What follows belongs to an exercise in optimizing a design on an open flow for small area; a production flow would make more cautious choices.
Function was checked by simulation only, so behaviour that the tests miss may differ from the original.
Some runs may be left out. An edit can pass the tests and still lose a function that they never use.

### run.sh
#!/bin/bash
# synth_recipe.tcl (not shown) runs the flow's synth.tcl, then flattens the netlist and writes it again
# the make line also repeats each setting of config.mk as NAME=value (left out here)
make -C /OpenROAD-flow-scripts/flow DESIGN_CONFIG=/design/flow/config.mk WORK_HOME=/design/flow/orfs CLKGATE_MAP_FILE= SYNTH_SCRIPT=/design/flow/synth_recipe.tcl finish
### config.mk
export PLATFORM = sky130hd
export DESIGN_NAME = bridge_top
export DESIGN_NICKNAME = bridge_top
export VERILOG_FILES = /design/flow/design.v
export SDC_FILE = /design/flow/constraint.sdc
export NUM_CORES = 4
export LEC_CHECK = 0
export CAP_MARGIN = 20
export CORE_MARGIN = 2
export CORE_UTILIZATION = 40
export SLEW_MARGIN = 20
### constraint.sdc
create_clock -name core_clock -period 4.0 [get_ports {hclk}]
set_input_delay 0.8000 -clock core_clock [delete_from_list [all_inputs] [get_ports {hclk}]]
set_output_delay 0.8000 -clock core_clock [all_outputs]
set_load 0.01 [all_outputs]
### design.v
module ahb_slave(hreadyin, htrans, haddr, valid, tempselx);
  input        hreadyin;
  input  [1:0] htrans;
  input  [31:0] haddr;
  output       valid;
  output [2:0] tempselx;
  wire inwin = (haddr[31:28] == 4'b1000) & ~(haddr[27] & haddr[26]);
  assign valid = hreadyin & htrans[1] & inwin;
  assign tempselx[0] = (haddr[31:28] == 4'b1000) & (haddr[27:26] == 2'b00);
  assign tempselx[1] = (haddr[31:28] == 4'b1000) & (haddr[27:26] == 2'b01);
  assign tempselx[2] = (haddr[31:28] == 4'b1000) & (haddr[27:26] == 2'b10);
endmodule
module apb_controller(hclk, hresetn, hwrite, haddr, hwdata, valid, tempselx,
                      pwrite, penable, psel, paddr, pwdata, hr_readyout);
  input        hclk, hresetn, hwrite, valid;
  input  [31:0] haddr, hwdata;
  input  [2:0] tempselx;
  output reg   pwrite, penable, hr_readyout;
  output reg [2:0]  psel;
  output reg [31:0] paddr, pwdata;
  localparam ST_IDLE     = 3'd0,
             ST_READ     = 3'd1,
             ST_WWAIT    = 3'd2,
             ST_WRITE    = 3'd3,
             ST_WENABLE  = 3'd4,
             ST_WRITEPA  = 3'd5,    
             ST_WRITEPB  = 3'd6,    
             ST_WENABLEP = 3'd7;
  reg [2:0]  st, nst;
  reg [31:0] a1, a2;
  reg        w1, w2, b1, b2, z;
  wire s_idle  = (st == ST_IDLE);
  wire s_read  = (st == ST_READ);
  wire s_wwait = (st == ST_WWAIT);
  wire s_write = (st == ST_WRITE);
  wire s_wen   = (st == ST_WENABLE);
  wire s_wpa   = (st == ST_WRITEPA);
  wire s_wpb   = (st == ST_WRITEPB);
  wire s_wenp  = (st == ST_WENABLEP);
  wire rd = valid & ~hwrite;
  wire wr = valid &  hwrite;
  wire c  = w1 & b2;
  always @(*) begin
    case (st)
      ST_IDLE, ST_WENABLE: nst = wr ? ST_WWAIT : (rd ? ST_READ : ST_IDLE);
      ST_READ:     nst = ST_IDLE;
      ST_WWAIT:    nst = valid ? ST_WRITEPA : ST_WRITE;
      ST_WRITE:    nst = valid ? ST_WENABLEP : ST_WENABLE;
      ST_WRITEPA, ST_WRITEPB: nst = ST_WENABLEP;
      default:     nst = ~w2 ? ST_READ :
                         (valid & w1) ? ST_WRITEPB :
                         ~valid ? ST_WRITE : ST_IDLE;
    endcase
  end
  wire selA  = s_idle;
  wire selA1 = (s_read & ~w1) | s_wwait | s_wen;
  wire selA2 = (s_write & w2) | (s_wpa & c) | (s_wpb & ~c) | s_wenp;
  wire selP  = (s_read & w1) | (s_write & ~w2) | (s_wpa & ~c) | (s_wpb & c);
  wire ldD = ~(s_write | s_wpa | s_wpb | (s_wenp & valid & ~w1));
  wire holdA2 = s_wwait & valid;
  always @(posedge hclk) begin
    z  <= ~hresetn;
    a1 <= haddr;
    a2 <= holdA2 ? a2 : (z ? 32'd0 : a1);
    w1 <= hwrite;
    w2 <= w1;
    b1 <= |hwdata[31:8];
    b2 <= b1;
    paddr  <= ({32{selA}} & haddr) | ({32{selA1}} & a1) |
              ({32{selA2}} & a2)   | ({32{selP}}  & paddr);
    pwdata <= ldD ? hwdata : pwdata;
    pwrite <= s_wwait | s_write | s_wpa | s_wpb | (s_wen & w1) | (s_wenp & w2);
  end
  always @(posedge hclk) begin
    if (!hresetn) begin
      st          <= ST_IDLE;
      psel        <= 3'b000;
      penable     <= 1'b0;
      hr_readyout <= 1'b1;
    end else begin
      st          <= nst;
      psel        <= ((s_idle & rd) | (s_wen & wr) | ~(s_idle | s_wen)) ? tempselx : 3'b000;
      penable     <= s_read | s_write | s_wpa | s_wpb;
      hr_readyout <= s_read | s_write |
                     ((s_idle) & ~rd) |
                     ((s_wwait | s_wen) & ~valid) |
                     ((s_wpa | s_wpb) & w1) |
                     (s_wenp & ~valid & w2);
    end
  end
endmodule
module bridge_top(hclk,hresetn,hwrite,haddr,hwdata,hreadyin,htrans,prdata,pwrite,penable,psel,paddr,pwdata,hrdata,hr_readyout,hresp);
input hclk,hresetn,hwrite,hreadyin;
input [1:0]htrans;
input [31:0]haddr,hwdata,prdata;
output pwrite,penable,hr_readyout;
output [1:0]hresp;
output [2:0]psel;
output [31:0]paddr,pwdata,hrdata;
wire [2:0] tempselx;
wire valid;
ahb_slave ahb_sl(.hreadyin(hreadyin), .htrans(htrans), .haddr(haddr),
                 .valid(valid), .tempselx(tempselx));
apb_controller apb_c(.hclk(hclk), .hresetn(hresetn), .hwrite(hwrite),
                     .haddr(haddr), .hwdata(hwdata), .valid(valid),
                     .tempselx(tempselx), .pwrite(pwrite), .penable(penable),
                     .psel(psel), .paddr(paddr), .pwdata(pwdata),
                     .hr_readyout(hr_readyout));
assign hrdata = prdata;
assign hresp  = 2'b00;
endmodule
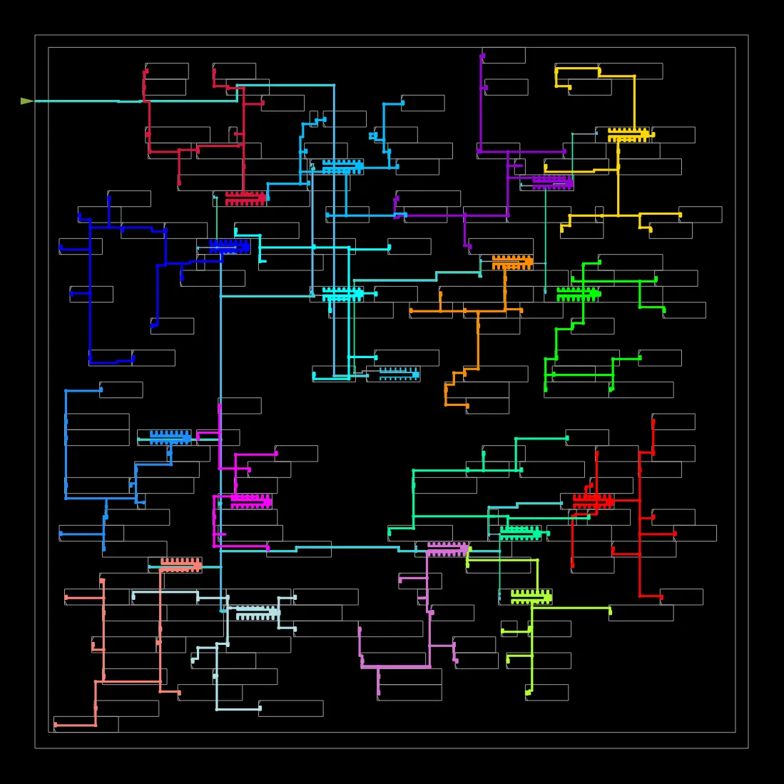
Figure 1: run 1, clock tree branches.
Num CTS Buffers: 17
clock root buffer: clkbuf_16

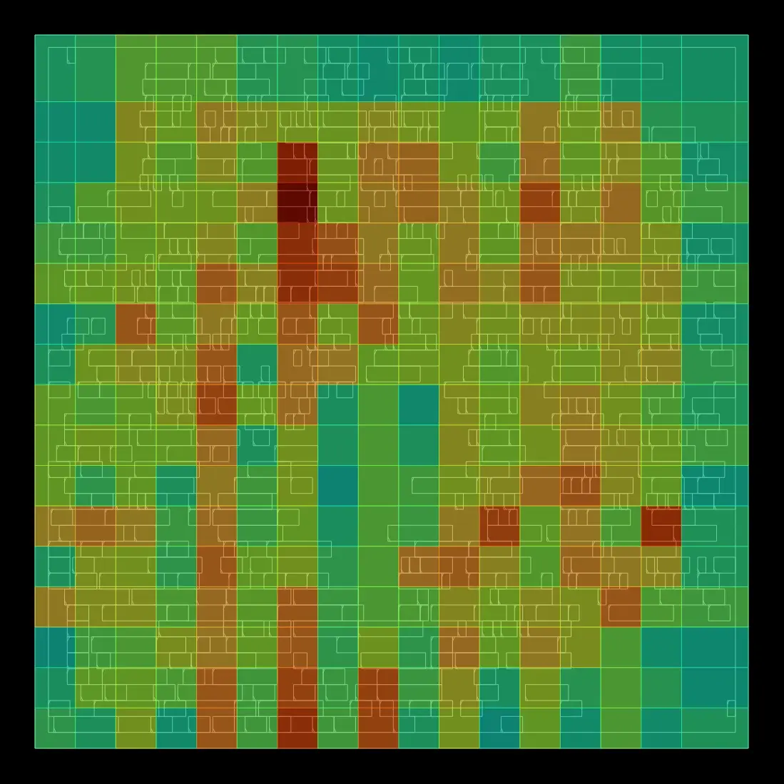
Figure 2: run 1, track usage over the die.
post-layout util: 54.0%
GRT Total Usage: 17.8%
Most Crowded Layer GR: met2

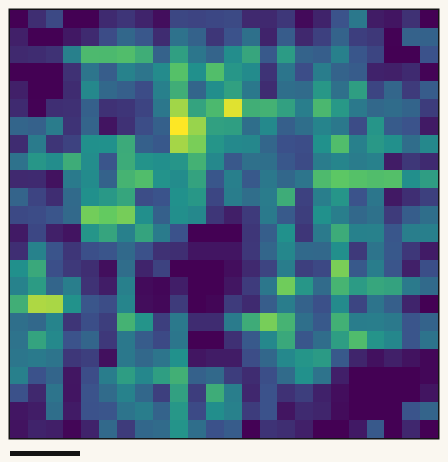
Figure 3: run 1, routed metal per tile.
The bar under the picture is 20 um long. The die is cut into 24 by 24 equal tiles; dark purple is low, yellow is high, scaled to the fullest tile. Values are wire area over tile area, all layers added.
mean over tiles	0.14
densest ninth of the die	top middle
nearly empty tiles	8.5%
fullest tile	0.45

==> flow_summary.json, run 1 <==
{
  "status": "complete, no violations",
  "dr_wl_met3_um": 866,
  "final.setup.tns_ps": 0,
  "cp_num_cells": 5,
  "final_cell_count_no_fill": 774,
  "fin_crit_ps": 2620,
  "synthAdderAreaFrac_pct": 0,
  "ys_seq_area_share_pct": 62.8,
  "drive_above_1_share_pct": 12.8,
  "wirelength_um": 12700,
  "grtUsageMet1_pct": 22.6,
  "start_kind": "primary input",
  "cts_resized": 0,
  "numSequentialCells": 142,
  "crit_end": "apb_c.a2[11]$_SDFFCE_PP0N_",
  "cts_tree": "yes",
  "via_count": 3926,
  "hp-start": "apb_c.b1$_DFF_P_",
  "period_share_pct": 65.6,
  "highest_layer": "met4",
  "multi_input_gates": 238,
  "met2_length_um": 6160,
  "synth.distinct_cells": 45,
  "regArea_um2": 3480,
  "buffers_excl_clock": 147,
  "drcViolationCount": 0,
  "finalSetupViolations": 0,
  "skew_ps": 8.46,
  "final_area_um2": 7410,
  "critPathMaxStageDelay_ps": 490,
  "synth_top_cells_by_area": "edfxtp_1 35%, dfxtp_1 28%, o2111ai_2 8.1%",
  "clk_latency_ps": 420,
  "synth_edf_count": 64,
  "timing.rr.end": "apb_c.paddr[13]$_DFF_P_",
  "synth_top_family_by_area": "compound AO/OA/AOI/OAI gates",
  "crit_type": "in -> reg",
  "fmax_mhz": 381,
  "clk_pin_slew_ps": 50,
  "placementRows": 43,
  "r2r_slack_ps": 1450,
  "syn_area_per_cell_um2": 11.7,
  "drtIter0Drc": 263,
  "crit_path_start": "haddr[30]",
  "dp.cells": 742,
  "avgViaCountPerCell": 5.07,
  "ys.warnings.count": 1,
  "grt_pass1_vias": 3894,
  "critPathTopFamily": "simple AND/OR/NAND/NOR gates",
  "drtAntennaViolNets": 0,
  "synth_top_cell_area_share_pct": 34.6,
  "dp_slack_ps": 963,
  "dominant_cells": "registers",
  "drv_slew": 0,
  "async_flop_share_pct": 0,
  "synth_top_area_cell": "edfxtp_1",
  "nNetsFinal": 683,
  "multi_input_area_um2": 1550,
  "tightest_slew_ps": 789,
  "die-area_um2": 14800,
  "die_height_um": 122,
  "rsz0062_at_grt": "no",
  "path_max_fanout": 32,
  "gp_congestion": 0.758,
  "hold_path_end": "apb_c.b2$_DFF_P_",
  "grt_antenna_before_repair": 0,
  "dpl_cell_area_um2": 6840,
  "final_common_cell": "clkdlybuf4s50_1",
  "synth_xor_area_share_pct": 0.473,
  "path_buf_inv": 2,
  "io_buffers": 138,
  "synth_compound_area_share_pct": 17.3,
  "gr-usage-met3_pct": 6.18,
  "num_antenna_cells": 0,
  "multi_input_area_share_pct": 20.9,
  "hold_class": "reg -> reg",
  "synth.most_common_cell": "dfxtp_1",
  "slew_headroom_pct": 47.3,
  "met2_usage_pct": 28.1,
  "synthTopCellsByCount": "78 x dfxtp_1, 64 x edfxtp_1, 63 x o21ai_0",
  "grt_pass1_wl_um": 20000,
  "non_clock_inverter_count": 35,
  "core-area_um2": 13700,
  "cts_setup_buffers": 0,
  "place_hpwl_um": 8220,
  "area_share_nonclk_buffers_pct": 19.6,
  "clock_path_buffers": 2,
  "grt-ovfl-total": 0,
  "initial_core_util_pct": 40.5,
  "numClockSinks": 142,
  "clockBufferCount": 26,
  "final-clk-cell-share_pct": 7.72,
  "syn_area_um2": 5550,
  "synthSimpleGateAreaFrac_pct": 9.49,
  "fp.dieW_um": 122,
  "cap_violations": 0,
  "wl_per_cell_um": 16.5,
  "fin_ws_ps": 1380,
  "final_cell_mix": "138 x clkdlybuf4s50_1, 78 x dfxtp_1, 64 x edfxtp_1",
  "nFillCells": 1244,
  "ys_ff_latch": 142,
  "hold_viol": 0,
  "fin_hold_ws_ps": 328,
  "worstPathCellList": "clkdlybuf4s50_1, nor4b_4, nand3_2, or4_1, buf_4",
  "synth_mux_area_share_pct": 0,
  "cts_max_level": 4,
  "min_path_cells": 0,
  "num_io_pins": 206,
  "r2r_start": "apb_c.st[0]$_SDFF_PN0_",
  "grt_max_degree": 33,
  "synthCells": 476,
  "arrival_ps": 2730,
  "crit_slowest_cell": "clkdlybuf4s50_1",
  "reg2regPathDepth": 5,
  "areaGrowthSynthToFinish_pct": 33.5,
  "synth_flop_cell": "dfxtp_1",
  "taps": 180,
  "cts_hold_buf": 0,
  "end_kind": "flip-flop",
  "met1_length_um": 5540,
  "seq_share_pct": 47.0,
  "first_pass_iters": 4,
  "critPathRequiredTime_ps": 4110
}
==> run 2: changes to the inputs <==
--- a/design.v
+++ b/design.v
@@ -25,4 +25,3 @@
              ST_WENABLE  = 3'd4,
-             ST_WRITEPA  = 3'd5,    
-             ST_WRITEPB  = 3'd6,    
+             ST_WRITEP   = 3'd5,
              ST_WENABLEP = 3'd7;
@@ -30,3 +29,3 @@
   reg [31:0] a1, a2;
-  reg        w1, w2, b1, b2, z;
+  reg        w1, w2, b1, z, zz;
   wire s_idle  = (st == ST_IDLE);
@@ -36,4 +35,3 @@
   wire s_wen   = (st == ST_WENABLE);
-  wire s_wpa   = (st == ST_WRITEPA);
-  wire s_wpb   = (st == ST_WRITEPB);
+  wire s_wp    = (st == ST_WRITEP);
   wire s_wenp  = (st == ST_WENABLEP);
@@ -41,3 +39,2 @@
   wire wr = valid &  hwrite;
-  wire c  = w1 & b2;
   always @(*) begin
@@ -46,16 +43,19 @@
       ST_READ:     nst = ST_IDLE;
-      ST_WWAIT:    nst = valid ? ST_WRITEPA : ST_WRITE;
+      ST_WWAIT:    nst = valid ? ST_WRITEP : ST_WRITE;
       ST_WRITE:    nst = valid ? ST_WENABLEP : ST_WENABLE;
-      ST_WRITEPA, ST_WRITEPB: nst = ST_WENABLEP;
-      default:     nst = ~w2 ? ST_READ :
-                         (valid & w1) ? ST_WRITEPB :
+      ST_WRITEP:   nst = ST_WENABLEP;
+      ST_WENABLEP: nst = ~w2 ? ST_READ :
+                         (valid & w1) ? ST_WRITEP :
                          ~valid ? ST_WRITE : ST_IDLE;
+      default:     nst = ST_IDLE;
     endcase
   end
+  wire big   = hwrite & b1;
+  wire holdA2 = (s_wwait & valid & big) |
+                (s_wenp & (~w2 | (valid ? big : ~w1)));
+  wire sel2ok = ~zz;
   wire selA  = s_idle;
-  wire selA1 = (s_read & ~w1) | s_wwait | s_wen;
-  wire selA2 = (s_write & w2) | (s_wpa & c) | (s_wpb & ~c) | s_wenp;
-  wire selP  = (s_read & w1) | (s_write & ~w2) | (s_wpa & ~c) | (s_wpb & c);
-  wire ldD = ~(s_write | s_wpa | s_wpb | (s_wenp & valid & ~w1));
-  wire holdA2 = s_wwait & valid;
+  wire sel1  = (s_read & ~w1) | s_wwait | s_wen;
+  wire sel2  = ((s_read & w1) | s_write | s_wp | s_wenp) & sel2ok;
+  wire ldD = ~(s_write | s_wp | (s_wenp & valid & ~w1));
   always @(posedge hclk) begin
@@ -63,3 +63,6 @@
     a1 <= haddr;
-    a2 <= holdA2 ? a2 : (z ? 32'd0 : a1);
+    if (!holdA2) begin
+      a2 <= a1;
+      zz <= z;
+    end
     w1 <= hwrite;
@@ -67,7 +70,5 @@
     b1 <= |hwdata[31:8];
-    b2 <= b1;
-    paddr  <= ({32{selA}} & haddr) | ({32{selA1}} & a1) |
-              ({32{selA2}} & a2)   | ({32{selP}}  & paddr);
-    pwdata <= ldD ? hwdata : pwdata;
-    pwrite <= s_wwait | s_write | s_wpa | s_wpb | (s_wen & w1) | (s_wenp & w2);
+    paddr  <= ({32{selA}} & haddr) | ({32{sel1}} & a1) | ({32{sel2}} & a2);
+    if (ldD) pwdata <= hwdata;
+    pwrite <= s_wwait | s_write | s_wp | (s_wen & w1) | (s_wenp & w2);
   end
@@ -82,7 +83,7 @@
       psel        <= ((s_idle & rd) | (s_wen & wr) | ~(s_idle | s_wen)) ? tempselx : 3'b000;
-      penable     <= s_read | s_write | s_wpa | s_wpb;
+      penable     <= s_read | s_write | s_wp;
       hr_readyout <= s_read | s_write |
-                     ((s_idle) & ~rd) |
+                     (s_idle & ~rd) |
                      ((s_wwait | s_wen) & ~valid) |
-                     ((s_wpa | s_wpb) & w1) |
+                     (s_wp & w1) |
                      (s_wenp & ~valid & w2);
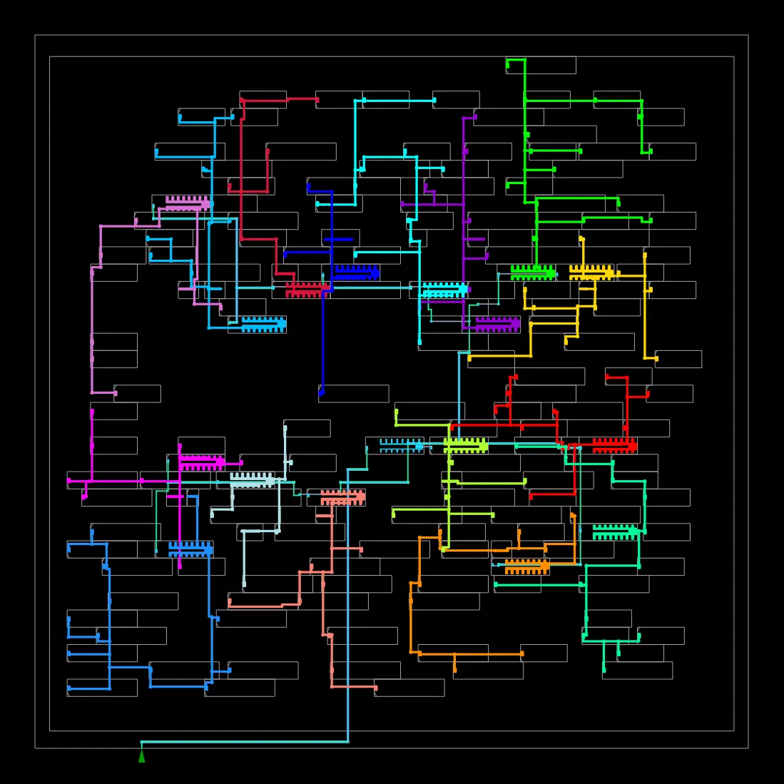
Figure 4: run 2, clock tree branches.
FF+latch count: 142
# H-tree levels: 4
clock sinks: 142

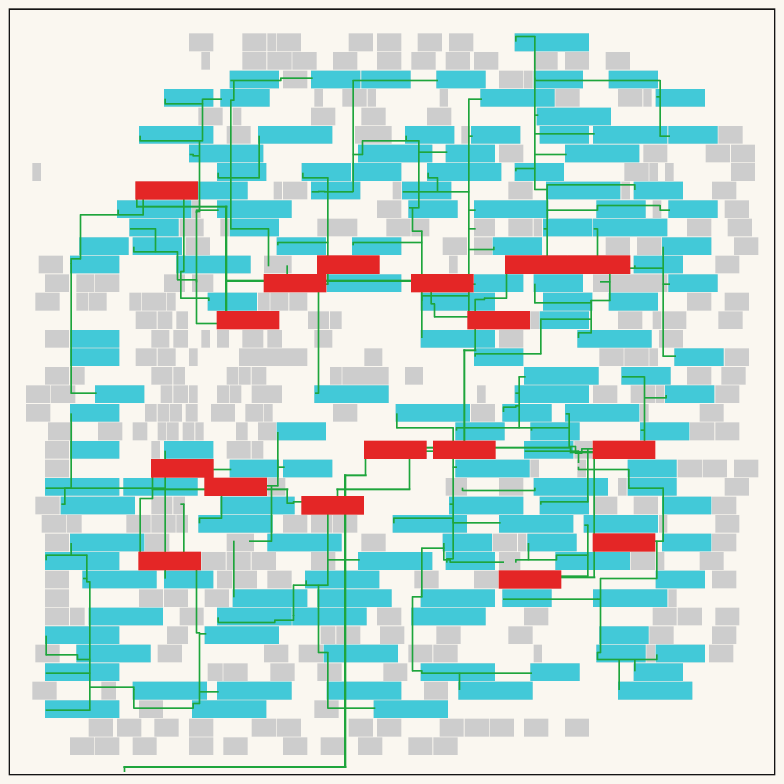
Figure 5: run 2, clock network drawn from the DEF.
[flip-flops] cyan | count: 142
[clock wires] green | length: 1560 um
[clock drivers] red | count: 17
routed clock nets	18

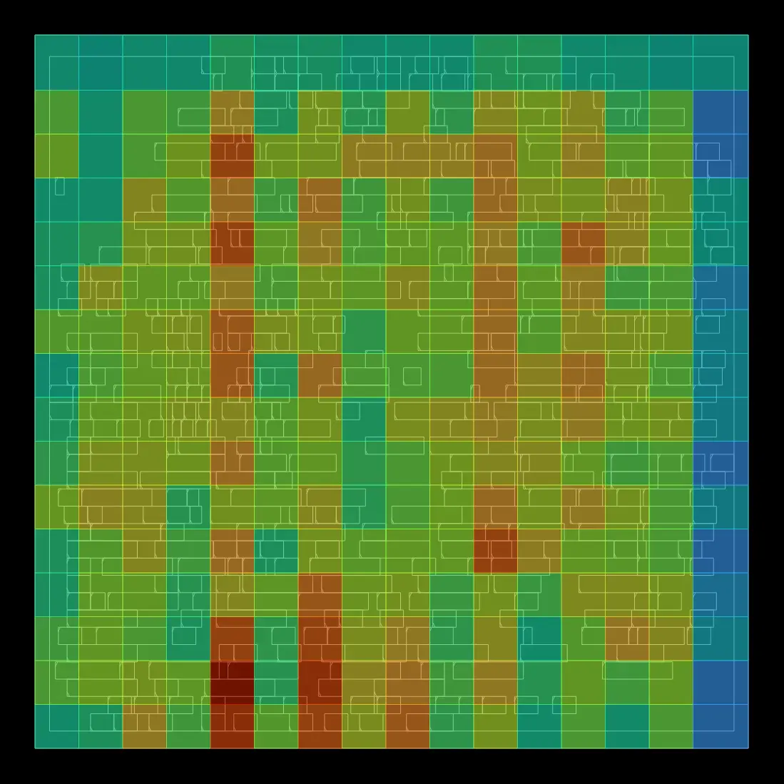
Figure 6: run 2, track usage over the die.
met1 Usage GRT: 20.1%
post-layout util: 57.5%

==> flow_summary.json, run 2 <==
{
  "fin_hold_ws_ps": 409,
  "cts_hold_buf": 0,
  "synthTopCellsByCount": "77 x dfxtp_1, 65 x edfxtp_1, 35 x inv_1",
  "cts_made_buffers": 17,
  "synth.distinct_cells": 40,
  "skew_ps": 9.05,
  "path_buf_inv": 2,
  "grt_pass1_wl_um": 15300,
  "nFillCells": 954,
  "hp-start": "apb_c.z$_DFF_P_",
  "synth_flop_cell": "dfxtp_1",
  "synth_compound_area_share_pct": 10.1,
  "hold_path_end": "apb_c.zz$_DFFE_PN_",
  "die_height_um": 112,
  "finalSetupViolations": 0,
  "rsz0062_at_grt": "no",
  "syn_area_per_cell_um2": 14.7,
  "gp_congestion": 0.810,
  "ys.warnings.count": 1,
  "seq_share_pct": 53.2,
  "synth.most_common_cell": "dfxtp_1",
  "core-area_um2": 11400,
  "fin_crit_ps": 2820,
  "initial_core_util_pct": 41.0,
  "final_area_um2": 6570,
  "place_hpwl_um": 6500,
  "synth_xor_area_share_pct": 0.187,
  "worstPathCellList": "clkdlybuf4s50_1, nor4b_2, and3_1, o21ai_0, a41oi_4, buf_4",
  "final_common_cell": "clkdlybuf4s50_1",
  "gr-usage-met3_pct": 5.29,
  "critPathRequiredTime_ps": 4080,
  "start_kind": "primary input",
  "busiest_layer": "met2",
  "area_share_nonclk_buffers_pct": 21.7,
  "num_antenna_cells": 0,
  "met2_usage_pct": 23.7,
  "final.setup.tns_ps": 0,
  "synthSimpleGateAreaFrac_pct": 4.86,
  "drtIter0Drc": 292,
  "synthCells": 319,
  "taps": 143,
  "final_cell_mix": "138 x clkdlybuf4s50_1, 77 x dfxtp_1, 65 x edfxtp_1",
  "clk_latency_ps": 400,
  "final_cell_count_no_fill": 591,
  "areaGrowthSynthToFinish_pct": 40.2,
  "synth_edf_count": 65,
  "timing.rr.end": "apb_c.paddr[8]$_DFF_P_",
  "crit_type": "in -> reg",
  "highest_layer": "met4",
  "wirelength_um": 9750,
  "dr_wl_met3_um": 714,
  "die-area_um2": 12600,
  "drive_above_1_share_pct": 9.38,
  "met2_length_um": 4710,
  "r2r_start": "apb_c.st[0]$_SDFF_PN0_",
  "ys_ff_latch": 142,
  "min_path_cells": 0,
  "slew_headroom_pct": 44.2,
  "fp.dieW_um": 112,
  "cts_setup_buffers": 0,
  "nNetsFinal": 537,
  "cp_num_cells": 6,
  "crit_end": "apb_c.a2[18]$_DFFE_PN_",
  "multi_input_gates": 95,
  "crit_slowest_cell": "nor4b_2",
  "dominant_cells": "registers",
  "met1_length_um": 4070,
  "fin_ws_ps": 1180,
  "final-clk-cell-share_pct": 8.82,
  "synth_mux_area_share_pct": 0.214,
  "placementRows": 39,
  "clockBufferCount": 17,
  "dp_slack_ps": 714,
  "crit_path_start": "haddr[30]",
  "dpl_cell_area_um2": 5990,
  "drcViolationCount": 0,
  "grt_pass1_vias": 2914,
  "cap_violations": 0,
  "io_buffers": 138,
  "synth_top_area_cell": "edfxtp_1",
  "first_pass_iters": 8,
  "path_max_fanout": 20,
  "multi_input_area_um2": 757,
  "track_usage_pct": 15.5,
  "clk_pin_slew_ps": 60,
  "reg2regPathDepth": 5,
  "grt_max_degree": 33,
  "multi_input_area_share_pct": 11.5,
  "wl_per_cell_um": 16.5,
  "clock_path_buffers": 2,
  "critPathMaxStageDelay_ps": 520,
  "drv_slew": 0,
  "buffers_excl_clock": 144,
  "arrival_ps": 2890,
  "synthAdderAreaFrac_pct": 0,
  "cts_resized": 0,
  "syn_area_um2": 4680,
  "critPathTopFamily": "simple AND/OR/NAND/NOR gates",
  "synth_top_cells_by_area": "edfxtp_1 42%, dfxtp_1 33%, a222oi_1 6.8%",
  "drtAntennaViolNets": 0,
  "fmax_mhz": 355,
  "num_io_pins": 206,
  "grt-ovfl-total": 0,
  "async_flop_share_pct": 0,
  "cts_tree": "yes",
  "end_kind": "flip-flop",
  "r2r_slack_ps": 1700,
  "grt_antenna_before_repair": 0,
  "period_share_pct": 70.4,
  "cts_root_buf": "clkbuf_16",
  "regArea_um2": 3490,
  "ys_seq_area_share_pct": 74.6,
  "dp.cells": 559,
  "synth_top_cell_area_share_pct": 41.7,
  "avgViaCountPerCell": 5.06,
  "non_clock_inverter_count": 35,
  "tightest_slew_ps": 832,
  "synth_top_family_by_area": "compound AO/OA/AOI/OAI gates",
  "hold_class": "reg -> reg",
  "via_count": 2991,
  "status": "complete, no violations",
  "hold_viol": 0
}
==> run 3: changes to the inputs <==
--- a/config.mk
+++ b/config.mk
@@ -10,2 +10,3 @@
 export CORE_UTILIZATION = 40
+export CTS_BUF_LIST = sky130_fd_sc_hd__clkbuf_4 sky130_fd_sc_hd__clkbuf_8
 export SLEW_MARGIN = 20
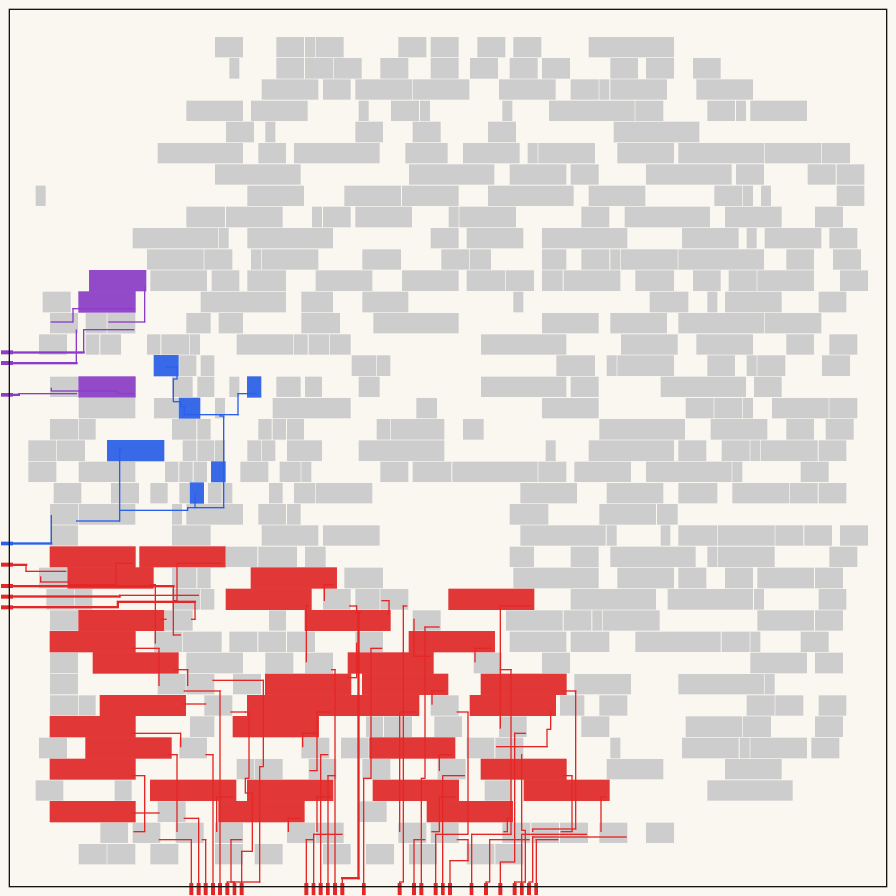
Figure 7: run 3, nets reached from selected ports.
port	colour	direction	edge	end cells	buffers	wire
psel	purple	output	left	3	3	71.4 um
hwrite	blue	input	left	6	1	72.5 um
pwdata	red	output	28 bottom, 4 left	32	32	883 um

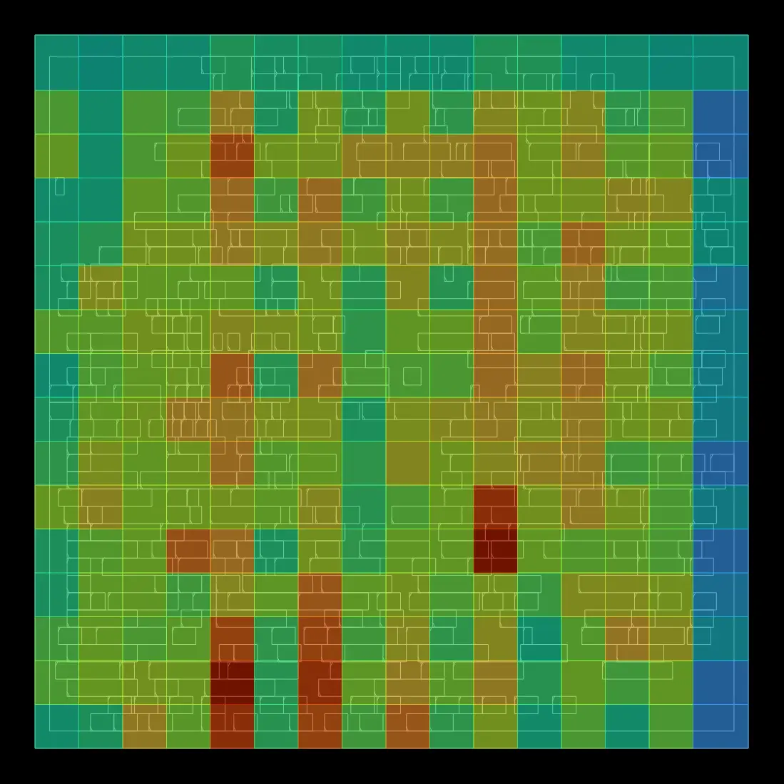
Figure 8: run 3, track usage over the die.
GRT Total Usage: 15.4%
drt wl/cell: 16.5 um
post-layout util: 55.8%
met1 Usage GRT: 19.8%

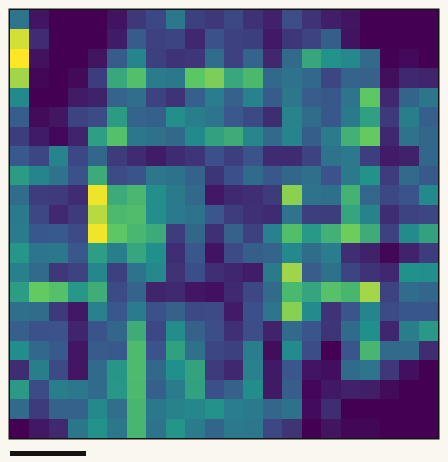
Figure 9: run 3, routed metal per tile.
The bar under the picture is 20 um long. The die is cut into 22 by 22 equal tiles; dark purple is low, yellow is high, scaled to the fullest tile. Values are wire area over tile area, all layers added.
emptiest ninth of the die	bottom right
nearly empty tiles	8.3%
tiles over half the peak	16%
densest ninth of the die	left middle
mean over tiles	0.13

==> flow_summary.json, run 3 <==
{
  "async_flop_share_pct": 0,
  "clk_pin_slew_ps": 80,
  "synth.distinct_cells": 40,
  "nNetsFinal": 537,
  "met2_usage_pct": 23.7,
  "cap_violations": 0,
  "fp.dieW_um": 112,
  "path_buf_inv": 2,
  "die-area_um2": 12600,
  "grt_max_degree": 33,
  "multi_input_gates": 95,
  "rsz0062_at_grt": "no",
  "cts_setup_buffers": 0,
  "regArea_um2": 3490,
  "fmax_mhz": 358,
  "grt_antenna_before_repair": 0,
  "cts_resized": 0,
  "r2r_slack_ps": 1730,
  "fin_hold_ws_ps": 414,
  "core-area_um2": 11400,
  "synth_top_family_by_area": "compound AO/OA/AOI/OAI gates",
  "final.setup.tns_ps": 0,
  "syn_area_um2": 4680,
  "clock_path_buffers": 2,
  "grt-ovfl-total": 0,
  "seq_share_pct": 54.8,
  "final_cell_mix": "138 x clkdlybuf4s50_1, 77 x dfxtp_1, 65 x edfxtp_1",
  "hold_path_end": "apb_c.zz$_DFFE_PN_",
  "synth_top_cells_by_area": "edfxtp_1 42%, dfxtp_1 33%, a222oi_1 6.8%",
  "taps": 143,
  "timing.rr.end": "apb_c.paddr[16]$_DFF_P_",
  "gr-usage-met3_pct": 5.02,
  "num_io_pins": 206,
  "wirelength_um": 9740,
  "met2_length_um": 4740,
  "final_cell_count_no_fill": 591,
  "slew_headroom_pct": 44.5,
  "initial_core_util_pct": 41.0,
  "crit_path_start": "haddr[30]",
  "drcViolationCount": 0,
  "via_count": 2994,
  "critPathTopFamily": "simple AND/OR/NAND/NOR gates",
  "synth_flop_cell": "dfxtp_1",
  "avgViaCountPerCell": 5.07,
  "syn_area_per_cell_um2": 14.7,
  "die_height_um": 112,
  "synth_compound_area_share_pct": 10.1,
  "start_kind": "primary input",
  "critPathRequiredTime_ps": 4100,
  "placementRows": 39,
  "synth_mux_area_share_pct": 0.214,
  "cts_hold_buf": 0,
  "worstPathCellList": "clkdlybuf4s50_1, nor4b_2, and3_1, o21ai_0, a41oi_4, buf_4",
  "synth_top_area_cell": "edfxtp_1",
  "finalSetupViolations": 0,
  "ys_ff_latch": 142,
  "nFillCells": 982,
  "tightest_slew_ps": 828,
  "skew_ps": 12.4,
  "dp_slack_ps": 714,
  "arrival_ps": 2890,
  "dpl_cell_area_um2": 5990,
  "gp_congestion": 0.810,
  "ys_seq_area_share_pct": 74.6,
  "multi_input_area_um2": 757,
  "met1_length_um": 4020,
  "buffers_excl_clock": 144,
  "r2r_start": "apb_c.st[0]$_SDFF_PN0_",
  "final_common_cell": "clkdlybuf4s50_1",
  "status": "complete, no violations",
  "period_share_pct": 69.8,
  "path_max_fanout": 20,
  "drtAntennaViolNets": 0,
  "num_antenna_cells": 0,
  "dp.cells": 559,
  "cts_max_level": 4,
  "synthTopCellsByCount": "77 x dfxtp_1, 65 x edfxtp_1, 35 x inv_1",
  "synthSimpleGateAreaFrac_pct": 4.86,
  "cts_made_buffers": 17,
  "hp-start": "apb_c.z$_DFF_P_",
  "crit_end": "apb_c.a2[18]$_DFFE_PN_",
  "non_clock_inverter_count": 35,
  "cts_tree": "yes",
  "synth_xor_area_share_pct": 0.187,
  "critPathMaxStageDelay_ps": 520,
  "synth.most_common_cell": "dfxtp_1",
  "min_path_cells": 0,
  "ys.warnings.count": 1,
  "numSequentialCells": 142,
  "place_hpwl_um": 6500,
  "fin_ws_ps": 1210,
  "area_share_nonclk_buffers_pct": 22.4,
  "end_kind": "flip-flop",
  "reg2regPathDepth": 5,
  "drtIter0Drc": 288,
  "synth_edf_count": 65,
  "drv_slew": 0,
  "areaGrowthSynthToFinish_pct": 36.2,
  "final-clk-cell-share_pct": 6.08,
  "io_buffers": 138,
  "dominant_cells": "registers",
  "numClockSinks": 142,
  "cp_num_cells": 6,
  "synth_top_cell_area_share_pct": 41.7,
  "highest_layer": "met4"
}
==> run 4: changes to the inputs <==
--- a/config.mk
+++ b/config.mk
@@ -10,3 +10,3 @@
 export CORE_UTILIZATION = 40
-export CTS_BUF_LIST = sky130_fd_sc_hd__clkbuf_4 sky130_fd_sc_hd__clkbuf_8
+export CTS_BUF_LIST = sky130_fd_sc_hd__clkbuf_8
 export SLEW_MARGIN = 20
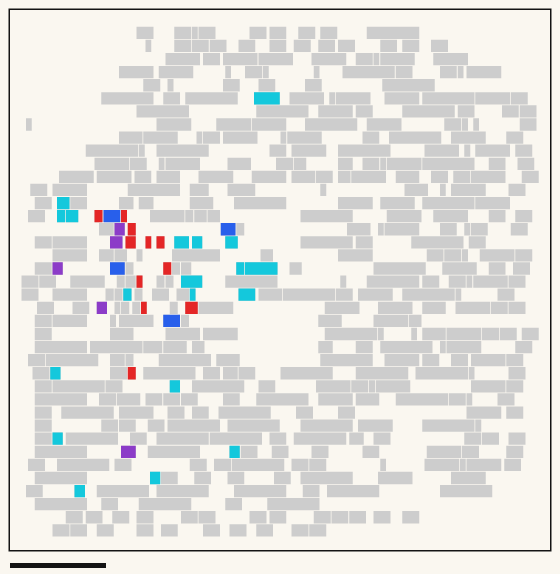
Figure 10: run 4, selected gate families.
The bar under the picture is 20 um long.
family	colour	cells
non-inverting ao/oa cells	blue	4
and/or cells	purple	5
nand cells	red	11
nor cells	cyan	19

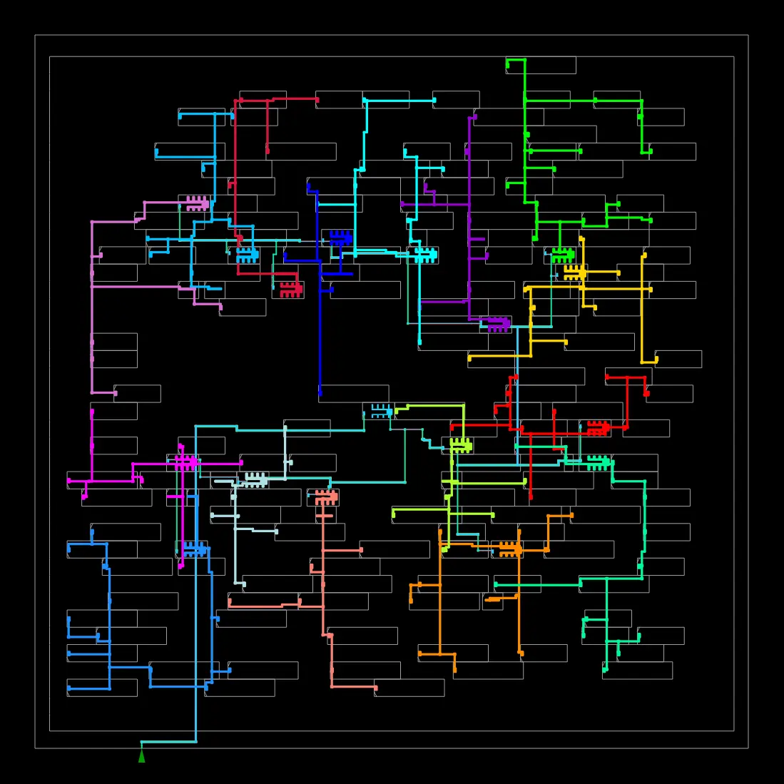
Figure 11: run 4, clock tree branches.
clock root buffer: clkbuf_8

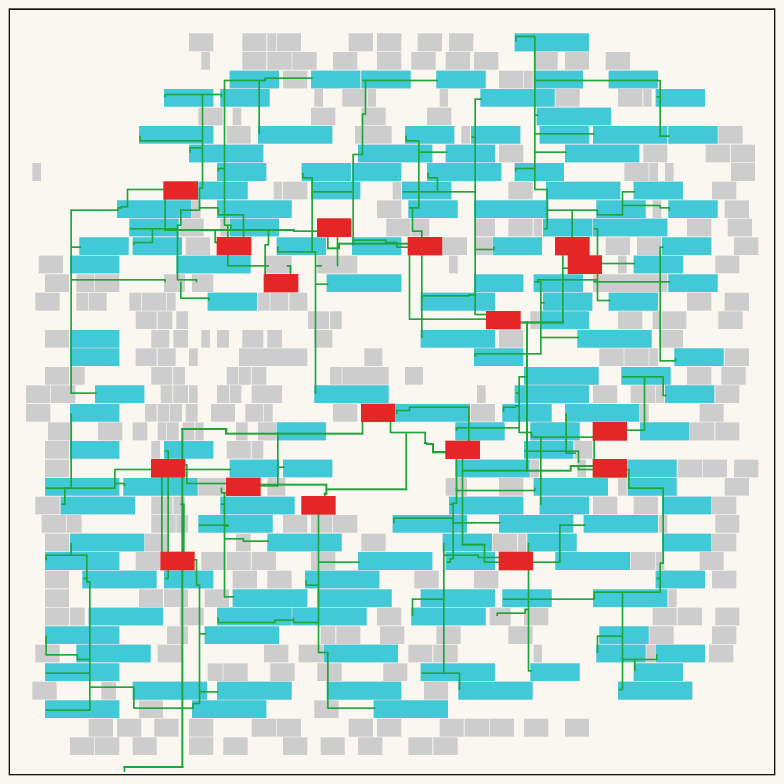
Figure 12: run 4, clock network drawn from the DEF.
[flip-flops] cyan | count: 142
[clock wires] green | length: 1570 um
[clock drivers] red | count: 17
routed clock nets	18

==> flow_summary.json, run 4 <==
{
  "end_kind": "flip-flop",
  "cts_tree": "yes",
  "grt_antenna_before_repair": 0,
  "drcViolationCount": 0,
  "nNetsFinal": 537,
  "highest_layer": "met4",
  "syn_area_um2": 4680,
  "synth_flop_cell": "dfxtp_1",
  "async_flop_share_pct": 0,
  "gr-usage-met3_pct": 5.02,
  "cts_resized": 0,
  "gp_congestion": 0.810,
  "fin_ws_ps": 1210,
  "critPathRequiredTime_ps": 4100,
  "cts_setup_buffers": 0,
  "numSequentialCells": 142,
  "die_height_um": 112,
  "grtUsageMet1_pct": 19.8,
  "ys_ff_latch": 142,
  "final_cell_mix": "138 x clkdlybuf4s50_1, 77 x dfxtp_1, 65 x edfxtp_1",
  "ys.warnings.count": 1,
  "wl_per_cell_um": 16.5,
  "reg2regPathDepth": 5,
  "critPathMaxStageDelay_ps": 520,
  "taps": 143,
  "min_path_cells": 0,
  "finalSetupViolations": 0,
  "synth_edf_count": 65,
  "via_count": 2994,
  "r2r_slack_ps": 1730,
  "synth.distinct_cells": 40,
  "final-clk-cell-share_pct": 6.08,
  "final.setup.tns_ps": 0,
  "buffers_excl_clock": 144,
  "drv_slew": 0,
  "critPathTopFamily": "simple AND/OR/NAND/NOR gates",
  "multi_input_area_um2": 757,
  "synth_top_family_by_area": "compound AO/OA/AOI/OAI gates",
  "synth_mux_area_share_pct": 0.214,
  "grt-ovfl-total": 0,
  "cts_hold_buf": 0,
  "regArea_um2": 3490,
  "synthTopCellsByCount": "77 x dfxtp_1, 65 x edfxtp_1, 35 x inv_1",
  "period_share_pct": 69.8,
  "dp.cells": 559,
  "met2_length_um": 4740,
  "synthSimpleGateAreaFrac_pct": 4.86,
  "hp-start": "apb_c.z$_DFF_P_",
  "synth_top_cells_by_area": "edfxtp_1 42%, dfxtp_1 33%, a222oi_1 6.8%",
  "met1_length_um": 4020,
  "cts_max_level": 4,
  "start_kind": "primary input",
  "grt_max_degree": 33,
  "rsz0062_at_grt": "no",
  "seq_share_pct": 54.8,
  "status": "complete, no violations",
  "synth_top_area_cell": "edfxtp_1",
  "placementRows": 39,
  "clock_path_buffers": 2,
  "crit_end": "apb_c.a2[18]$_DFFE_PN_",
  "path_max_fanout": 20,
  "core-area_um2": 11400,
  "crit_path_start": "haddr[30]",
  "non_clock_inverter_count": 35,
  "worstPathCellList": "clkdlybuf4s50_1, nor4b_2, and3_1, o21ai_0, a41oi_4, buf_4"
}
==> run 5: changes to the inputs <==
--- a/config.mk
+++ b/config.mk
@@ -11,2 +11,4 @@
 export CTS_BUF_LIST = sky130_fd_sc_hd__clkbuf_8
+export CTS_CLUSTER_DIAMETER = 200
+export CTS_CLUSTER_SIZE = 40
 export SLEW_MARGIN = 20
==> flow_summary.json, run 5 <==
{
  "path_max_fanout": 20,
  "syn_area_um2": 4680,
  "numSequentialCells": 142,
  "cts_made_buffers": 17,
  "grtUsageMet1_pct": 19.8,
  "async_flop_share_pct": 0,
  "core-area_um2": 11400,
  "dp.cells": 559,
  "cts_hold_buf": 0,
  "placementRows": 39,
  "taps": 143,
  "cts_setup_buffers": 0,
  "synth_top_family_by_area": "compound AO/OA/AOI/OAI gates",
  "wl_per_cell_um": 16.5,
  "final_cell_mix": "138 x clkdlybuf4s50_1, 77 x dfxtp_1, 65 x edfxtp_1",
  "highest_layer": "met4",
  "finalSetupViolations": 0,
  "synth_mux_area_share_pct": 0.214,
  "synth_top_cells_by_area": "edfxtp_1 42%, dfxtp_1 33%, a222oi_1 6.8%",
  "nFillCells": 982,
  "synthSimpleGateAreaFrac_pct": 4.86,
  "critPathMaxStageDelay_ps": 520,
  "synth_top_area_cell": "edfxtp_1",
  "syn_area_per_cell_um2": 14.7,
  "cts_resized": 0,
  "fin_hold_ws_ps": 414,
  "status": "complete, no violations",
  "cp_num_cells": 6,
  "non_clock_inverter_count": 35,
  "grt-ovfl-total": 0,
  "rsz0062_at_grt": "no",
  "min_path_cells": 0,
  "ys_ff_latch": 142,
  "seq_share_pct": 54.8,
  "final-clk-cell-share_pct": 6.08,
  "gp_congestion": 0.810,
  "period_share_pct": 69.8,
  "die_height_um": 112,
  "worstPathCellList": "clkdlybuf4s50_1, nor4b_2, and3_1, o21ai_0, a41oi_4, buf_4",
  "crit_end": "apb_c.a2[18]$_DFFE_PN_",
  "first_pass_iters": 8,
  "ys.warnings.count": 1,
  "synth_edf_count": 65,
  "cts_tree": "yes",
  "met1_length_um": 4020,
  "critPathRequiredTime_ps": 4100,
  "final.setup.tns_ps": 0,
  "gr-usage-met3_pct": 5.02,
  "reg2regPathDepth": 5,
  "fin_ws_ps": 1210,
  "multi_input_area_um2": 757,
  "crit_path_start": "haddr[30]",
  "synth.distinct_cells": 40,
  "buffers_excl_clock": 144,
  "grt_max_degree": 33,
  "synth_flop_cell": "dfxtp_1",
  "regArea_um2": 3490,
  "synth.most_common_cell": "dfxtp_1",
  "drcViolationCount": 0,
  "start_kind": "primary input",
  "cts_root_buf": "clkbuf_8",
  "hp-start": "apb_c.z$_DFF_P_",
  "via_count": 2994,
  "r2r_slack_ps": 1730,
  "drtAntennaViolNets": 0,
  "cts_max_level": 4,
  "nNetsFinal": 537,
  "critPathTopFamily": "simple AND/OR/NAND/NOR gates",
  "grt_antenna_before_repair": 0,
  "synthTopCellsByCount": "77 x dfxtp_1, 65 x edfxtp_1, 35 x inv_1",
  "end_kind": "flip-flop",
  "clock_path_buffers": 2,
  "met2_length_um": 4740,
  "drv_slew": 0,
  "wirelength_um": 9740
}
==> run 6: changes to the inputs <==
--- a/config.mk
+++ b/config.mk
@@ -10,5 +10,5 @@
 export CORE_UTILIZATION = 40
-export CTS_BUF_LIST = sky130_fd_sc_hd__clkbuf_8
+export CTS_BUF_LIST = sky130_fd_sc_hd__clkbuf_4 sky130_fd_sc_hd__clkbuf_8
 export CTS_CLUSTER_DIAMETER = 200
-export CTS_CLUSTER_SIZE = 40
+export CTS_CLUSTER_SIZE = 30
 export SLEW_MARGIN = 20
==> flow_summary.json, run 6 <==
{
  "start_kind": "primary input",
  "grt_antenna_before_repair": 0,
  "r2r_slack_ps": 1730,
  "hp-start": "apb_c.z$_DFF_P_",
  "clk_pin_slew_ps": 80,
  "drv_slew": 0,
  "grtUsageMet1_pct": 19.8,
  "taps": 143,
  "async_flop_share_pct": 0,
  "cts_made_buffers": 17,
  "synth_xor_area_share_pct": 0.187,
  "synth_top_area_cell": "edfxtp_1",
  "path_buf_inv": 2,
  "synthTopCellsByCount": "77 x dfxtp_1, 65 x edfxtp_1, 35 x inv_1",
  "synth_edf_count": 65,
  "dpl_cell_area_um2": 5990,
  "busiest_layer": "met2",
  "synth.distinct_cells": 40,
  "area_share_nonclk_buffers_pct": 22.4,
  "cts_resized": 0,
  "end_kind": "flip-flop",
  "cts_hold_buf": 0,
  "ys.warnings.count": 1,
  "synth_flop_cell": "dfxtp_1",
  "via_count": 2994,
  "avgViaCountPerCell": 5.07,
  "status": "complete, no violations",
  "gr-usage-met3_pct": 5.02,
  "rsz0062_at_grt": "no",
  "highest_layer": "met4",
  "clk_latency_ps": 420,
  "io_buffers": 138,
  "dp_slack_ps": 714,
  "cp_num_cells": 6,
  "crit_type": "in -> reg",
  "crit_end": "apb_c.a2[18]$_DFFE_PN_",
  "r2r_start": "apb_c.st[0]$_SDFF_PN0_",
  "worstPathCellList": "clkdlybuf4s50_1, nor4b_2, and3_1, o21ai_0, a41oi_4, buf_4",
  "nFillCells": 982,
  "skew_ps": 12.4,
  "initial_core_util_pct": 41.0,
  "fp.dieW_um": 112,
  "numClockSinks": 142,
  "min_path_cells": 0,
  "synth_compound_area_share_pct": 10.1,
  "fmax_mhz": 358,
  "drtAntennaViolNets": 0,
  "synthCells": 319,
  "dr_wl_met3_um": 715,
  "multi_input_gates": 95,
  "multi_input_area_um2": 757,
  "synth.most_common_cell": "dfxtp_1",
  "drtIter0Drc": 288,
  "met1_length_um": 4020,
  "synthAdderAreaFrac_pct": 0,
  "placementRows": 39,
  "syn_area_per_cell_um2": 14.7,
  "wirelength_um": 9740,
  "synth_mux_area_share_pct": 0.214,
  "first_pass_iters": 8,
  "hold_path_end": "apb_c.zz$_DFFE_PN_",
  "wl_per_cell_um": 16.5,
  "critPathRequiredTime_ps": 4100,
  "crit_path_start": "haddr[30]",
  "ys_ff_latch": 142,
  "cts_tree": "yes",
  "fin_ws_ps": 1210,
  "synth_top_cell_area_share_pct": 41.7,
  "cts_max_level": 4,
  "final.setup.tns_ps": 0,
  "final_area_um2": 6370,
  "track_usage_pct": 15.4,
  "areaGrowthSynthToFinish_pct": 36.2,
  "fin_hold_ws_ps": 414,
  "critPathTopFamily": "simple AND/OR/NAND/NOR gates",
  "cap_violations": 0,
  "timing.rr.end": "apb_c.paddr[16]$_DFF_P_",
  "final_cell_count_no_fill": 591,
  "slew_headroom_pct": 44.5,
  "finalSetupViolations": 0,
  "arrival_ps": 2890,
  "met2_length_um": 4740,
  "num_io_pins": 206,
  "grt_max_degree": 33,
  "nNetsFinal": 537,
  "grt-ovfl-total": 0,
  "die-area_um2": 12600,
  "drcViolationCount": 0,
  "buffers_excl_clock": 144,
  "regArea_um2": 3490,
  "core-area_um2": 11400,
  "dp.cells": 559,
  "reg2regPathDepth": 5,
  "synthSimpleGateAreaFrac_pct": 4.86,
  "gp_congestion": 0.810,
  "syn_area_um2": 4680,
  "seq_share_pct": 54.8,
  "critPathMaxStageDelay_ps": 520,
  "synth_top_family_by_area": "compound AO/OA/AOI/OAI gates",
  "numSequentialCells": 142,
  "drive_above_1_share_pct": 9.38,
  "final_cell_mix": "138 x clkdlybuf4s50_1, 77 x dfxtp_1, 65 x edfxtp_1",
  "met2_usage_pct": 23.7,
  "path_max_fanout": 20,
  "grt_pass1_wl_um": 15200,
  "synth_top_cells_by_area": "edfxtp_1 42%, dfxtp_1 33%, a222oi_1 6.8%",
  "grt_pass1_vias": 2912,
  "place_hpwl_um": 6500,
  "cts_root_buf": "clkbuf_8",
  "clockBufferCount": 17,
  "hold_class": "reg -> reg",
  "cts_setup_buffers": 0,
  "final-clk-cell-share_pct": 6.08,
  "clock_path_buffers": 2,
  "die_height_um": 112,
  "crit_slowest_cell": "nor4b_2",
  "tightest_slew_ps": 828,
  "fin_crit_ps": 2790,
  "period_share_pct": 69.8,
  "non_clock_inverter_count": 35
}
==> run 7: changes to the inputs <==
==> flow/run.sh (new file) <==
#!/bin/bash
# Own layout flow: the standard layout, with the port buffers made of the
# smallest buffer cell (buf_1) and a clock tree with larger sink clusters.
# make's full output goes to flow_make.log here; ORFS keeps each tool's log
# under orfs/logs/.
set -euo pipefail
bash standard.sh BUFFER_PORTS_ARGS="-buffer_cell sky130_fd_sc_hd__buf_1" CTS_ARGS="-sink_clustering_enable -repair_clock_nets -buf_list sky130_fd_sc_hd__clkbuf_8 -sink_clustering_size 40 -sink_clustering_max_diameter 300 -sink_buffer_max_cap_derate 0.5 -dont_use_dummy_load" finish > flow_make.log 2>&1
==> standard.sh (new file) <==
#!/bin/bash
# synth_recipe.tcl (not shown) runs the flow's synth.tcl, then flattens the netlist and writes it again
# the make line also repeats each setting of config.mk as NAME=value (left out here)
make -C /OpenROAD-flow-scripts/flow DESIGN_CONFIG=/design/flow/config.mk WORK_HOME=/design/flow/orfs CLKGATE_MAP_FILE= SYNTH_SCRIPT=/design/flow/synth_recipe.tcl "${@:-finish}"
--- a/config.mk
+++ b/config.mk
@@ -10,5 +10,2 @@
 export CORE_UTILIZATION = 40
-export CTS_BUF_LIST = sky130_fd_sc_hd__clkbuf_4 sky130_fd_sc_hd__clkbuf_8
-export CTS_CLUSTER_DIAMETER = 200
-export CTS_CLUSTER_SIZE = 30
 export SLEW_MARGIN = 20
removed: run.sh
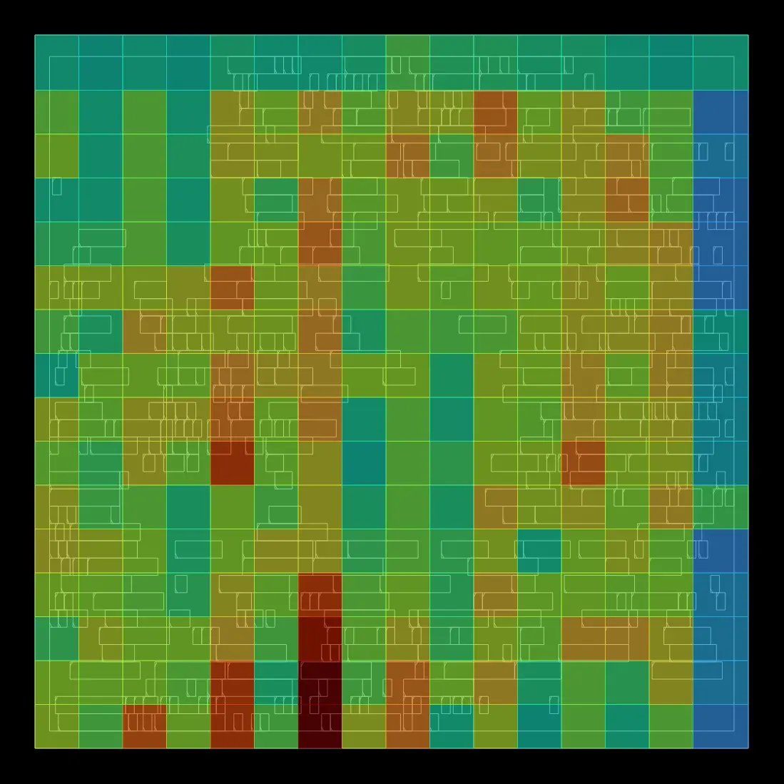
Figure 13: run 7, track usage over the die.
GR Util met3: 4.97%
post-layout util: 47.0%
GRT Total Usage: 14.9%
met1 Usage GRT: 19.2%

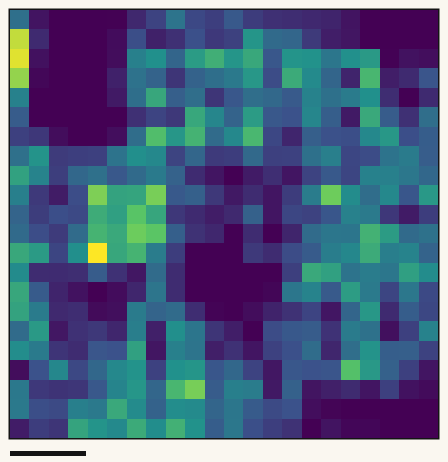
Figure 14: run 7, routed metal per tile.
The bar under the picture is 20 um long. The die is cut into 22 by 22 equal tiles; dark purple is low, yellow is high, scaled to the fullest tile. Values are wire area over tile area, all layers added.
fullest tile	0.44
mean over tiles	0.12
tiles over half the peak	15%
nearly empty tiles	14%

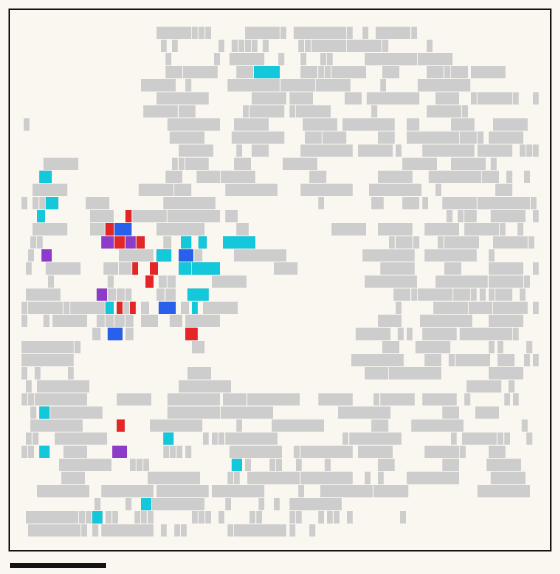
Figure 15: run 7, selected gate families.
The bar under the picture is 20 um long.
family	colour	cells
nand cells	red	11
nor cells	cyan	19
and/or cells	purple	5
non-inverting ao/oa cells	blue	4

==> flow_summary.json, run 7 <==
{
  "period_share_pct": 61.3,
  "critPathTopFamily": "simple AND/OR/NAND/NOR gates",
  "avgViaCountPerCell": 5.11,
  "cts_setup_buffers": 0,
  "nFillCells": 1066,
  "r2r_slack_ps": 1580,
  "wl_per_cell_um": 15.9,
  "clk_pin_slew_ps": 60,
  "first_pass_iters": 6,
  "clockBufferCount": 17,
  "hold_class": "reg -> reg",
  "cts_root_buf": "clkbuf_8",
  "synth_edf_count": 65,
  "syn_area_per_cell_um2": 14.7,
  "final_area_um2": 5360,
  "met2_usage_pct": 21.9,
  "drv_slew": 0,
  "drive_above_1_share_pct": 6.47,
  "tightest_slew_ps": 810,
  "drcViolationCount": 0,
  "placementRows": 39,
  "start_kind": "primary input",
  "seq_share_pct": 65.1,
  "grt_pass1_vias": 2854,
  "cts_hold_buf": 0,
  "multi_input_gates": 95,
  "cts_resized": 0,
  "finalSetupViolations": 0,
  "num_io_pins": 206,
  "wirelength_um": 9170,
  "dpl_cell_area_um2": 5130,
  "synth.most_common_cell": "dfxtp_1",
  "synth_compound_area_share_pct": 10.1,
  "regArea_um2": 3490,
  "met1_length_um": 3970,
  "timing.rr.end": "apb_c.paddr[7]$_DFF_P_",
  "highest_layer": "met4",
  "hold_path_end": "apb_c.zz$_DFFE_PN_",
  "grt-ovfl-total": 0,
  "worstPathCellList": "buf_1, nor4b_2, and3_1, o21ai_0, a41oi_4, buf_4",
  "crit_slowest_cell": "nor4b_2",
  "area_share_nonclk_buffers_pct": 10.5,
  "cap_violations": 0,
  "path_max_fanout": 18,
  "fin_hold_ws_ps": 404,
  "ys.warnings.count": 1,
  "arrival_ps": 2550,
  "cp_num_cells": 6,
  "cts_max_level": 4,
  "fin_ws_ps": 1550,
  "synth_top_area_cell": "edfxtp_1",
  "synth_mux_area_share_pct": 0.214,
  "rsz0062_at_grt": "no",
  "end_kind": "flip-flop",
  "drtIter0Drc": 321,
  "busiest_layer": "met2",
  "areaGrowthSynthToFinish_pct": 14.6,
  "fin_crit_ps": 2450,
  "synth_top_cells_by_area": "edfxtp_1 42%, dfxtp_1 33%, a222oi_1 6.8%",
  "clock_path_buffers": 2,
  "numSequentialCells": 142,
  "cts_tree": "yes",
  "met2_length_um": 4290,
  "buffers_excl_clock": 144,
  "synthSimpleGateAreaFrac_pct": 4.86,
  "skew_ps": 27.6,
  "ys_ff_latch": 142,
  "nNetsFinal": 537,
  "reg2regPathDepth": 5,
  "grt_pass1_wl_um": 14500,
  "grt_antenna_before_repair": 0,
  "synth_flop_cell": "dfxtp_1",
  "dp_slack_ps": 1090,
  "synth.distinct_cells": 40,
  "core-area_um2": 11400,
  "dr_wl_met3_um": 662,
  "synthTopCellsByCount": "77 x dfxtp_1, 65 x edfxtp_1, 35 x inv_1",
  "final-clk-cell-share_pct": 4.36,
  "drtAntennaViolNets": 0,
  "synthAdderAreaFrac_pct": 0,
  "syn_area_um2": 4680,
  "async_flop_share_pct": 0,
  "synth_xor_area_share_pct": 0.187,
  "synth_top_cell_area_share_pct": 41.7,
  "critPathMaxStageDelay_ps": 550,
  "non_clock_inverter_count": 35,
  "gp_congestion": 0.814,
  "die-area_um2": 12600,
  "grt_max_degree": 33,
  "crit_path_start": "haddr[30]",
  "status": "complete, no violations",
  "r2r_start": "apb_c.st[0]$_SDFF_PN0_"
}
==> run 8: changes to the inputs <==
--- a/config.mk
+++ b/config.mk
@@ -7,5 +7,5 @@
 export LEC_CHECK = 0
-export CAP_MARGIN = 20
+export CAP_MARGIN = 0
 export CORE_MARGIN = 2
 export CORE_UTILIZATION = 40
-export SLEW_MARGIN = 20
+export SLEW_MARGIN = 0
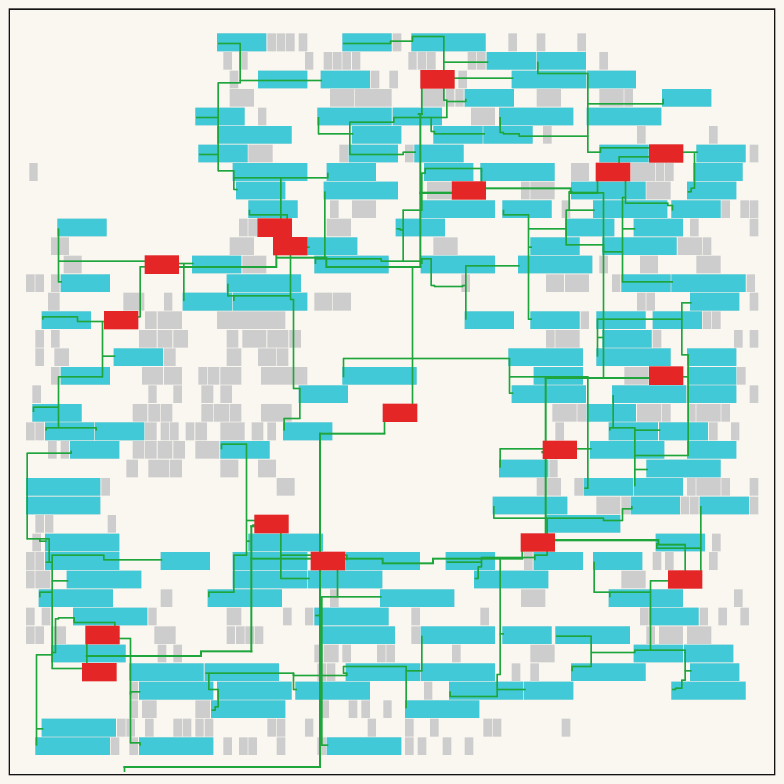
Figure 16: run 8, clock network drawn from the DEF.
[flip-flops] cyan | count: 142
[clock wires] green | length: 1580 um
[clock drivers] red | count: 17
routed clock nets	18

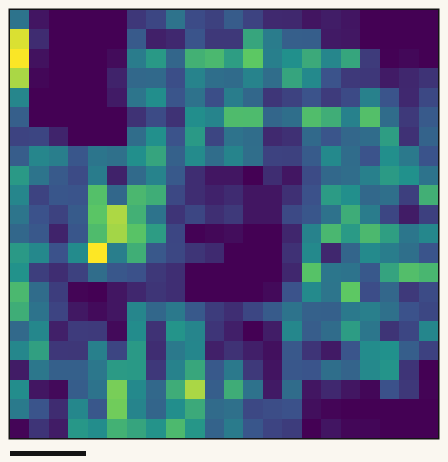
Figure 17: run 8, routed metal per tile.
The bar under the picture is 20 um long. The die is cut into 22 by 22 equal tiles; dark purple is low, yellow is high, scaled to the fullest tile. Values are wire area over tile area, all layers added.
GRT Total Usage: 14.5%
Vias: 2917
WL final: 9050 um

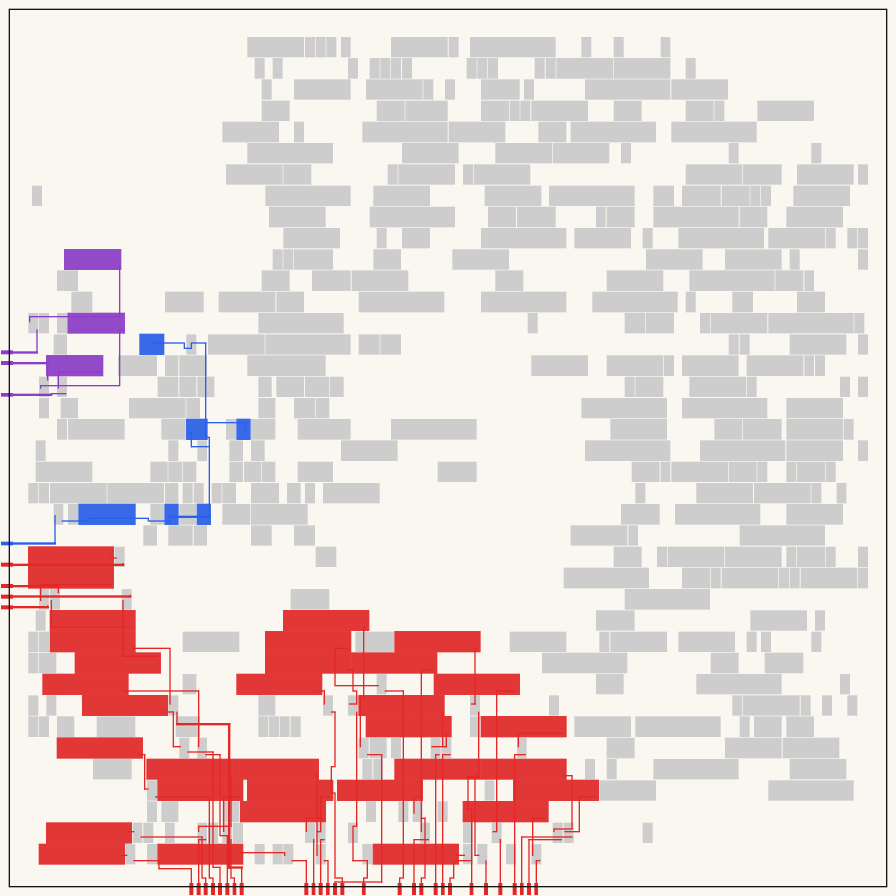
Figure 18: run 8, nets reached from selected ports.
IO Port Bufs: 138
I/O pins: 206

==> flow_summary.json, run 8 <==
{
  "status": "complete, no violations",
  "reg2regPathDepth": 5,
  "critPathTopFamily": "simple AND/OR/NAND/NOR gates",
  "grt_pass1_wl_um": 14000,
  "met2_usage_pct": 21.7,
  "finalSetupViolations": 0,
  "start_kind": "primary input",
  "hold_path_end": "apb_c.zz$_DFFE_PN_",
  "grt_pass1_vias": 2831,
  "hold_class": "reg -> reg",
  "crit_slowest_cell": "nor4b_1",
  "cts_tree": "yes",
  "synth_flop_cell": "dfxtp_1",
  "met1_length_um": 3930,
  "nFillCells": 1055,
  "gr-usage-met3_pct": 6.16,
  "cap_violations": 0,
  "gp_congestion": 0.814,
  "drv_slew": 0,
  "buffers_excl_clock": 144,
  "r2r_start": "apb_c.st[0]$_SDFF_PN0_",
  "worstPathCellList": "buf_1, nor4b_2, nand3_1, nor4b_1, a41oi_4, buf_4",
  "grtUsageMet1_pct": 17.9,
  "clk_pin_slew_ps": 60,
  "synth_top_cell_area_share_pct": 41.7,
  "numSequentialCells": 142,
  "synthTopCellsByCount": "77 x dfxtp_1, 65 x edfxtp_1, 35 x inv_1",
  "drtIter0Drc": 301,
  "ys_ff_latch": 142,
  "placementRows": 39,
  "grt_max_degree": 33,
  "cts_setup_buffers": 0,
  "synth_xor_area_share_pct": 0.187,
  "final-clk-cell-share_pct": 4.37,
  "clockBufferCount": 17,
  "final.setup.tns_ps": 0,
  "cts_max_level": 4,
  "core-area_um2": 11400,
  "final_cell_count_no_fill": 576,
  "period_share_pct": 60.4,
  "ys.warnings.count": 1,
  "final_area_um2": 5360,
  "first_pass_iters": 9,
  "grt-ovfl-total": 0,
  "synth_edf_count": 65,
  "drcViolationCount": 0,
  "r2r_slack_ps": 1680,
  "cts_root_buf": "clkbuf_8",
  "busiest_layer": "met2",
  "drtAntennaViolNets": 0,
  "multi_input_gates": 95,
  "non_clock_inverter_count": 35,
  "fin_hold_ws_ps": 390,
  "syn_area_per_cell_um2": 14.7,
  "nNetsFinal": 537,
  "path_max_fanout": 18,
  "path_buf_inv": 2,
  "cp_num_cells": 6,
  "fin_crit_ps": 2420,
  "synth_compound_area_share_pct": 10.1,
  "arrival_ps": 2570,
  "synth_top_cells_by_area": "edfxtp_1 42%, dfxtp_1 33%, a222oi_1 6.8%",
  "area_share_nonclk_buffers_pct": 10.5,
  "tightest_slew_ps": 1110,
  "cts_resized": 0,
  "areaGrowthSynthToFinish_pct": 14.4,
  "clock_path_buffers": 2,
  "wl_per_cell_um": 15.7,
  "regArea_um2": 3490,
  "critPathMaxStageDelay_ps": 550,
  "crit_path_start": "haddr[30]",
  "fin_util_pct": 46.9,
  "drive_above_1_share_pct": 6.47,
  "rsz0062_at_grt": "no",
  "dp_slack_ps": 1070,
  "place_hpwl_um": 6000,
  "highest_layer": "met4",
  "met2_length_um": 4170,
  "grt_antenna_before_repair": 0,
  "dr_wl_met3_um": 696,
  "synth.most_common_cell": "dfxtp_1",
  "cts_hold_buf": 0,
  "synth.distinct_cells": 40,
  "num_antenna_cells": 0,
  "synthAdderAreaFrac_pct": 0,
  "synth_mux_area_share_pct": 0.214,
  "syn_area_um2": 4680
}
==> run 9: changes to the inputs <==
--- a/config.mk
+++ b/config.mk
@@ -9,3 +9,3 @@
 export CORE_MARGIN = 2
-export CORE_UTILIZATION = 40
+export CORE_UTILIZATION = 65
 export SLEW_MARGIN = 0
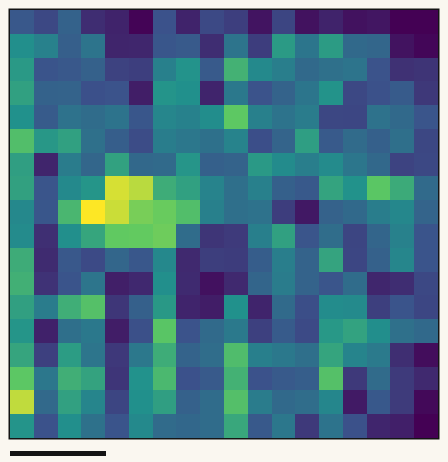
Figure 19: run 9, routed metal per tile.
The bar under the picture is 20 um long. The die is cut into 18 by 18 equal tiles; dark purple is low, yellow is high, scaled to the fullest tile. Values are wire area over tile area, all layers added.
densest ninth of the die	left middle
tiles over half the peak	21%
nearly empty tiles	1.5%
emptiest ninth of the die	top right
mean over tiles	0.19
fullest tile	0.53

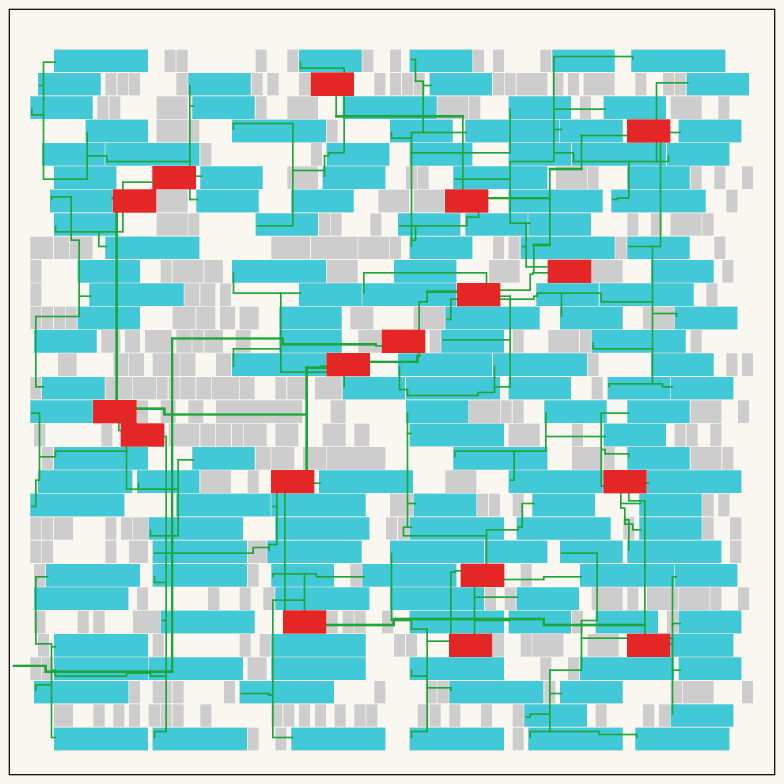
Figure 20: run 9, clock network drawn from the DEF.
[flip-flops] cyan | count: 142
[clock wires] green | length: 1330 um
[clock drivers] red | count: 17
routed clock nets	18

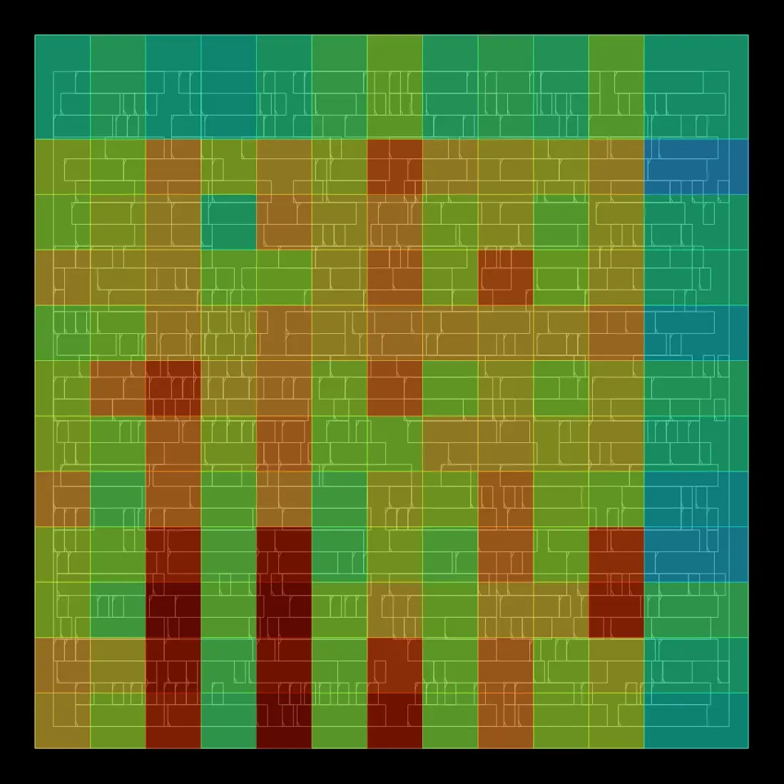
Figure 21: run 9, track usage over the die.
drt wl/cell: 16.9 um
met1 Usage GRT: 27.8%
post-layout util: 77.0%
M2 GR Usage: 38.0%

==> flow_summary.json, run 9 <==
{
  "synth_top_area_cell": "edfxtp_1",
  "wirelength_um": 8940,
  "synthAdderAreaFrac_pct": 0,
  "ys_ff_latch": 142,
  "fin_hold_ws_ps": 412,
  "synth.most_common_cell": "dfxtp_1",
  "crit_path_start": "haddr[30]",
  "num_io_pins": 206,
  "synth_top_family_by_area": "compound AO/OA/AOI/OAI gates",
  "ys.warnings.count": 1,
  "drtAntennaViolNets": 0,
  "end_kind": "flip-flop",
  "path_buf_inv": 2,
  "placementRows": 30,
  "syn_area_um2": 4680,
  "nNetsFinal": 536,
  "start_kind": "primary input",
  "regArea_um2": 3490,
  "arrival_ps": 2500,
  "multi_input_gates": 95,
  "grt_pass1_vias": 2788,
  "syn_area_per_cell_um2": 14.7,
  "grt_pass1_wl_um": 13300,
  "synthSimpleGateAreaFrac_pct": 4.86,
  "final-clk-cell-share_pct": 4.42,
  "drcViolationCount": 0,
  "multi_input_area_share_pct": 14.3,
  "path_max_fanout": 33,
  "io_buffers": 138,
  "busiest_layer": "met2",
  "timing.rr.end": "apb_c.zz$_DFFE_PN_",
  "first_pass_iters": 8,
  "cts_hold_buf": 0,
  "synth_compound_area_share_pct": 10.1,
  "highest_layer": "met4",
  "synth_xor_area_share_pct": 0.187,
  "dp_slack_ps": 1140,
  "cts_root_buf": "clkbuf_8",
  "drv_slew": 0,
  "clockBufferCount": 17,
  "min_path_cells": 0,
  "synth_flop_cell": "dfxtp_1",
  "clk_latency_ps": 430,
  "areaGrowthSynthToFinish_pct": 13.0,
  "multi_input_area_um2": 757,
  "cts_made_buffers": 17,
  "grt-ovfl-total": 0,
  "rsz0062_at_grt": "no",
  "initial_core_util_pct": 68.2,
  "numSequentialCells": 142,
  "met2_length_um": 4710,
  "dpl_cell_area_um2": 5060,
  "critPathMaxStageDelay_ps": 440,
  "cts_max_level": 4,
  "hold_path_end": "apb_c.a2[25]$_DFFE_PN_",
  "synth_top_cells_by_area": "edfxtp_1 42%, dfxtp_1 33%, a222oi_1 6.8%",
  "area_share_nonclk_buffers_pct": 10.5,
  "final.setup.tns_ps": 0,
  "finalSetupViolations": 0,
  "r2r_slack_ps": 1830,
  "core-area_um2": 6870,
  "non_clock_inverter_count": 35,
  "reg2regPathDepth": 4,
  "via_count": 2953,
  "num_antenna_cells": 0,
  "synthTopCellsByCount": "77 x dfxtp_1, 65 x edfxtp_1, 35 x inv_1",
  "grt_max_degree": 34,
  "crit_slowest_cell": "buf_4",
  "synth.distinct_cells": 40,
  "taps": 96,
  "met1_length_um": 3250,
  "buffers_excl_clock": 143,
  "status": "complete, no violations",
  "cp_num_cells": 6,
  "synth_top_cell_area_share_pct": 41.7,
  "critPathTopFamily": "simple AND/OR/NAND/NOR gates",
  "synthCells": 319,
  "ys_seq_area_share_pct": 74.6,
  "tightest_slew_ps": 767,
  "synth_mux_area_share_pct": 0.214,
  "cts_setup_buffers": 0,
  "final_cell_count_no_fill": 528,
  "period_share_pct": 61.6,
  "r2r_start": "apb_c.st[0]$_SDFF_PN0_",
  "fin_crit_ps": 2470,
  "track_usage_pct": 23.6,
  "gr-usage-met3_pct": 7.93,
  "gp_congestion": 0.858,
  "grt_antenna_before_repair": 0,
  "die-area_um2": 7900,
  "clk_pin_slew_ps": 80,
  "seq_share_pct": 66.0,
  "drive_above_1_share_pct": 6.25,
  "final_area_um2": 5290,
  "cap_violations": 0,
  "crit_type": "in -> reg",
  "hold_class": "reg -> reg",
  "cts_tree": "yes",
  "dp.cells": 511,
  "worstPathCellList": "buf_1, nor4b_2, and3_1, o21ai_0, a41oi_4, buf_4",
  "nFillCells": 464,
  "cts_resized": 0,
  "place_hpwl_um": 6120,
  "synth_edf_count": 65,
  "clock_path_buffers": 2,
  "drtIter0Drc": 280,
  "dr_wl_met3_um": 704
}
==> run 10: changes to the inputs <==
--- a/config.mk
+++ b/config.mk
@@ -7,2 +7,3 @@
 export LEC_CHECK = 0
+export ABC_AREA = 1
 export CAP_MARGIN = 0
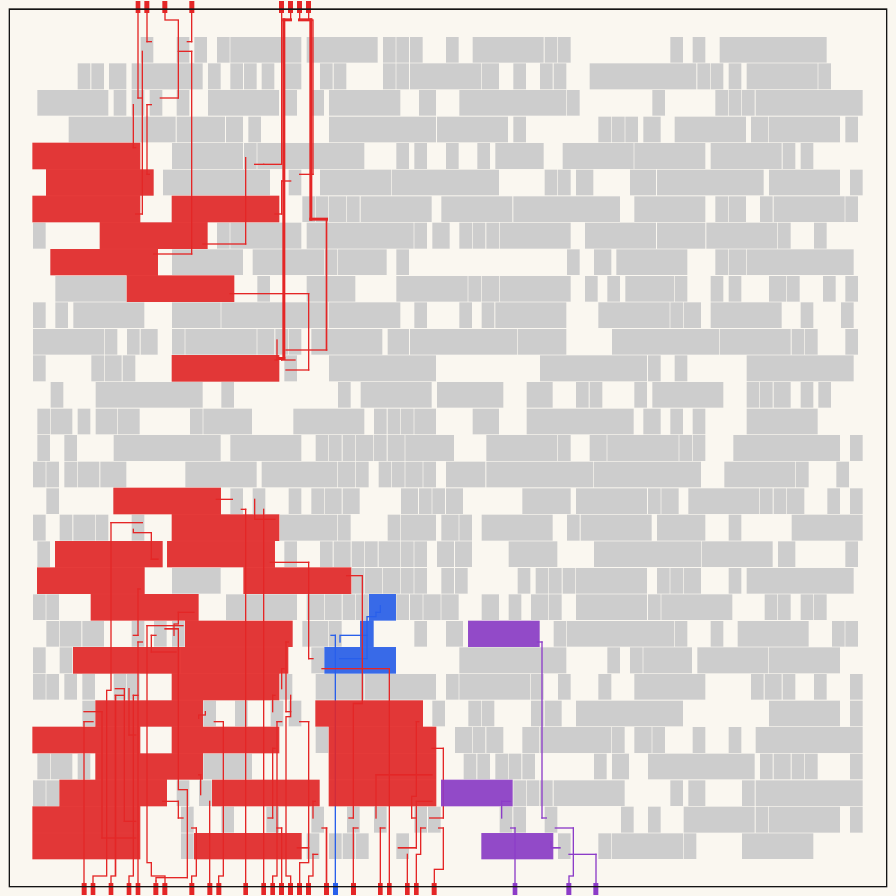
Figure 22: run 10, nets reached from selected ports.
port	colour	direction	edge	end cells	buffers	wire
hwrite	blue	input	bottom	3	1	38.9 um
psel	purple	output	bottom	3	3	42.8 um
pwdata	red	output	24 bottom, 8 top	32	32	842 um

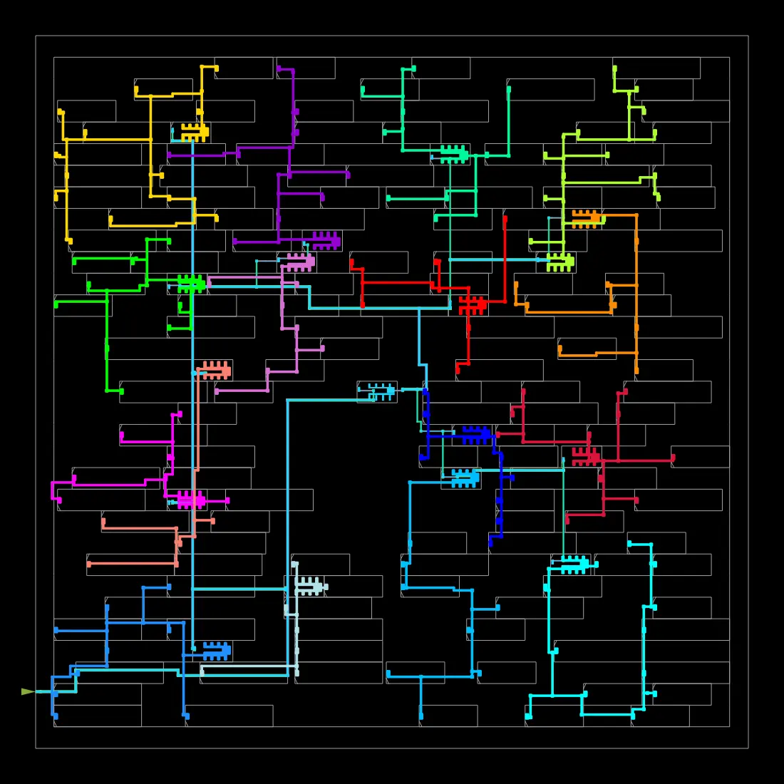
Figure 23: run 10, clock tree branches.

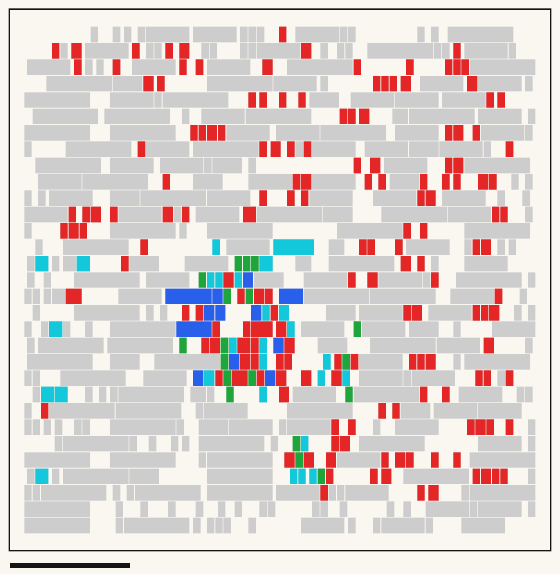
Figure 24: run 10, selected gate families.
The bar under the picture is 20 um long.
family	colour	cells
nor cells	cyan	27
aoi and oai cells	blue	12
inv cells	green	18
nand cells	red	166

==> flow_summary.json, run 10 <==
{
  "synth_top_area_cell": "edfxtp_1",
  "r2r_start": "apb_c.st[1]$_SDFF_PN0_",
  "grtUsageMet1_pct": 25.9,
  "gp_congestion": 0.831,
  "buffers_excl_clock": 142,
  "multi_input_area_share_pct": 17.5,
  "synthTopCellsByCount": "116 x nand2_1, 77 x dfxtp_1, 65 x edfxtp_1",
  "met1_length_um": 3430,
  "wl_per_cell_um": 14.6,
  "grt_pass1_vias": 3085,
  "cap_violations": 0,
  "cts_hold_buf": 0,
  "multi_input_gates": 209,
  "synth.distinct_cells": 25,
  "cts_setup_buffers": 0,
  "start_kind": "primary input",
  "period_share_pct": 56.4,
  "seq_share_pct": 64.5,
  "clk_pin_slew_ps": 50,
  "critPathMaxStageDelay_ps": 430,
  "dpl_cell_area_um2": 5180,
  "cts_max_level": 4,
  "reg2regPathDepth": 4,
  "wirelength_um": 9180,
  "drtAntennaViolNets": 0,
  "status": "complete, no violations",
  "synthAdderAreaFrac_pct": 0,
  "r2r_slack_ps": 1880,
  "nFillCells": 528,
  "synth_compound_area_share_pct": 1.41,
  "fin_util_pct": 75.5,
  "synthSimpleGateAreaFrac_pct": 17.7,
  "synth_flop_cell": "dfxtp_1",
  "clockBufferCount": 17,
  "num_antenna_cells": 0,
  "area_share_nonclk_buffers_pct": 10.1,
  "grt-ovfl-total": 0,
  "cts_made_buffers": 17,
  "drive_above_1_share_pct": 5.68,
  "syn_area_per_cell_um2": 11.6,
  "synthCells": 411,
  "ys_ff_latch": 142,
  "dp.cells": 610,
  "cts_tree": "yes",
  "tightest_slew_ps": 1100,
  "highest_layer": "met4",
  "via_count": 3163,
  "cp_num_cells": 7,
  "path_max_fanout": 33,
  "busiest_layer": "met2",
  "crit_path_start": "haddr[26]",
  "multi_input_area_um2": 948,
  "met2_usage_pct": 40.5,
  "dp_slack_ps": 1320,
  "track_usage_pct": 23.4
}
==> run 11: changes to the inputs <==
--- a/config.mk
+++ b/config.mk
@@ -10,3 +10,4 @@
 export CORE_MARGIN = 2
-export CORE_UTILIZATION = 65
+export CORE_UTILIZATION = 80
+export PLACE_DENSITY = 0.9
 export SLEW_MARGIN = 0
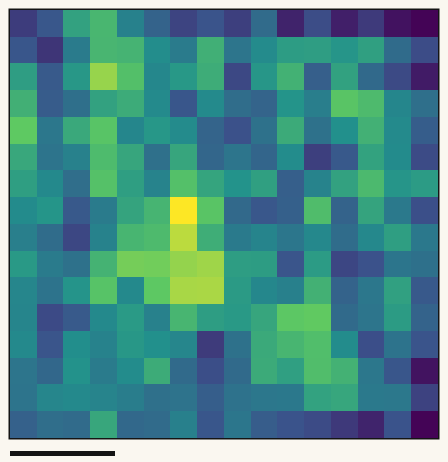
Figure 25: run 11, routed metal per tile.
The bar under the picture is 20 um long. The die is cut into 16 by 16 equal tiles; dark purple is low, yellow is high, scaled to the fullest tile. Values are wire area over tile area, all layers added.
nearly empty tiles	0.80%
fullest tile	0.58
tiles over half the peak	38%
densest ninth of the die	middle

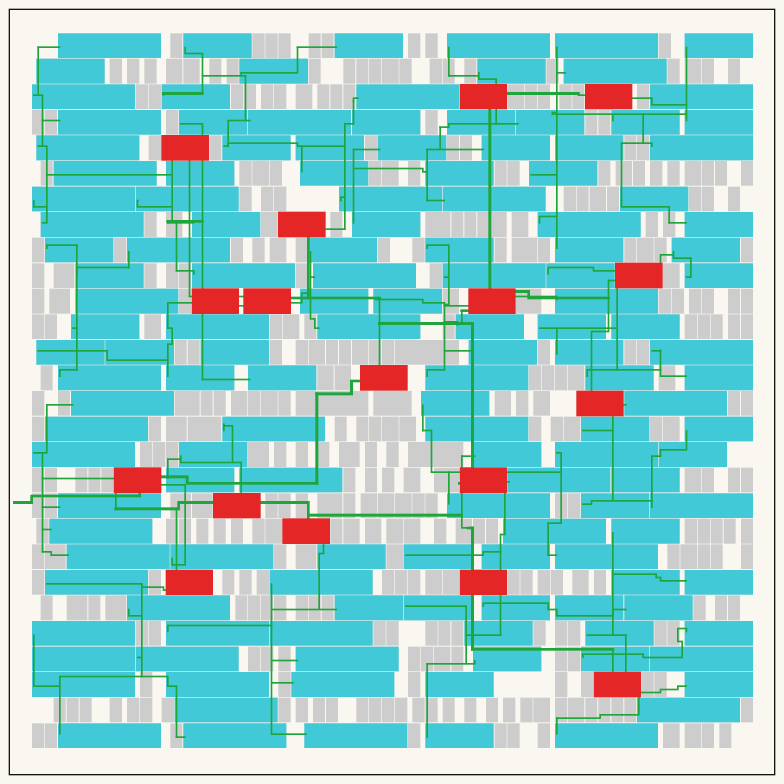
Figure 26: run 11, clock network drawn from the DEF.

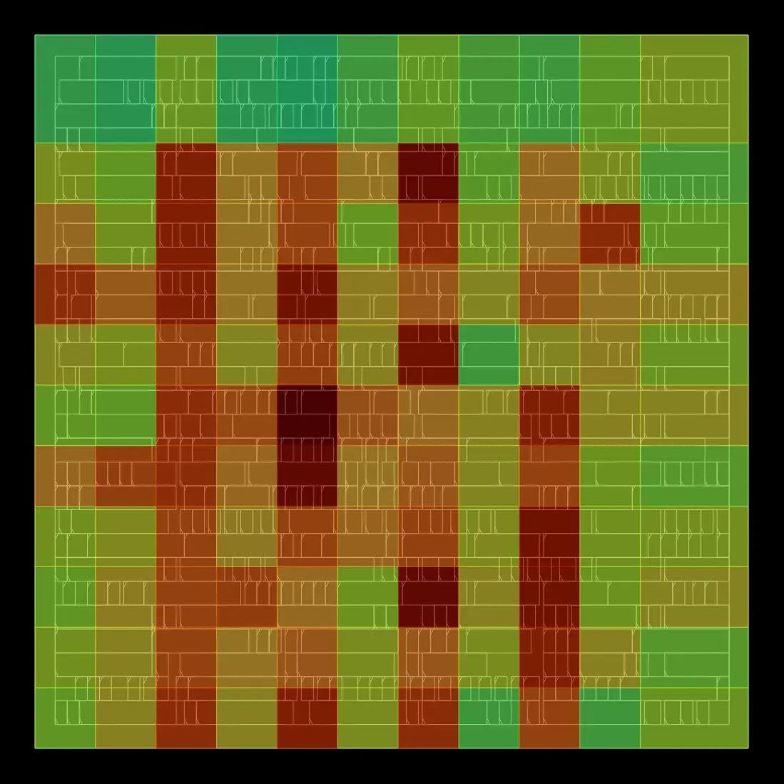
Figure 27: run 11, track usage over the die.
met1 Usage GRT: 36.5%
M2 GR Usage: 58.4%

==> flow_summary.json, run 11 <==
{
  "dp.cells": 586,
  "via_count": 3401,
  "drtAntennaViolNets": 0,
  "synth_xor_area_share_pct": 0,
  "min_path_cells": 0,
  "final_common_cell": "buf_1",
  "r2r_start": "apb_c.st[2]$_SDFF_PN0_",
  "grt_max_degree": 34,
  "cts_hold_buf": 0,
  "taps": 75,
  "dr_wl_met3_um": 745,
  "dominant_cells": "registers",
  "rsz0062_at_grt": "no",
  "regArea_um2": 3490,
  "critPathTopFamily": "simple AND/OR/NAND/NOR gates",
  "path_max_fanout": 33,
  "clk_latency_ps": 430,
  "cts_resized": 0,
  "dp_slack_ps": 1300,
  "ys.warnings.count": 1,
  "core-area_um2": 5850,
  "synth_compound_area_share_pct": 1.41,
  "initial_core_util_pct": 81.7,
  "fp.dieW_um": 81.3,
  "hold_path_end": "apb_c.w2$_DFF_P_",
  "arrival_ps": 2350,
  "fin_crit_ps": 2310,
  "synth_edf_count": 65,
  "synth.distinct_cells": 25,
  "tightest_slew_ps": 1040,
  "async_flop_share_pct": 0,
  "fin_hold_ws_ps": 412,
  "area_share_nonclk_buffers_pct": 10.2,
  "timing.rr.end": "apb_c.pwdata[2]$_DFFE_PN_",
  "grt_antenna_before_repair": 0,
  "synthTopCellsByCount": "116 x nand2_1, 77 x dfxtp_1, 65 x edfxtp_1",
  "synth_mux_area_share_pct": 0,
  "num_antenna_cells": 0,
  "hold_viol": 0,
  "final_cell_count_no_fill": 603,
  "crit_end": "apb_c.a2[11]$_DFFE_PN_",
  "r2r_slack_ps": 1780,
  "clk_pin_slew_ps": 60,
  "drv_slew": 0,
  "final_area_um2": 5390,
  "cts_tree": "yes",
  "met1_length_um": 3790,
  "placementRows": 28,
  "grt_pass1_vias": 3354,
  "dpl_cell_area_um2": 5150,
  "syn_area_um2": 4780,
  "synth_top_family_by_area": "simple AND/OR/NAND/NOR gates",
  "synth.most_common_cell": "nand2_1",
  "final-clk-cell-share_pct": 4.34,
  "grt-ovfl-total": 0,
  "hp-start": "apb_c.w1$_DFF_P_",
  "critPathRequiredTime_ps": 4040,
  "fin_util_pct": 92.0,
  "skew_ps": 37.1,
  "synthCells": 411,
  "die_height_um": 81.3,
  "die-area_um2": 6610,
  "nNetsFinal": 632,
  "areaGrowthSynthToFinish_pct": 12.6,
  "crit_slowest_cell": "buf_4",
  "cts_made_buffers": 17,
  "synth_flop_cell": "dfxtp_1",
  "numClockSinks": 142,
  "reg2regPathDepth": 4,
  "wirelength_um": 10500,
  "track_usage_pct": 33.3,
  "numSequentialCells": 142,
  "multi_input_area_um2": 948,
  "place_hpwl_um": 7230,
  "status": "complete, no violations",
  "worstPathCellList": "buf_1, nor2_1, nand3_1, nor2_1, o21ai_0, a21oi_4, buf_4",
  "seq_share_pct": 64.9,
  "fin_ws_ps": 1690,
  "synth_top_cell_area_share_pct": 40.8,
  "non_clock_inverter_count": 18,
  "met2_length_um": 5670,
  "gp_congestion": 0.794,
  "syn_area_per_cell_um2": 11.6,
  "highest_layer": "met4",
  "crit_path_start": "haddr[29]",
  "nFillCells": 224,
  "cts_setup_buffers": 0,
  "hold_class": "reg -> reg",
  "path_buf_inv": 2,
  "clockBufferCount": 17,
  "drive_above_1_share_pct": 5.68,
  "end_kind": "flip-flop",
  "grt_pass1_wl_um": 15800,
  "period_share_pct": 57.8,
  "first_pass_iters": 5,
  "avgViaCountPerCell": 5.64,
  "cap_violations": 0,
  "ys_ff_latch": 142,
  "cts_root_buf": "clkbuf_8",
  "wl_per_cell_um": 17.4,
  "slew_headroom_pct": 30.6,
  "finalSetupViolations": 0,
  "final.setup.tns_ps": 0,
  "final_cell_mix": "138 x buf_1, 116 x nand2_1, 77 x dfxtp_1",
  "synth_top_area_cell": "edfxtp_1",
  "cts_max_level": 4,
  "multi_input_gates": 209,
  "crit_type": "in -> reg",
  "io_buffers": 138,
  "critPathMaxStageDelay_ps": 420,
  "fmax_mhz": 432,
  "start_kind": "primary input",
  "multi_input_area_share_pct": 17.6,
  "synthAdderAreaFrac_pct": 0,
  "drcViolationCount": 0,
  "synthSimpleGateAreaFrac_pct": 17.7,
  "busiest_layer": "met2",
  "gr-usage-met3_pct": 11.7,
  "ys_seq_area_share_pct": 73.1,
  "crit_top_cell": "nor2_1",
  "synth_top_cells_by_area": "edfxtp_1 41%, dfxtp_1 32%, nand2_1 9.1%",
  "clock_path_buffers": 2,
  "num_io_pins": 206,
  "drtIter0Drc": 270,
  "cp_num_cells": 7,
  "buffers_excl_clock": 142
}
==> run 12: changes to the inputs <==
==> flow/run.sh (replaced) <==
#!/bin/bash
# Own layout flow: the standard layout, with the port buffers made of the
# smallest buffer cell (buf_1) and a clock tree with larger sink clusters.
# make's full output goes to flow_make.log here; ORFS keeps each tool's log
# under orfs/logs/.
set -euo pipefail
bash standard.sh BUFFER_PORTS_ARGS="-buffer_cell sky130_fd_sc_hd__buf_1" CTS_ARGS="-sink_clustering_enable -repair_clock_nets -buf_list sky130_fd_sc_hd__clkbuf_16 -sink_clustering_size 80 -sink_clustering_max_diameter 500 -sink_buffer_max_cap_derate 1.0 -dont_use_dummy_load" finish > flow_make.log 2>&1
--- a/config.mk
+++ b/config.mk
@@ -7,7 +7,5 @@
 export LEC_CHECK = 0
-export ABC_AREA = 1
-export CAP_MARGIN = 0
+export CAP_MARGIN = 20
 export CORE_MARGIN = 2
-export CORE_UTILIZATION = 80
-export PLACE_DENSITY = 0.9
-export SLEW_MARGIN = 0
+export CORE_UTILIZATION = 40
+export SLEW_MARGIN = 20
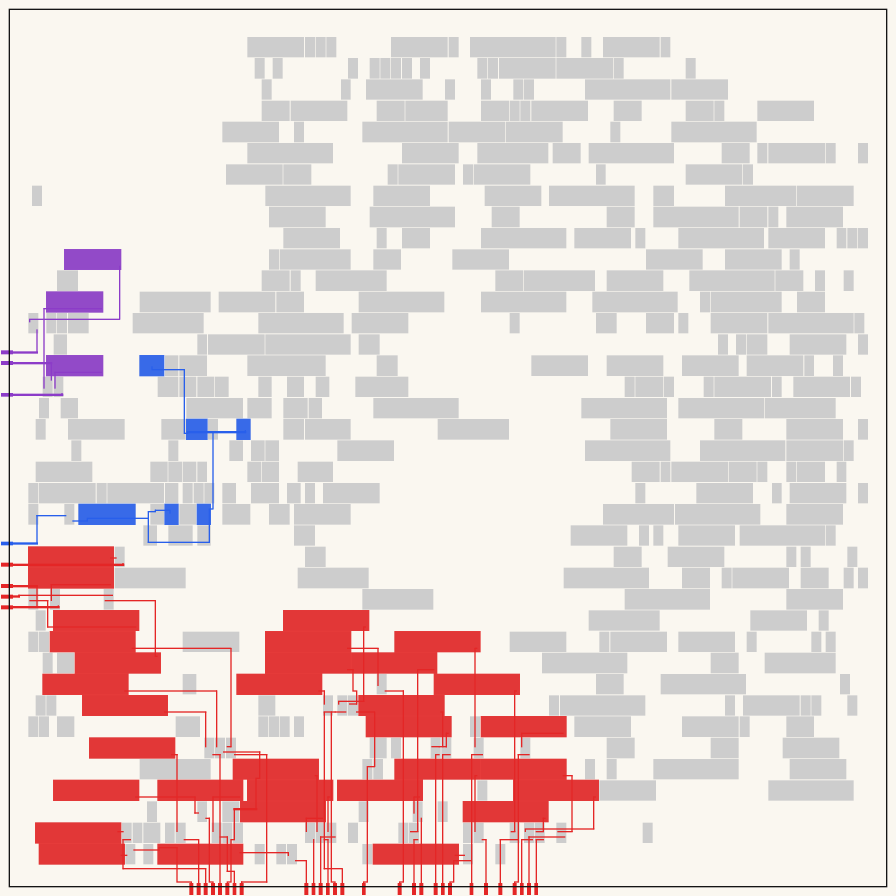
Figure 28: run 12, nets reached from selected ports.
port	colour	direction	edge	end cells	buffers	wire
hwrite	blue	input	left	6	1	70.6 um
psel	purple	output	left	3	3	63.5 um
pwdata	red	output	28 bottom, 4 left	32	32	701 um

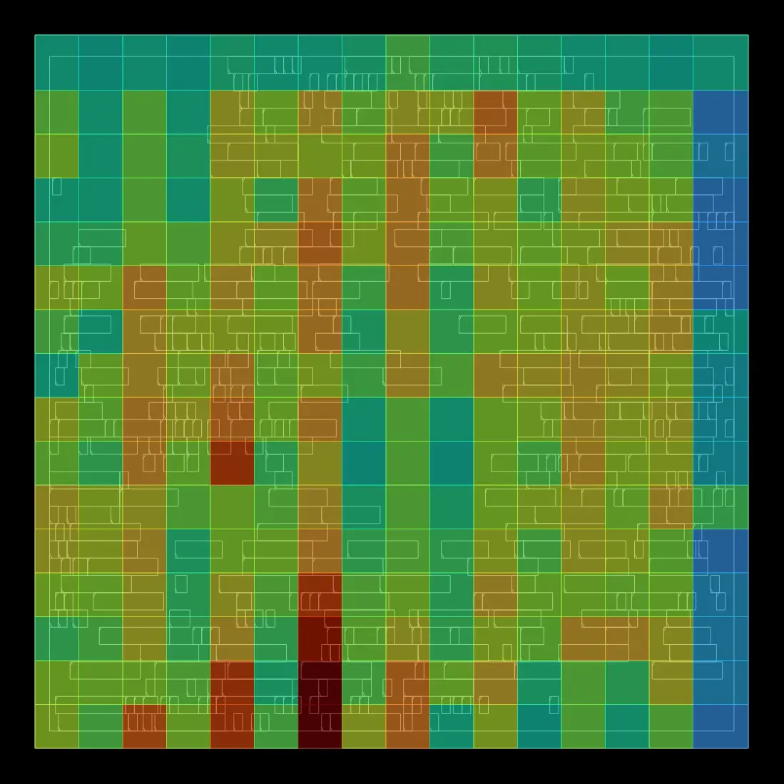
Figure 29: run 12, track usage over the die.
GRT Total Usage: 14.8%
M2 GR Usage: 21.6%
post-layout util: 48.7%
met1 Usage GRT: 19.2%

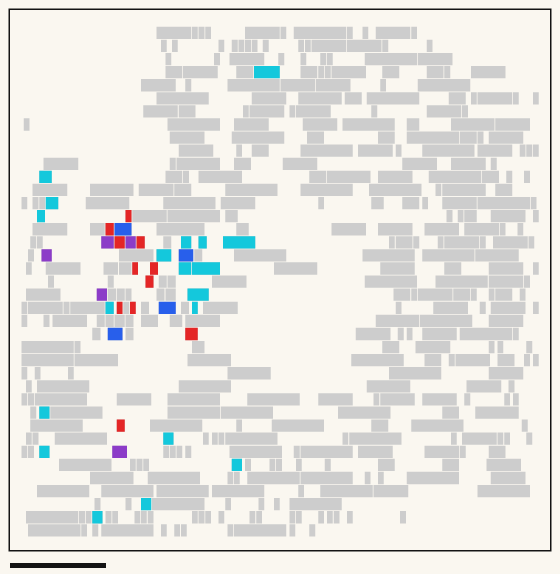
Figure 30: run 12, selected gate families.
The bar under the picture is 20 um long.
multi-input gate share of total cell area: 13.7%
commonest non-fill, non-tap cell in the layout: buf_1

==> flow_summary.json, run 12 <==
{
  "cap_violations": 0,
  "r2r_start": "apb_c.st[0]$_SDFF_PN0_",
  "ys_ff_latch": 142,
  "syn_area_per_cell_um2": 14.7,
  "drive_above_1_share_pct": 6.47,
  "gp_congestion": 0.814,
  "hold_class": "reg -> reg",
  "crit_type": "in -> reg",
  "initial_core_util_pct": 41.0,
  "area_share_nonclk_buffers_pct": 10.1,
  "dp_slack_ps": 1090,
  "synthAdderAreaFrac_pct": 0,
  "hp-start": "apb_c.z$_DFF_P_",
  "crit_path_start": "haddr[30]",
  "cts_hold_buf": 0,
  "ys_seq_area_share_pct": 74.6,
  "worstPathCellList": "buf_1, nor4b_2, and3_1, o21ai_0, a41oi_4, buf_4",
  "place_hpwl_um": 6010,
  "dp.cells": 559,
  "synth.distinct_cells": 40,
  "dpl_cell_area_um2": 5130,
  "clock_path_buffers": 2,
  "synth_top_cell_area_share_pct": 41.7,
  "highest_layer": "met4",
  "synth_xor_area_share_pct": 0.187,
  "multi_input_area_um2": 763,
  "crit_slowest_cell": "nor4b_2",
  "num_antenna_cells": 0,
  "rsz0062_at_grt": "no",
  "cts_resized": 0,
  "synthSimpleGateAreaFrac_pct": 4.86,
  "dominant_cells": "registers",
  "fin_hold_ws_ps": 402,
  "end_kind": "flip-flop",
  "synth_top_family_by_area": "compound AO/OA/AOI/OAI gates",
  "status": "complete, no violations",
  "synth_mux_area_share_pct": 0.214,
  "regArea_um2": 3490,
  "finalSetupViolations": 0,
  "path_max_fanout": 18,
  "grt_max_degree": 33,
  "numClockSinks": 142,
  "synth_top_cells_by_area": "edfxtp_1 42%, dfxtp_1 33%, a222oi_1 6.8%",
  "synth_top_area_cell": "edfxtp_1",
  "cts_tree": "yes",
  "critPathTopFamily": "simple AND/OR/NAND/NOR gates",
  "multi_input_gates": 95,
  "clk_latency_ps": 410,
  "critPathRequiredTime_ps": 4080,
  "final-clk-cell-share_pct": 7.66,
  "grt_pass1_wl_um": 14400,
  "final.setup.tns_ps": 0,
  "cts_max_level": 4,
  "avgViaCountPerCell": 5.13,
  "min_path_cells": 0,
  "areaGrowthSynthToFinish_pct": 18.7,
  "core-area_um2": 11400,
  "wirelength_um": 9180,
  "nFillCells": 1044,
  "drv_slew": 0,
  "path_buf_inv": 2,
  "synth_flop_cell": "dfxtp_1",
  "first_pass_iters": 7,
  "gr-usage-met3_pct": 4.97,
  "crit_end": "apb_c.a2[26]$_DFFE_PN_",
  "nNetsFinal": 537,
  "taps": 143,
  "r2r_slack_ps": 1580,
  "fin_crit_ps": 2460,
  "cp_num_cells": 6,
  "synth.most_common_cell": "dfxtp_1",
  "die_height_um": 112,
  "cts_root_buf": "clkbuf_16",
  "drtAntennaViolNets": 0,
  "via_count": 2957,
  "reg2regPathDepth": 5,
  "io_buffers": 138,
  "synthCells": 319,
  "period_share_pct": 61.5,
  "met2_length_um": 4250
}
==> run 13: changes to the inputs <==
==> flow/run.sh (replaced) <==
#!/bin/bash
# Own layout flow: the standard layout, with the port buffers made of the
# smallest buffer cell (buf_1) instead of the one buffer_ports picks itself.
# make's full output goes to flow_make.log here; ORFS keeps each tool's log
# under orfs/logs/.
set -euo pipefail
bash standard.sh BUFFER_PORTS_ARGS="-buffer_cell sky130_fd_sc_hd__buf_1" finish > flow_make.log 2>&1
--- a/config.mk
+++ b/config.mk
@@ -10,2 +10,3 @@
 export CORE_UTILIZATION = 40
+export CTS_BUF_LIST = sky130_fd_sc_hd__clkbuf_8
 export SLEW_MARGIN = 20
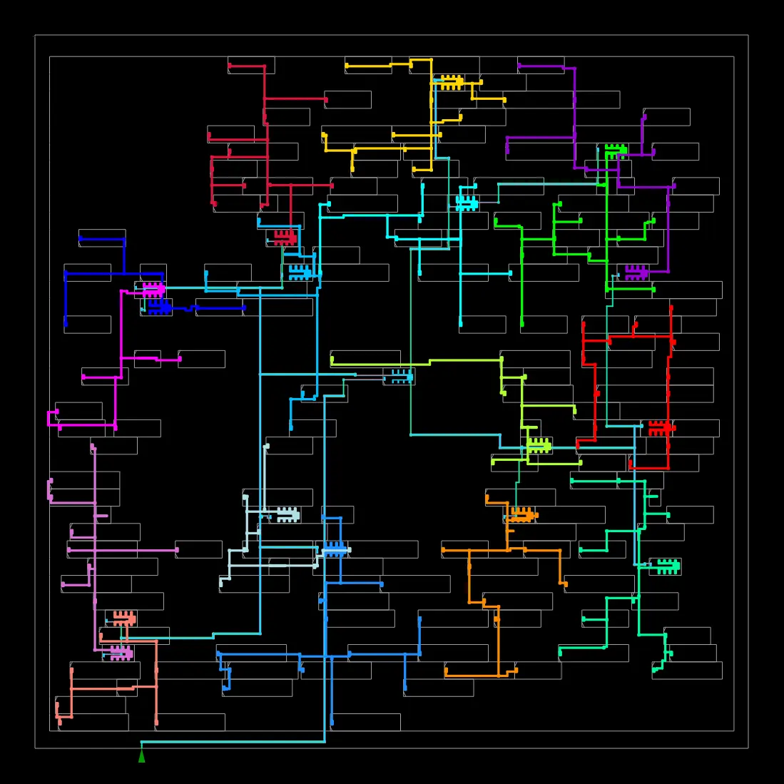
Figure 31: run 13, clock tree branches.

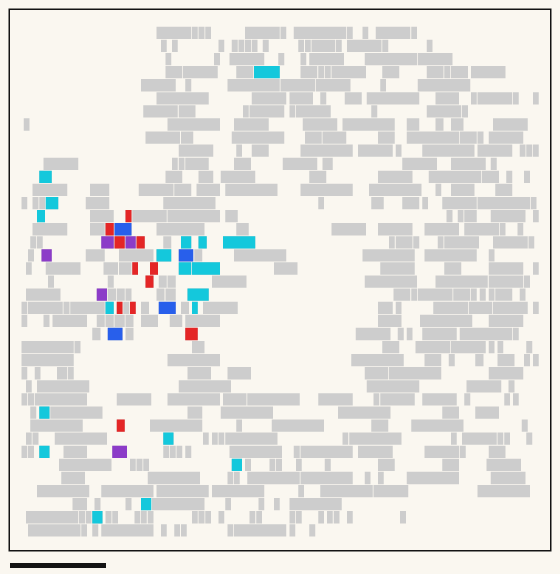
Figure 32: run 13, selected gate families.
The bar under the picture is 20 um long.
Final Non-Filler Cells: 591
multi-input gate share of total cell area: 13.8%

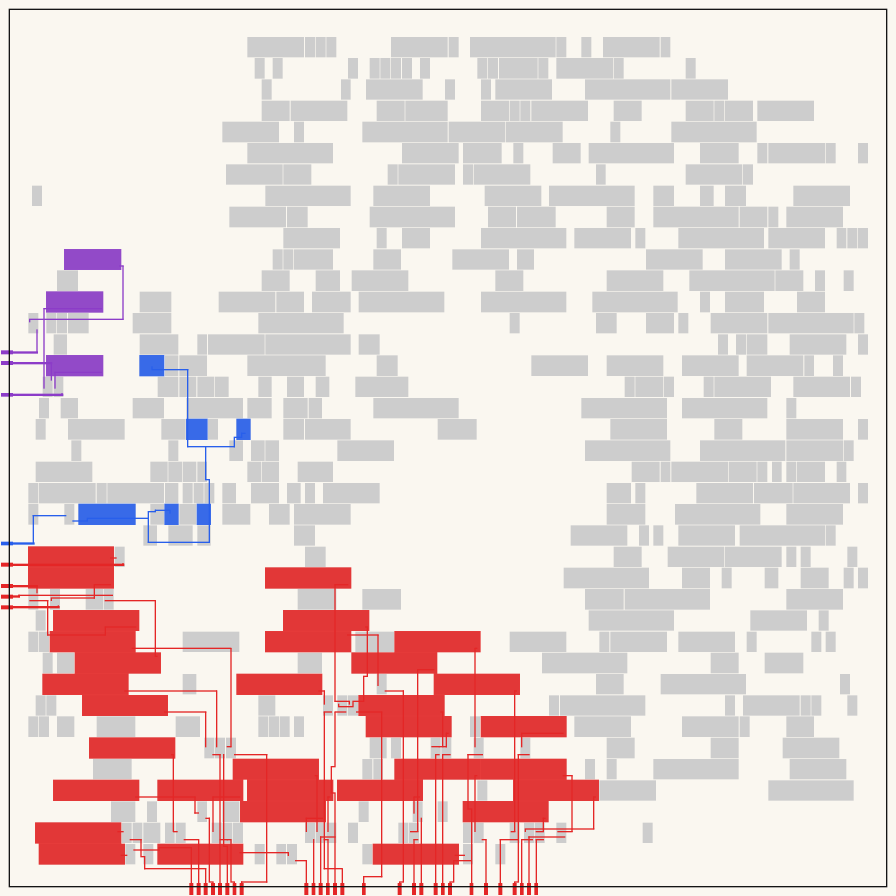
Figure 33: run 13, nets reached from selected ports.

==> flow_summary.json, run 13 <==
{
  "hold_viol": 0,
  "final_area_um2": 5520,
  "fin_crit_ps": 2440,
  "wirelength_um": 9320,
  "cts_resized": 0,
  "critPathMaxStageDelay_ps": 860,
  "dominant_cells": "registers",
  "synth_mux_area_share_pct": 0.214,
  "dp_slack_ps": 1090,
  "grt_max_degree": 33,
  "cap_violations": 0,
  "place_hpwl_um": 6010,
  "reg2regPathDepth": 5,
  "cts_tree": "yes",
  "rsz0062_at_grt": "no",
  "r2r_start": "apb_c.st[0]$_SDFF_PN0_",
  "ys.warnings.count": 1,
  "met1_length_um": 4000,
  "grt-ovfl-total": 0,
  "grt_pass1_vias": 2887,
  "clock_path_buffers": 2,
  "numClockSinks": 142,
  "nNetsFinal": 537,
  "synthTopCellsByCount": "77 x dfxtp_1, 65 x edfxtp_1, 35 x inv_1",
  "fin_util_pct": 48.3,
  "period_share_pct": 61.1,
  "grt_antenna_before_repair": 0,
  "regArea_um2": 3490,
  "drcViolationCount": 0,
  "io_buffers": 138,
  "drv_slew": 0,
  "cts_root_buf": "clkbuf_8",
  "critPathRequiredTime_ps": 4340,
  "syn_area_um2": 4680,
  "status": "complete, no violations",
  "cp_num_cells": 5,
  "cts_made_buffers": 17,
  "crit_path_start": "apb_c.st[0]$_SDFF_PN0_",
  "end_kind": "flip-flop",
  "ys_ff_latch": 142,
  "drtIter0Drc": 332,
  "multi_input_area_um2": 763,
  "fin_hold_ws_ps": 407,
  "crit_type": "reg -> reg",
  "hold_class": "reg -> reg",
  "gr-usage-met3_pct": 4.64,
  "gp_congestion": 0.814,
  "dr_wl_met3_um": 652,
  "wl_per_cell_um": 15.8,
  "start_kind": "flip-flop",
  "fin_ws_ps": 1560,
  "synth_xor_area_share_pct": 0.187,
  "drive_above_1_share_pct": 9.60,
  "crit_slowest_cell": "dfxtp_1",
  "path_max_fanout": 24,
  "track_usage_pct": 15.1,
  "path_buf_inv": 2,
  "synth.most_common_cell": "dfxtp_1",
  "cts_hold_buf": 0,
  "synth_top_cells_by_area": "edfxtp_1 42%, dfxtp_1 33%, a222oi_1 6.8%",
  "grtUsageMet1_pct": 19.3,
  "multi_input_gates": 95,
  "non_clock_inverter_count": 35,
  "synth_edf_count": 65,
  "avgViaCountPerCell": 5.07,
  "synth.distinct_cells": 40,
  "first_pass_iters": 7,
  "area_share_nonclk_buffers_pct": 10.2,
  "num_antenna_cells": 0,
  "synth_top_cell_area_share_pct": 41.7,
  "tightest_slew_ps": 815,
  "num_io_pins": 206,
  "synthSimpleGateAreaFrac_pct": 4.86,
  "synthAdderAreaFrac_pct": 0,
  "async_flop_share_pct": 0,
  "fmax_mhz": 409,
  "highest_layer": "met4",
  "clockBufferCount": 19,
  "dp.cells": 559,
  "ys_seq_area_share_pct": 74.6,
  "synth_top_area_cell": "edfxtp_1",
  "grt_pass1_wl_um": 14600,
  "syn_area_per_cell_um2": 14.7,
  "drtAntennaViolNets": 0,
  "die_height_um": 112,
  "busiest_layer": "met2",
  "synthCells": 319,
  "final.setup.tns_ps": 0,
  "buffers_excl_clock": 144,
  "worstPathCellList": "nor2b_1, o31a_1, buf_4, a222oi_1, inv_1",
  "synth_flop_cell": "dfxtp_1",
  "hold_path_end": "apb_c.zz$_DFFE_PN_",
  "hp-start": "apb_c.z$_DFF_P_",
  "cts_max_level": 4,
  "min_path_cells": 0,
  "slew_headroom_pct": 45.6,
  "skew_ps": 8.27,
  "die-area_um2": 12600,
  "placementRows": 39,
  "numSequentialCells": 142,
  "met2_usage_pct": 22.2,
  "timing.rr.end": "apb_c.paddr[7]$_DFF_P_",
  "final_cell_mix": "138 x buf_1, 77 x dfxtp_1, 65 x edfxtp_1",
  "final-clk-cell-share_pct": 7.01,
  "r2r_slack_ps": 1560,
  "dpl_cell_area_um2": 5130,
  "nFillCells": 1065,
  "initial_core_util_pct": 41.0,
  "via_count": 2997,
  "core-area_um2": 11400,
  "critPathTopFamily": "compound AO/OA/AOI/OAI gates",
  "fp.dieW_um": 112,
  "synth_top_family_by_area": "compound AO/OA/AOI/OAI gates",
  "taps": 143,
  "seq_share_pct": 63.3,
  "clk_pin_slew_ps": 80,
  "arrival_ps": 2780,
  "finalSetupViolations": 0,
  "met2_length_um": 4410,
  "crit_end": "apb_c.paddr[7]$_DFF_P_",
  "areaGrowthSynthToFinish_pct": 17.8,
  "synth_compound_area_share_pct": 10.1,
  "clk_latency_ps": 450,
  "cts_setup_buffers": 0,
  "final_common_cell": "buf_1"
}

==> screenshots <==
Selected gate families.
The bar under the picture is 20 um long.
picture 1
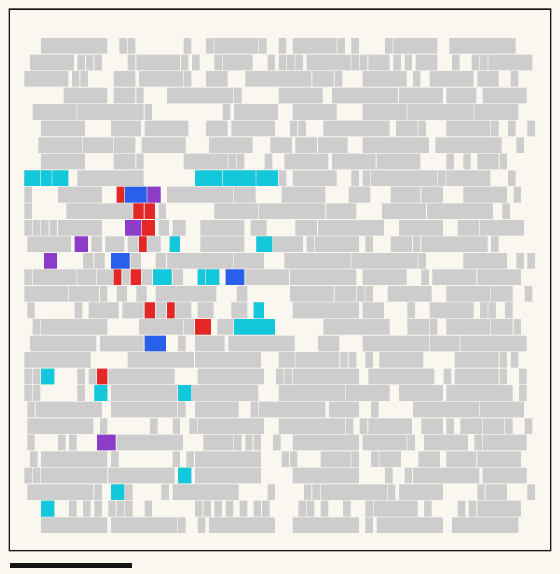
picture 2
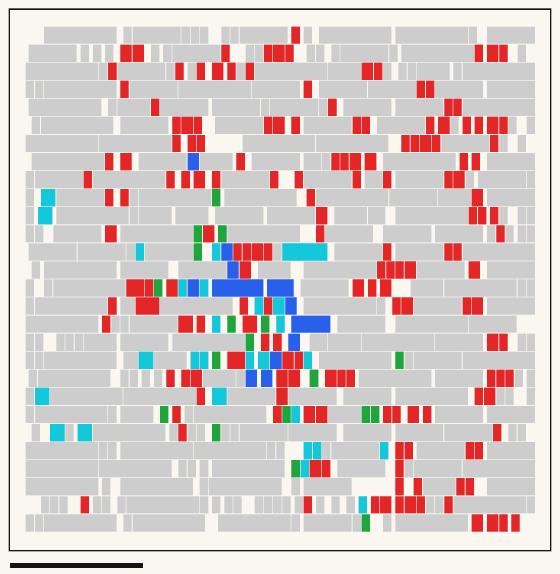
picture 3
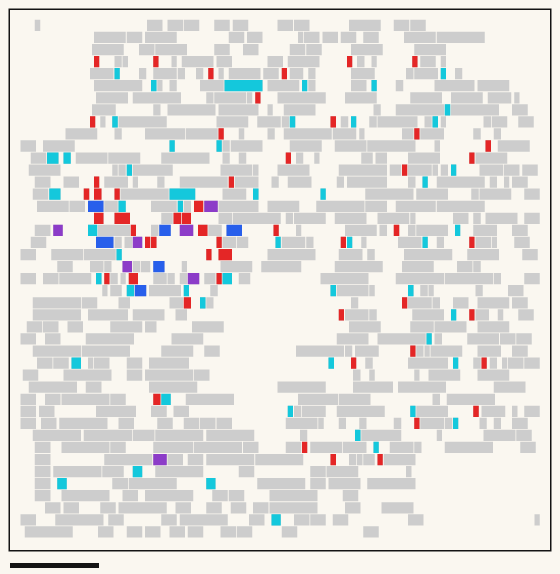
picture 4
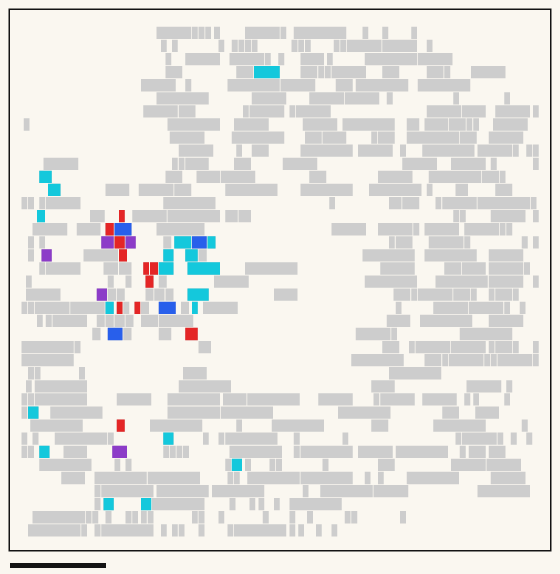
run 11 -> picture 2
run 8 -> picture 4
run 1 -> picture 3
run 9 -> picture 1
- largest die: picture 3

Key to picture 4:
family	colour	cells
and/or cells	purple	5
non-inverting ao/oa cells	blue	4
nor cells	cyan	19
nand cells	red	11


## Gallery

Track usage over the die.
(a)
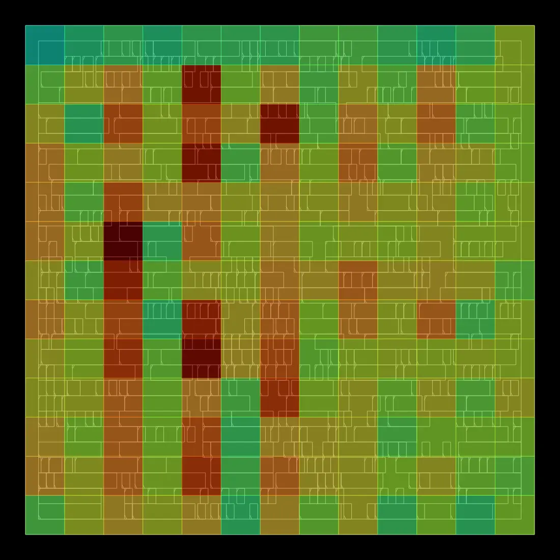
(b)
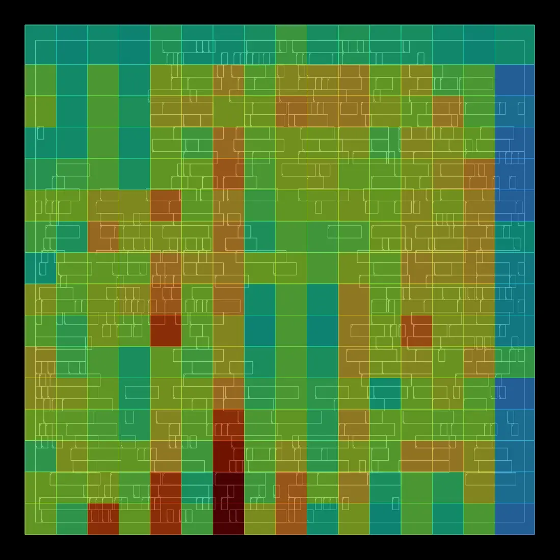
- run 10 = (a)
- run 13 = (b)

==> port drivers added, routing unchanged <==
Ports are ideal in the flow. The routed layouts listed here were re-timed in OpenROAD. Step 1: set_driving_cell puts a clkbuf_16 on hclk and a buf_2 on each other input, an assumption about the parent block. Step 2 times the ports against the registers' clock, not the clock port: input delays grow and output delays shrink by t, the midpoint of the rising clock arrivals with the driver on. Slacks: ideal ports / drivers / drivers and shift; pairs: ideal ports / drivers.
| run | t, ns | slack for setup (ns) | clock arrival spread, ns |
|---|---|---|---|
| run 1 | 0.452 | 1.378 / 1.398 / 0.946 | 0.009 / 0.009 |
| run 2 | 0.432 | 1.185 / 1.198 / 0.765 | 0.012 / 0.013 |
| run 3 | 0.449 | 1.208 / 1.218 / 0.769 | 0.012 / 0.013 |
| run 4 | 0.449 | 1.208 / 1.218 / 0.769 | 0.012 / 0.013 |
| run 5 | 0.449 | 1.208 / 1.218 / 0.769 | 0.012 / 0.013 |
| run 6 | 0.449 | 1.208 / 1.218 / 0.769 | 0.012 / 0.013 |
| run 7 | 0.457 | 1.547 / 1.559 / 1.102 | 0.028 / 0.028 |
| run 8 | 0.455 | 1.584 / 1.595 / 1.140 | 0.038 / 0.038 |
| run 9 | 0.446 | 1.535 / 1.540 / 1.095 | 0.037 / 0.037 |
| run 10 | 0.436 | 1.745 / 1.758 / 1.322 | 0.027 / 0.026 |
| run 11 | 0.439 | 1.687 / 1.684 / 1.245 | 0.037 / 0.037 |
| run 12 | 0.444 | 1.538 / 1.556 / 1.112 | 0.021 / 0.021 |
| run 13 | 0.476 | 1.556 / 1.556 / 1.126 | 0.012 / 0.011 |
After both steps every run listed still meets setup and hold. The setup slack of run 7, which loses most, moves by +0.012 ns with the drivers and by -0.445 ns with both steps.
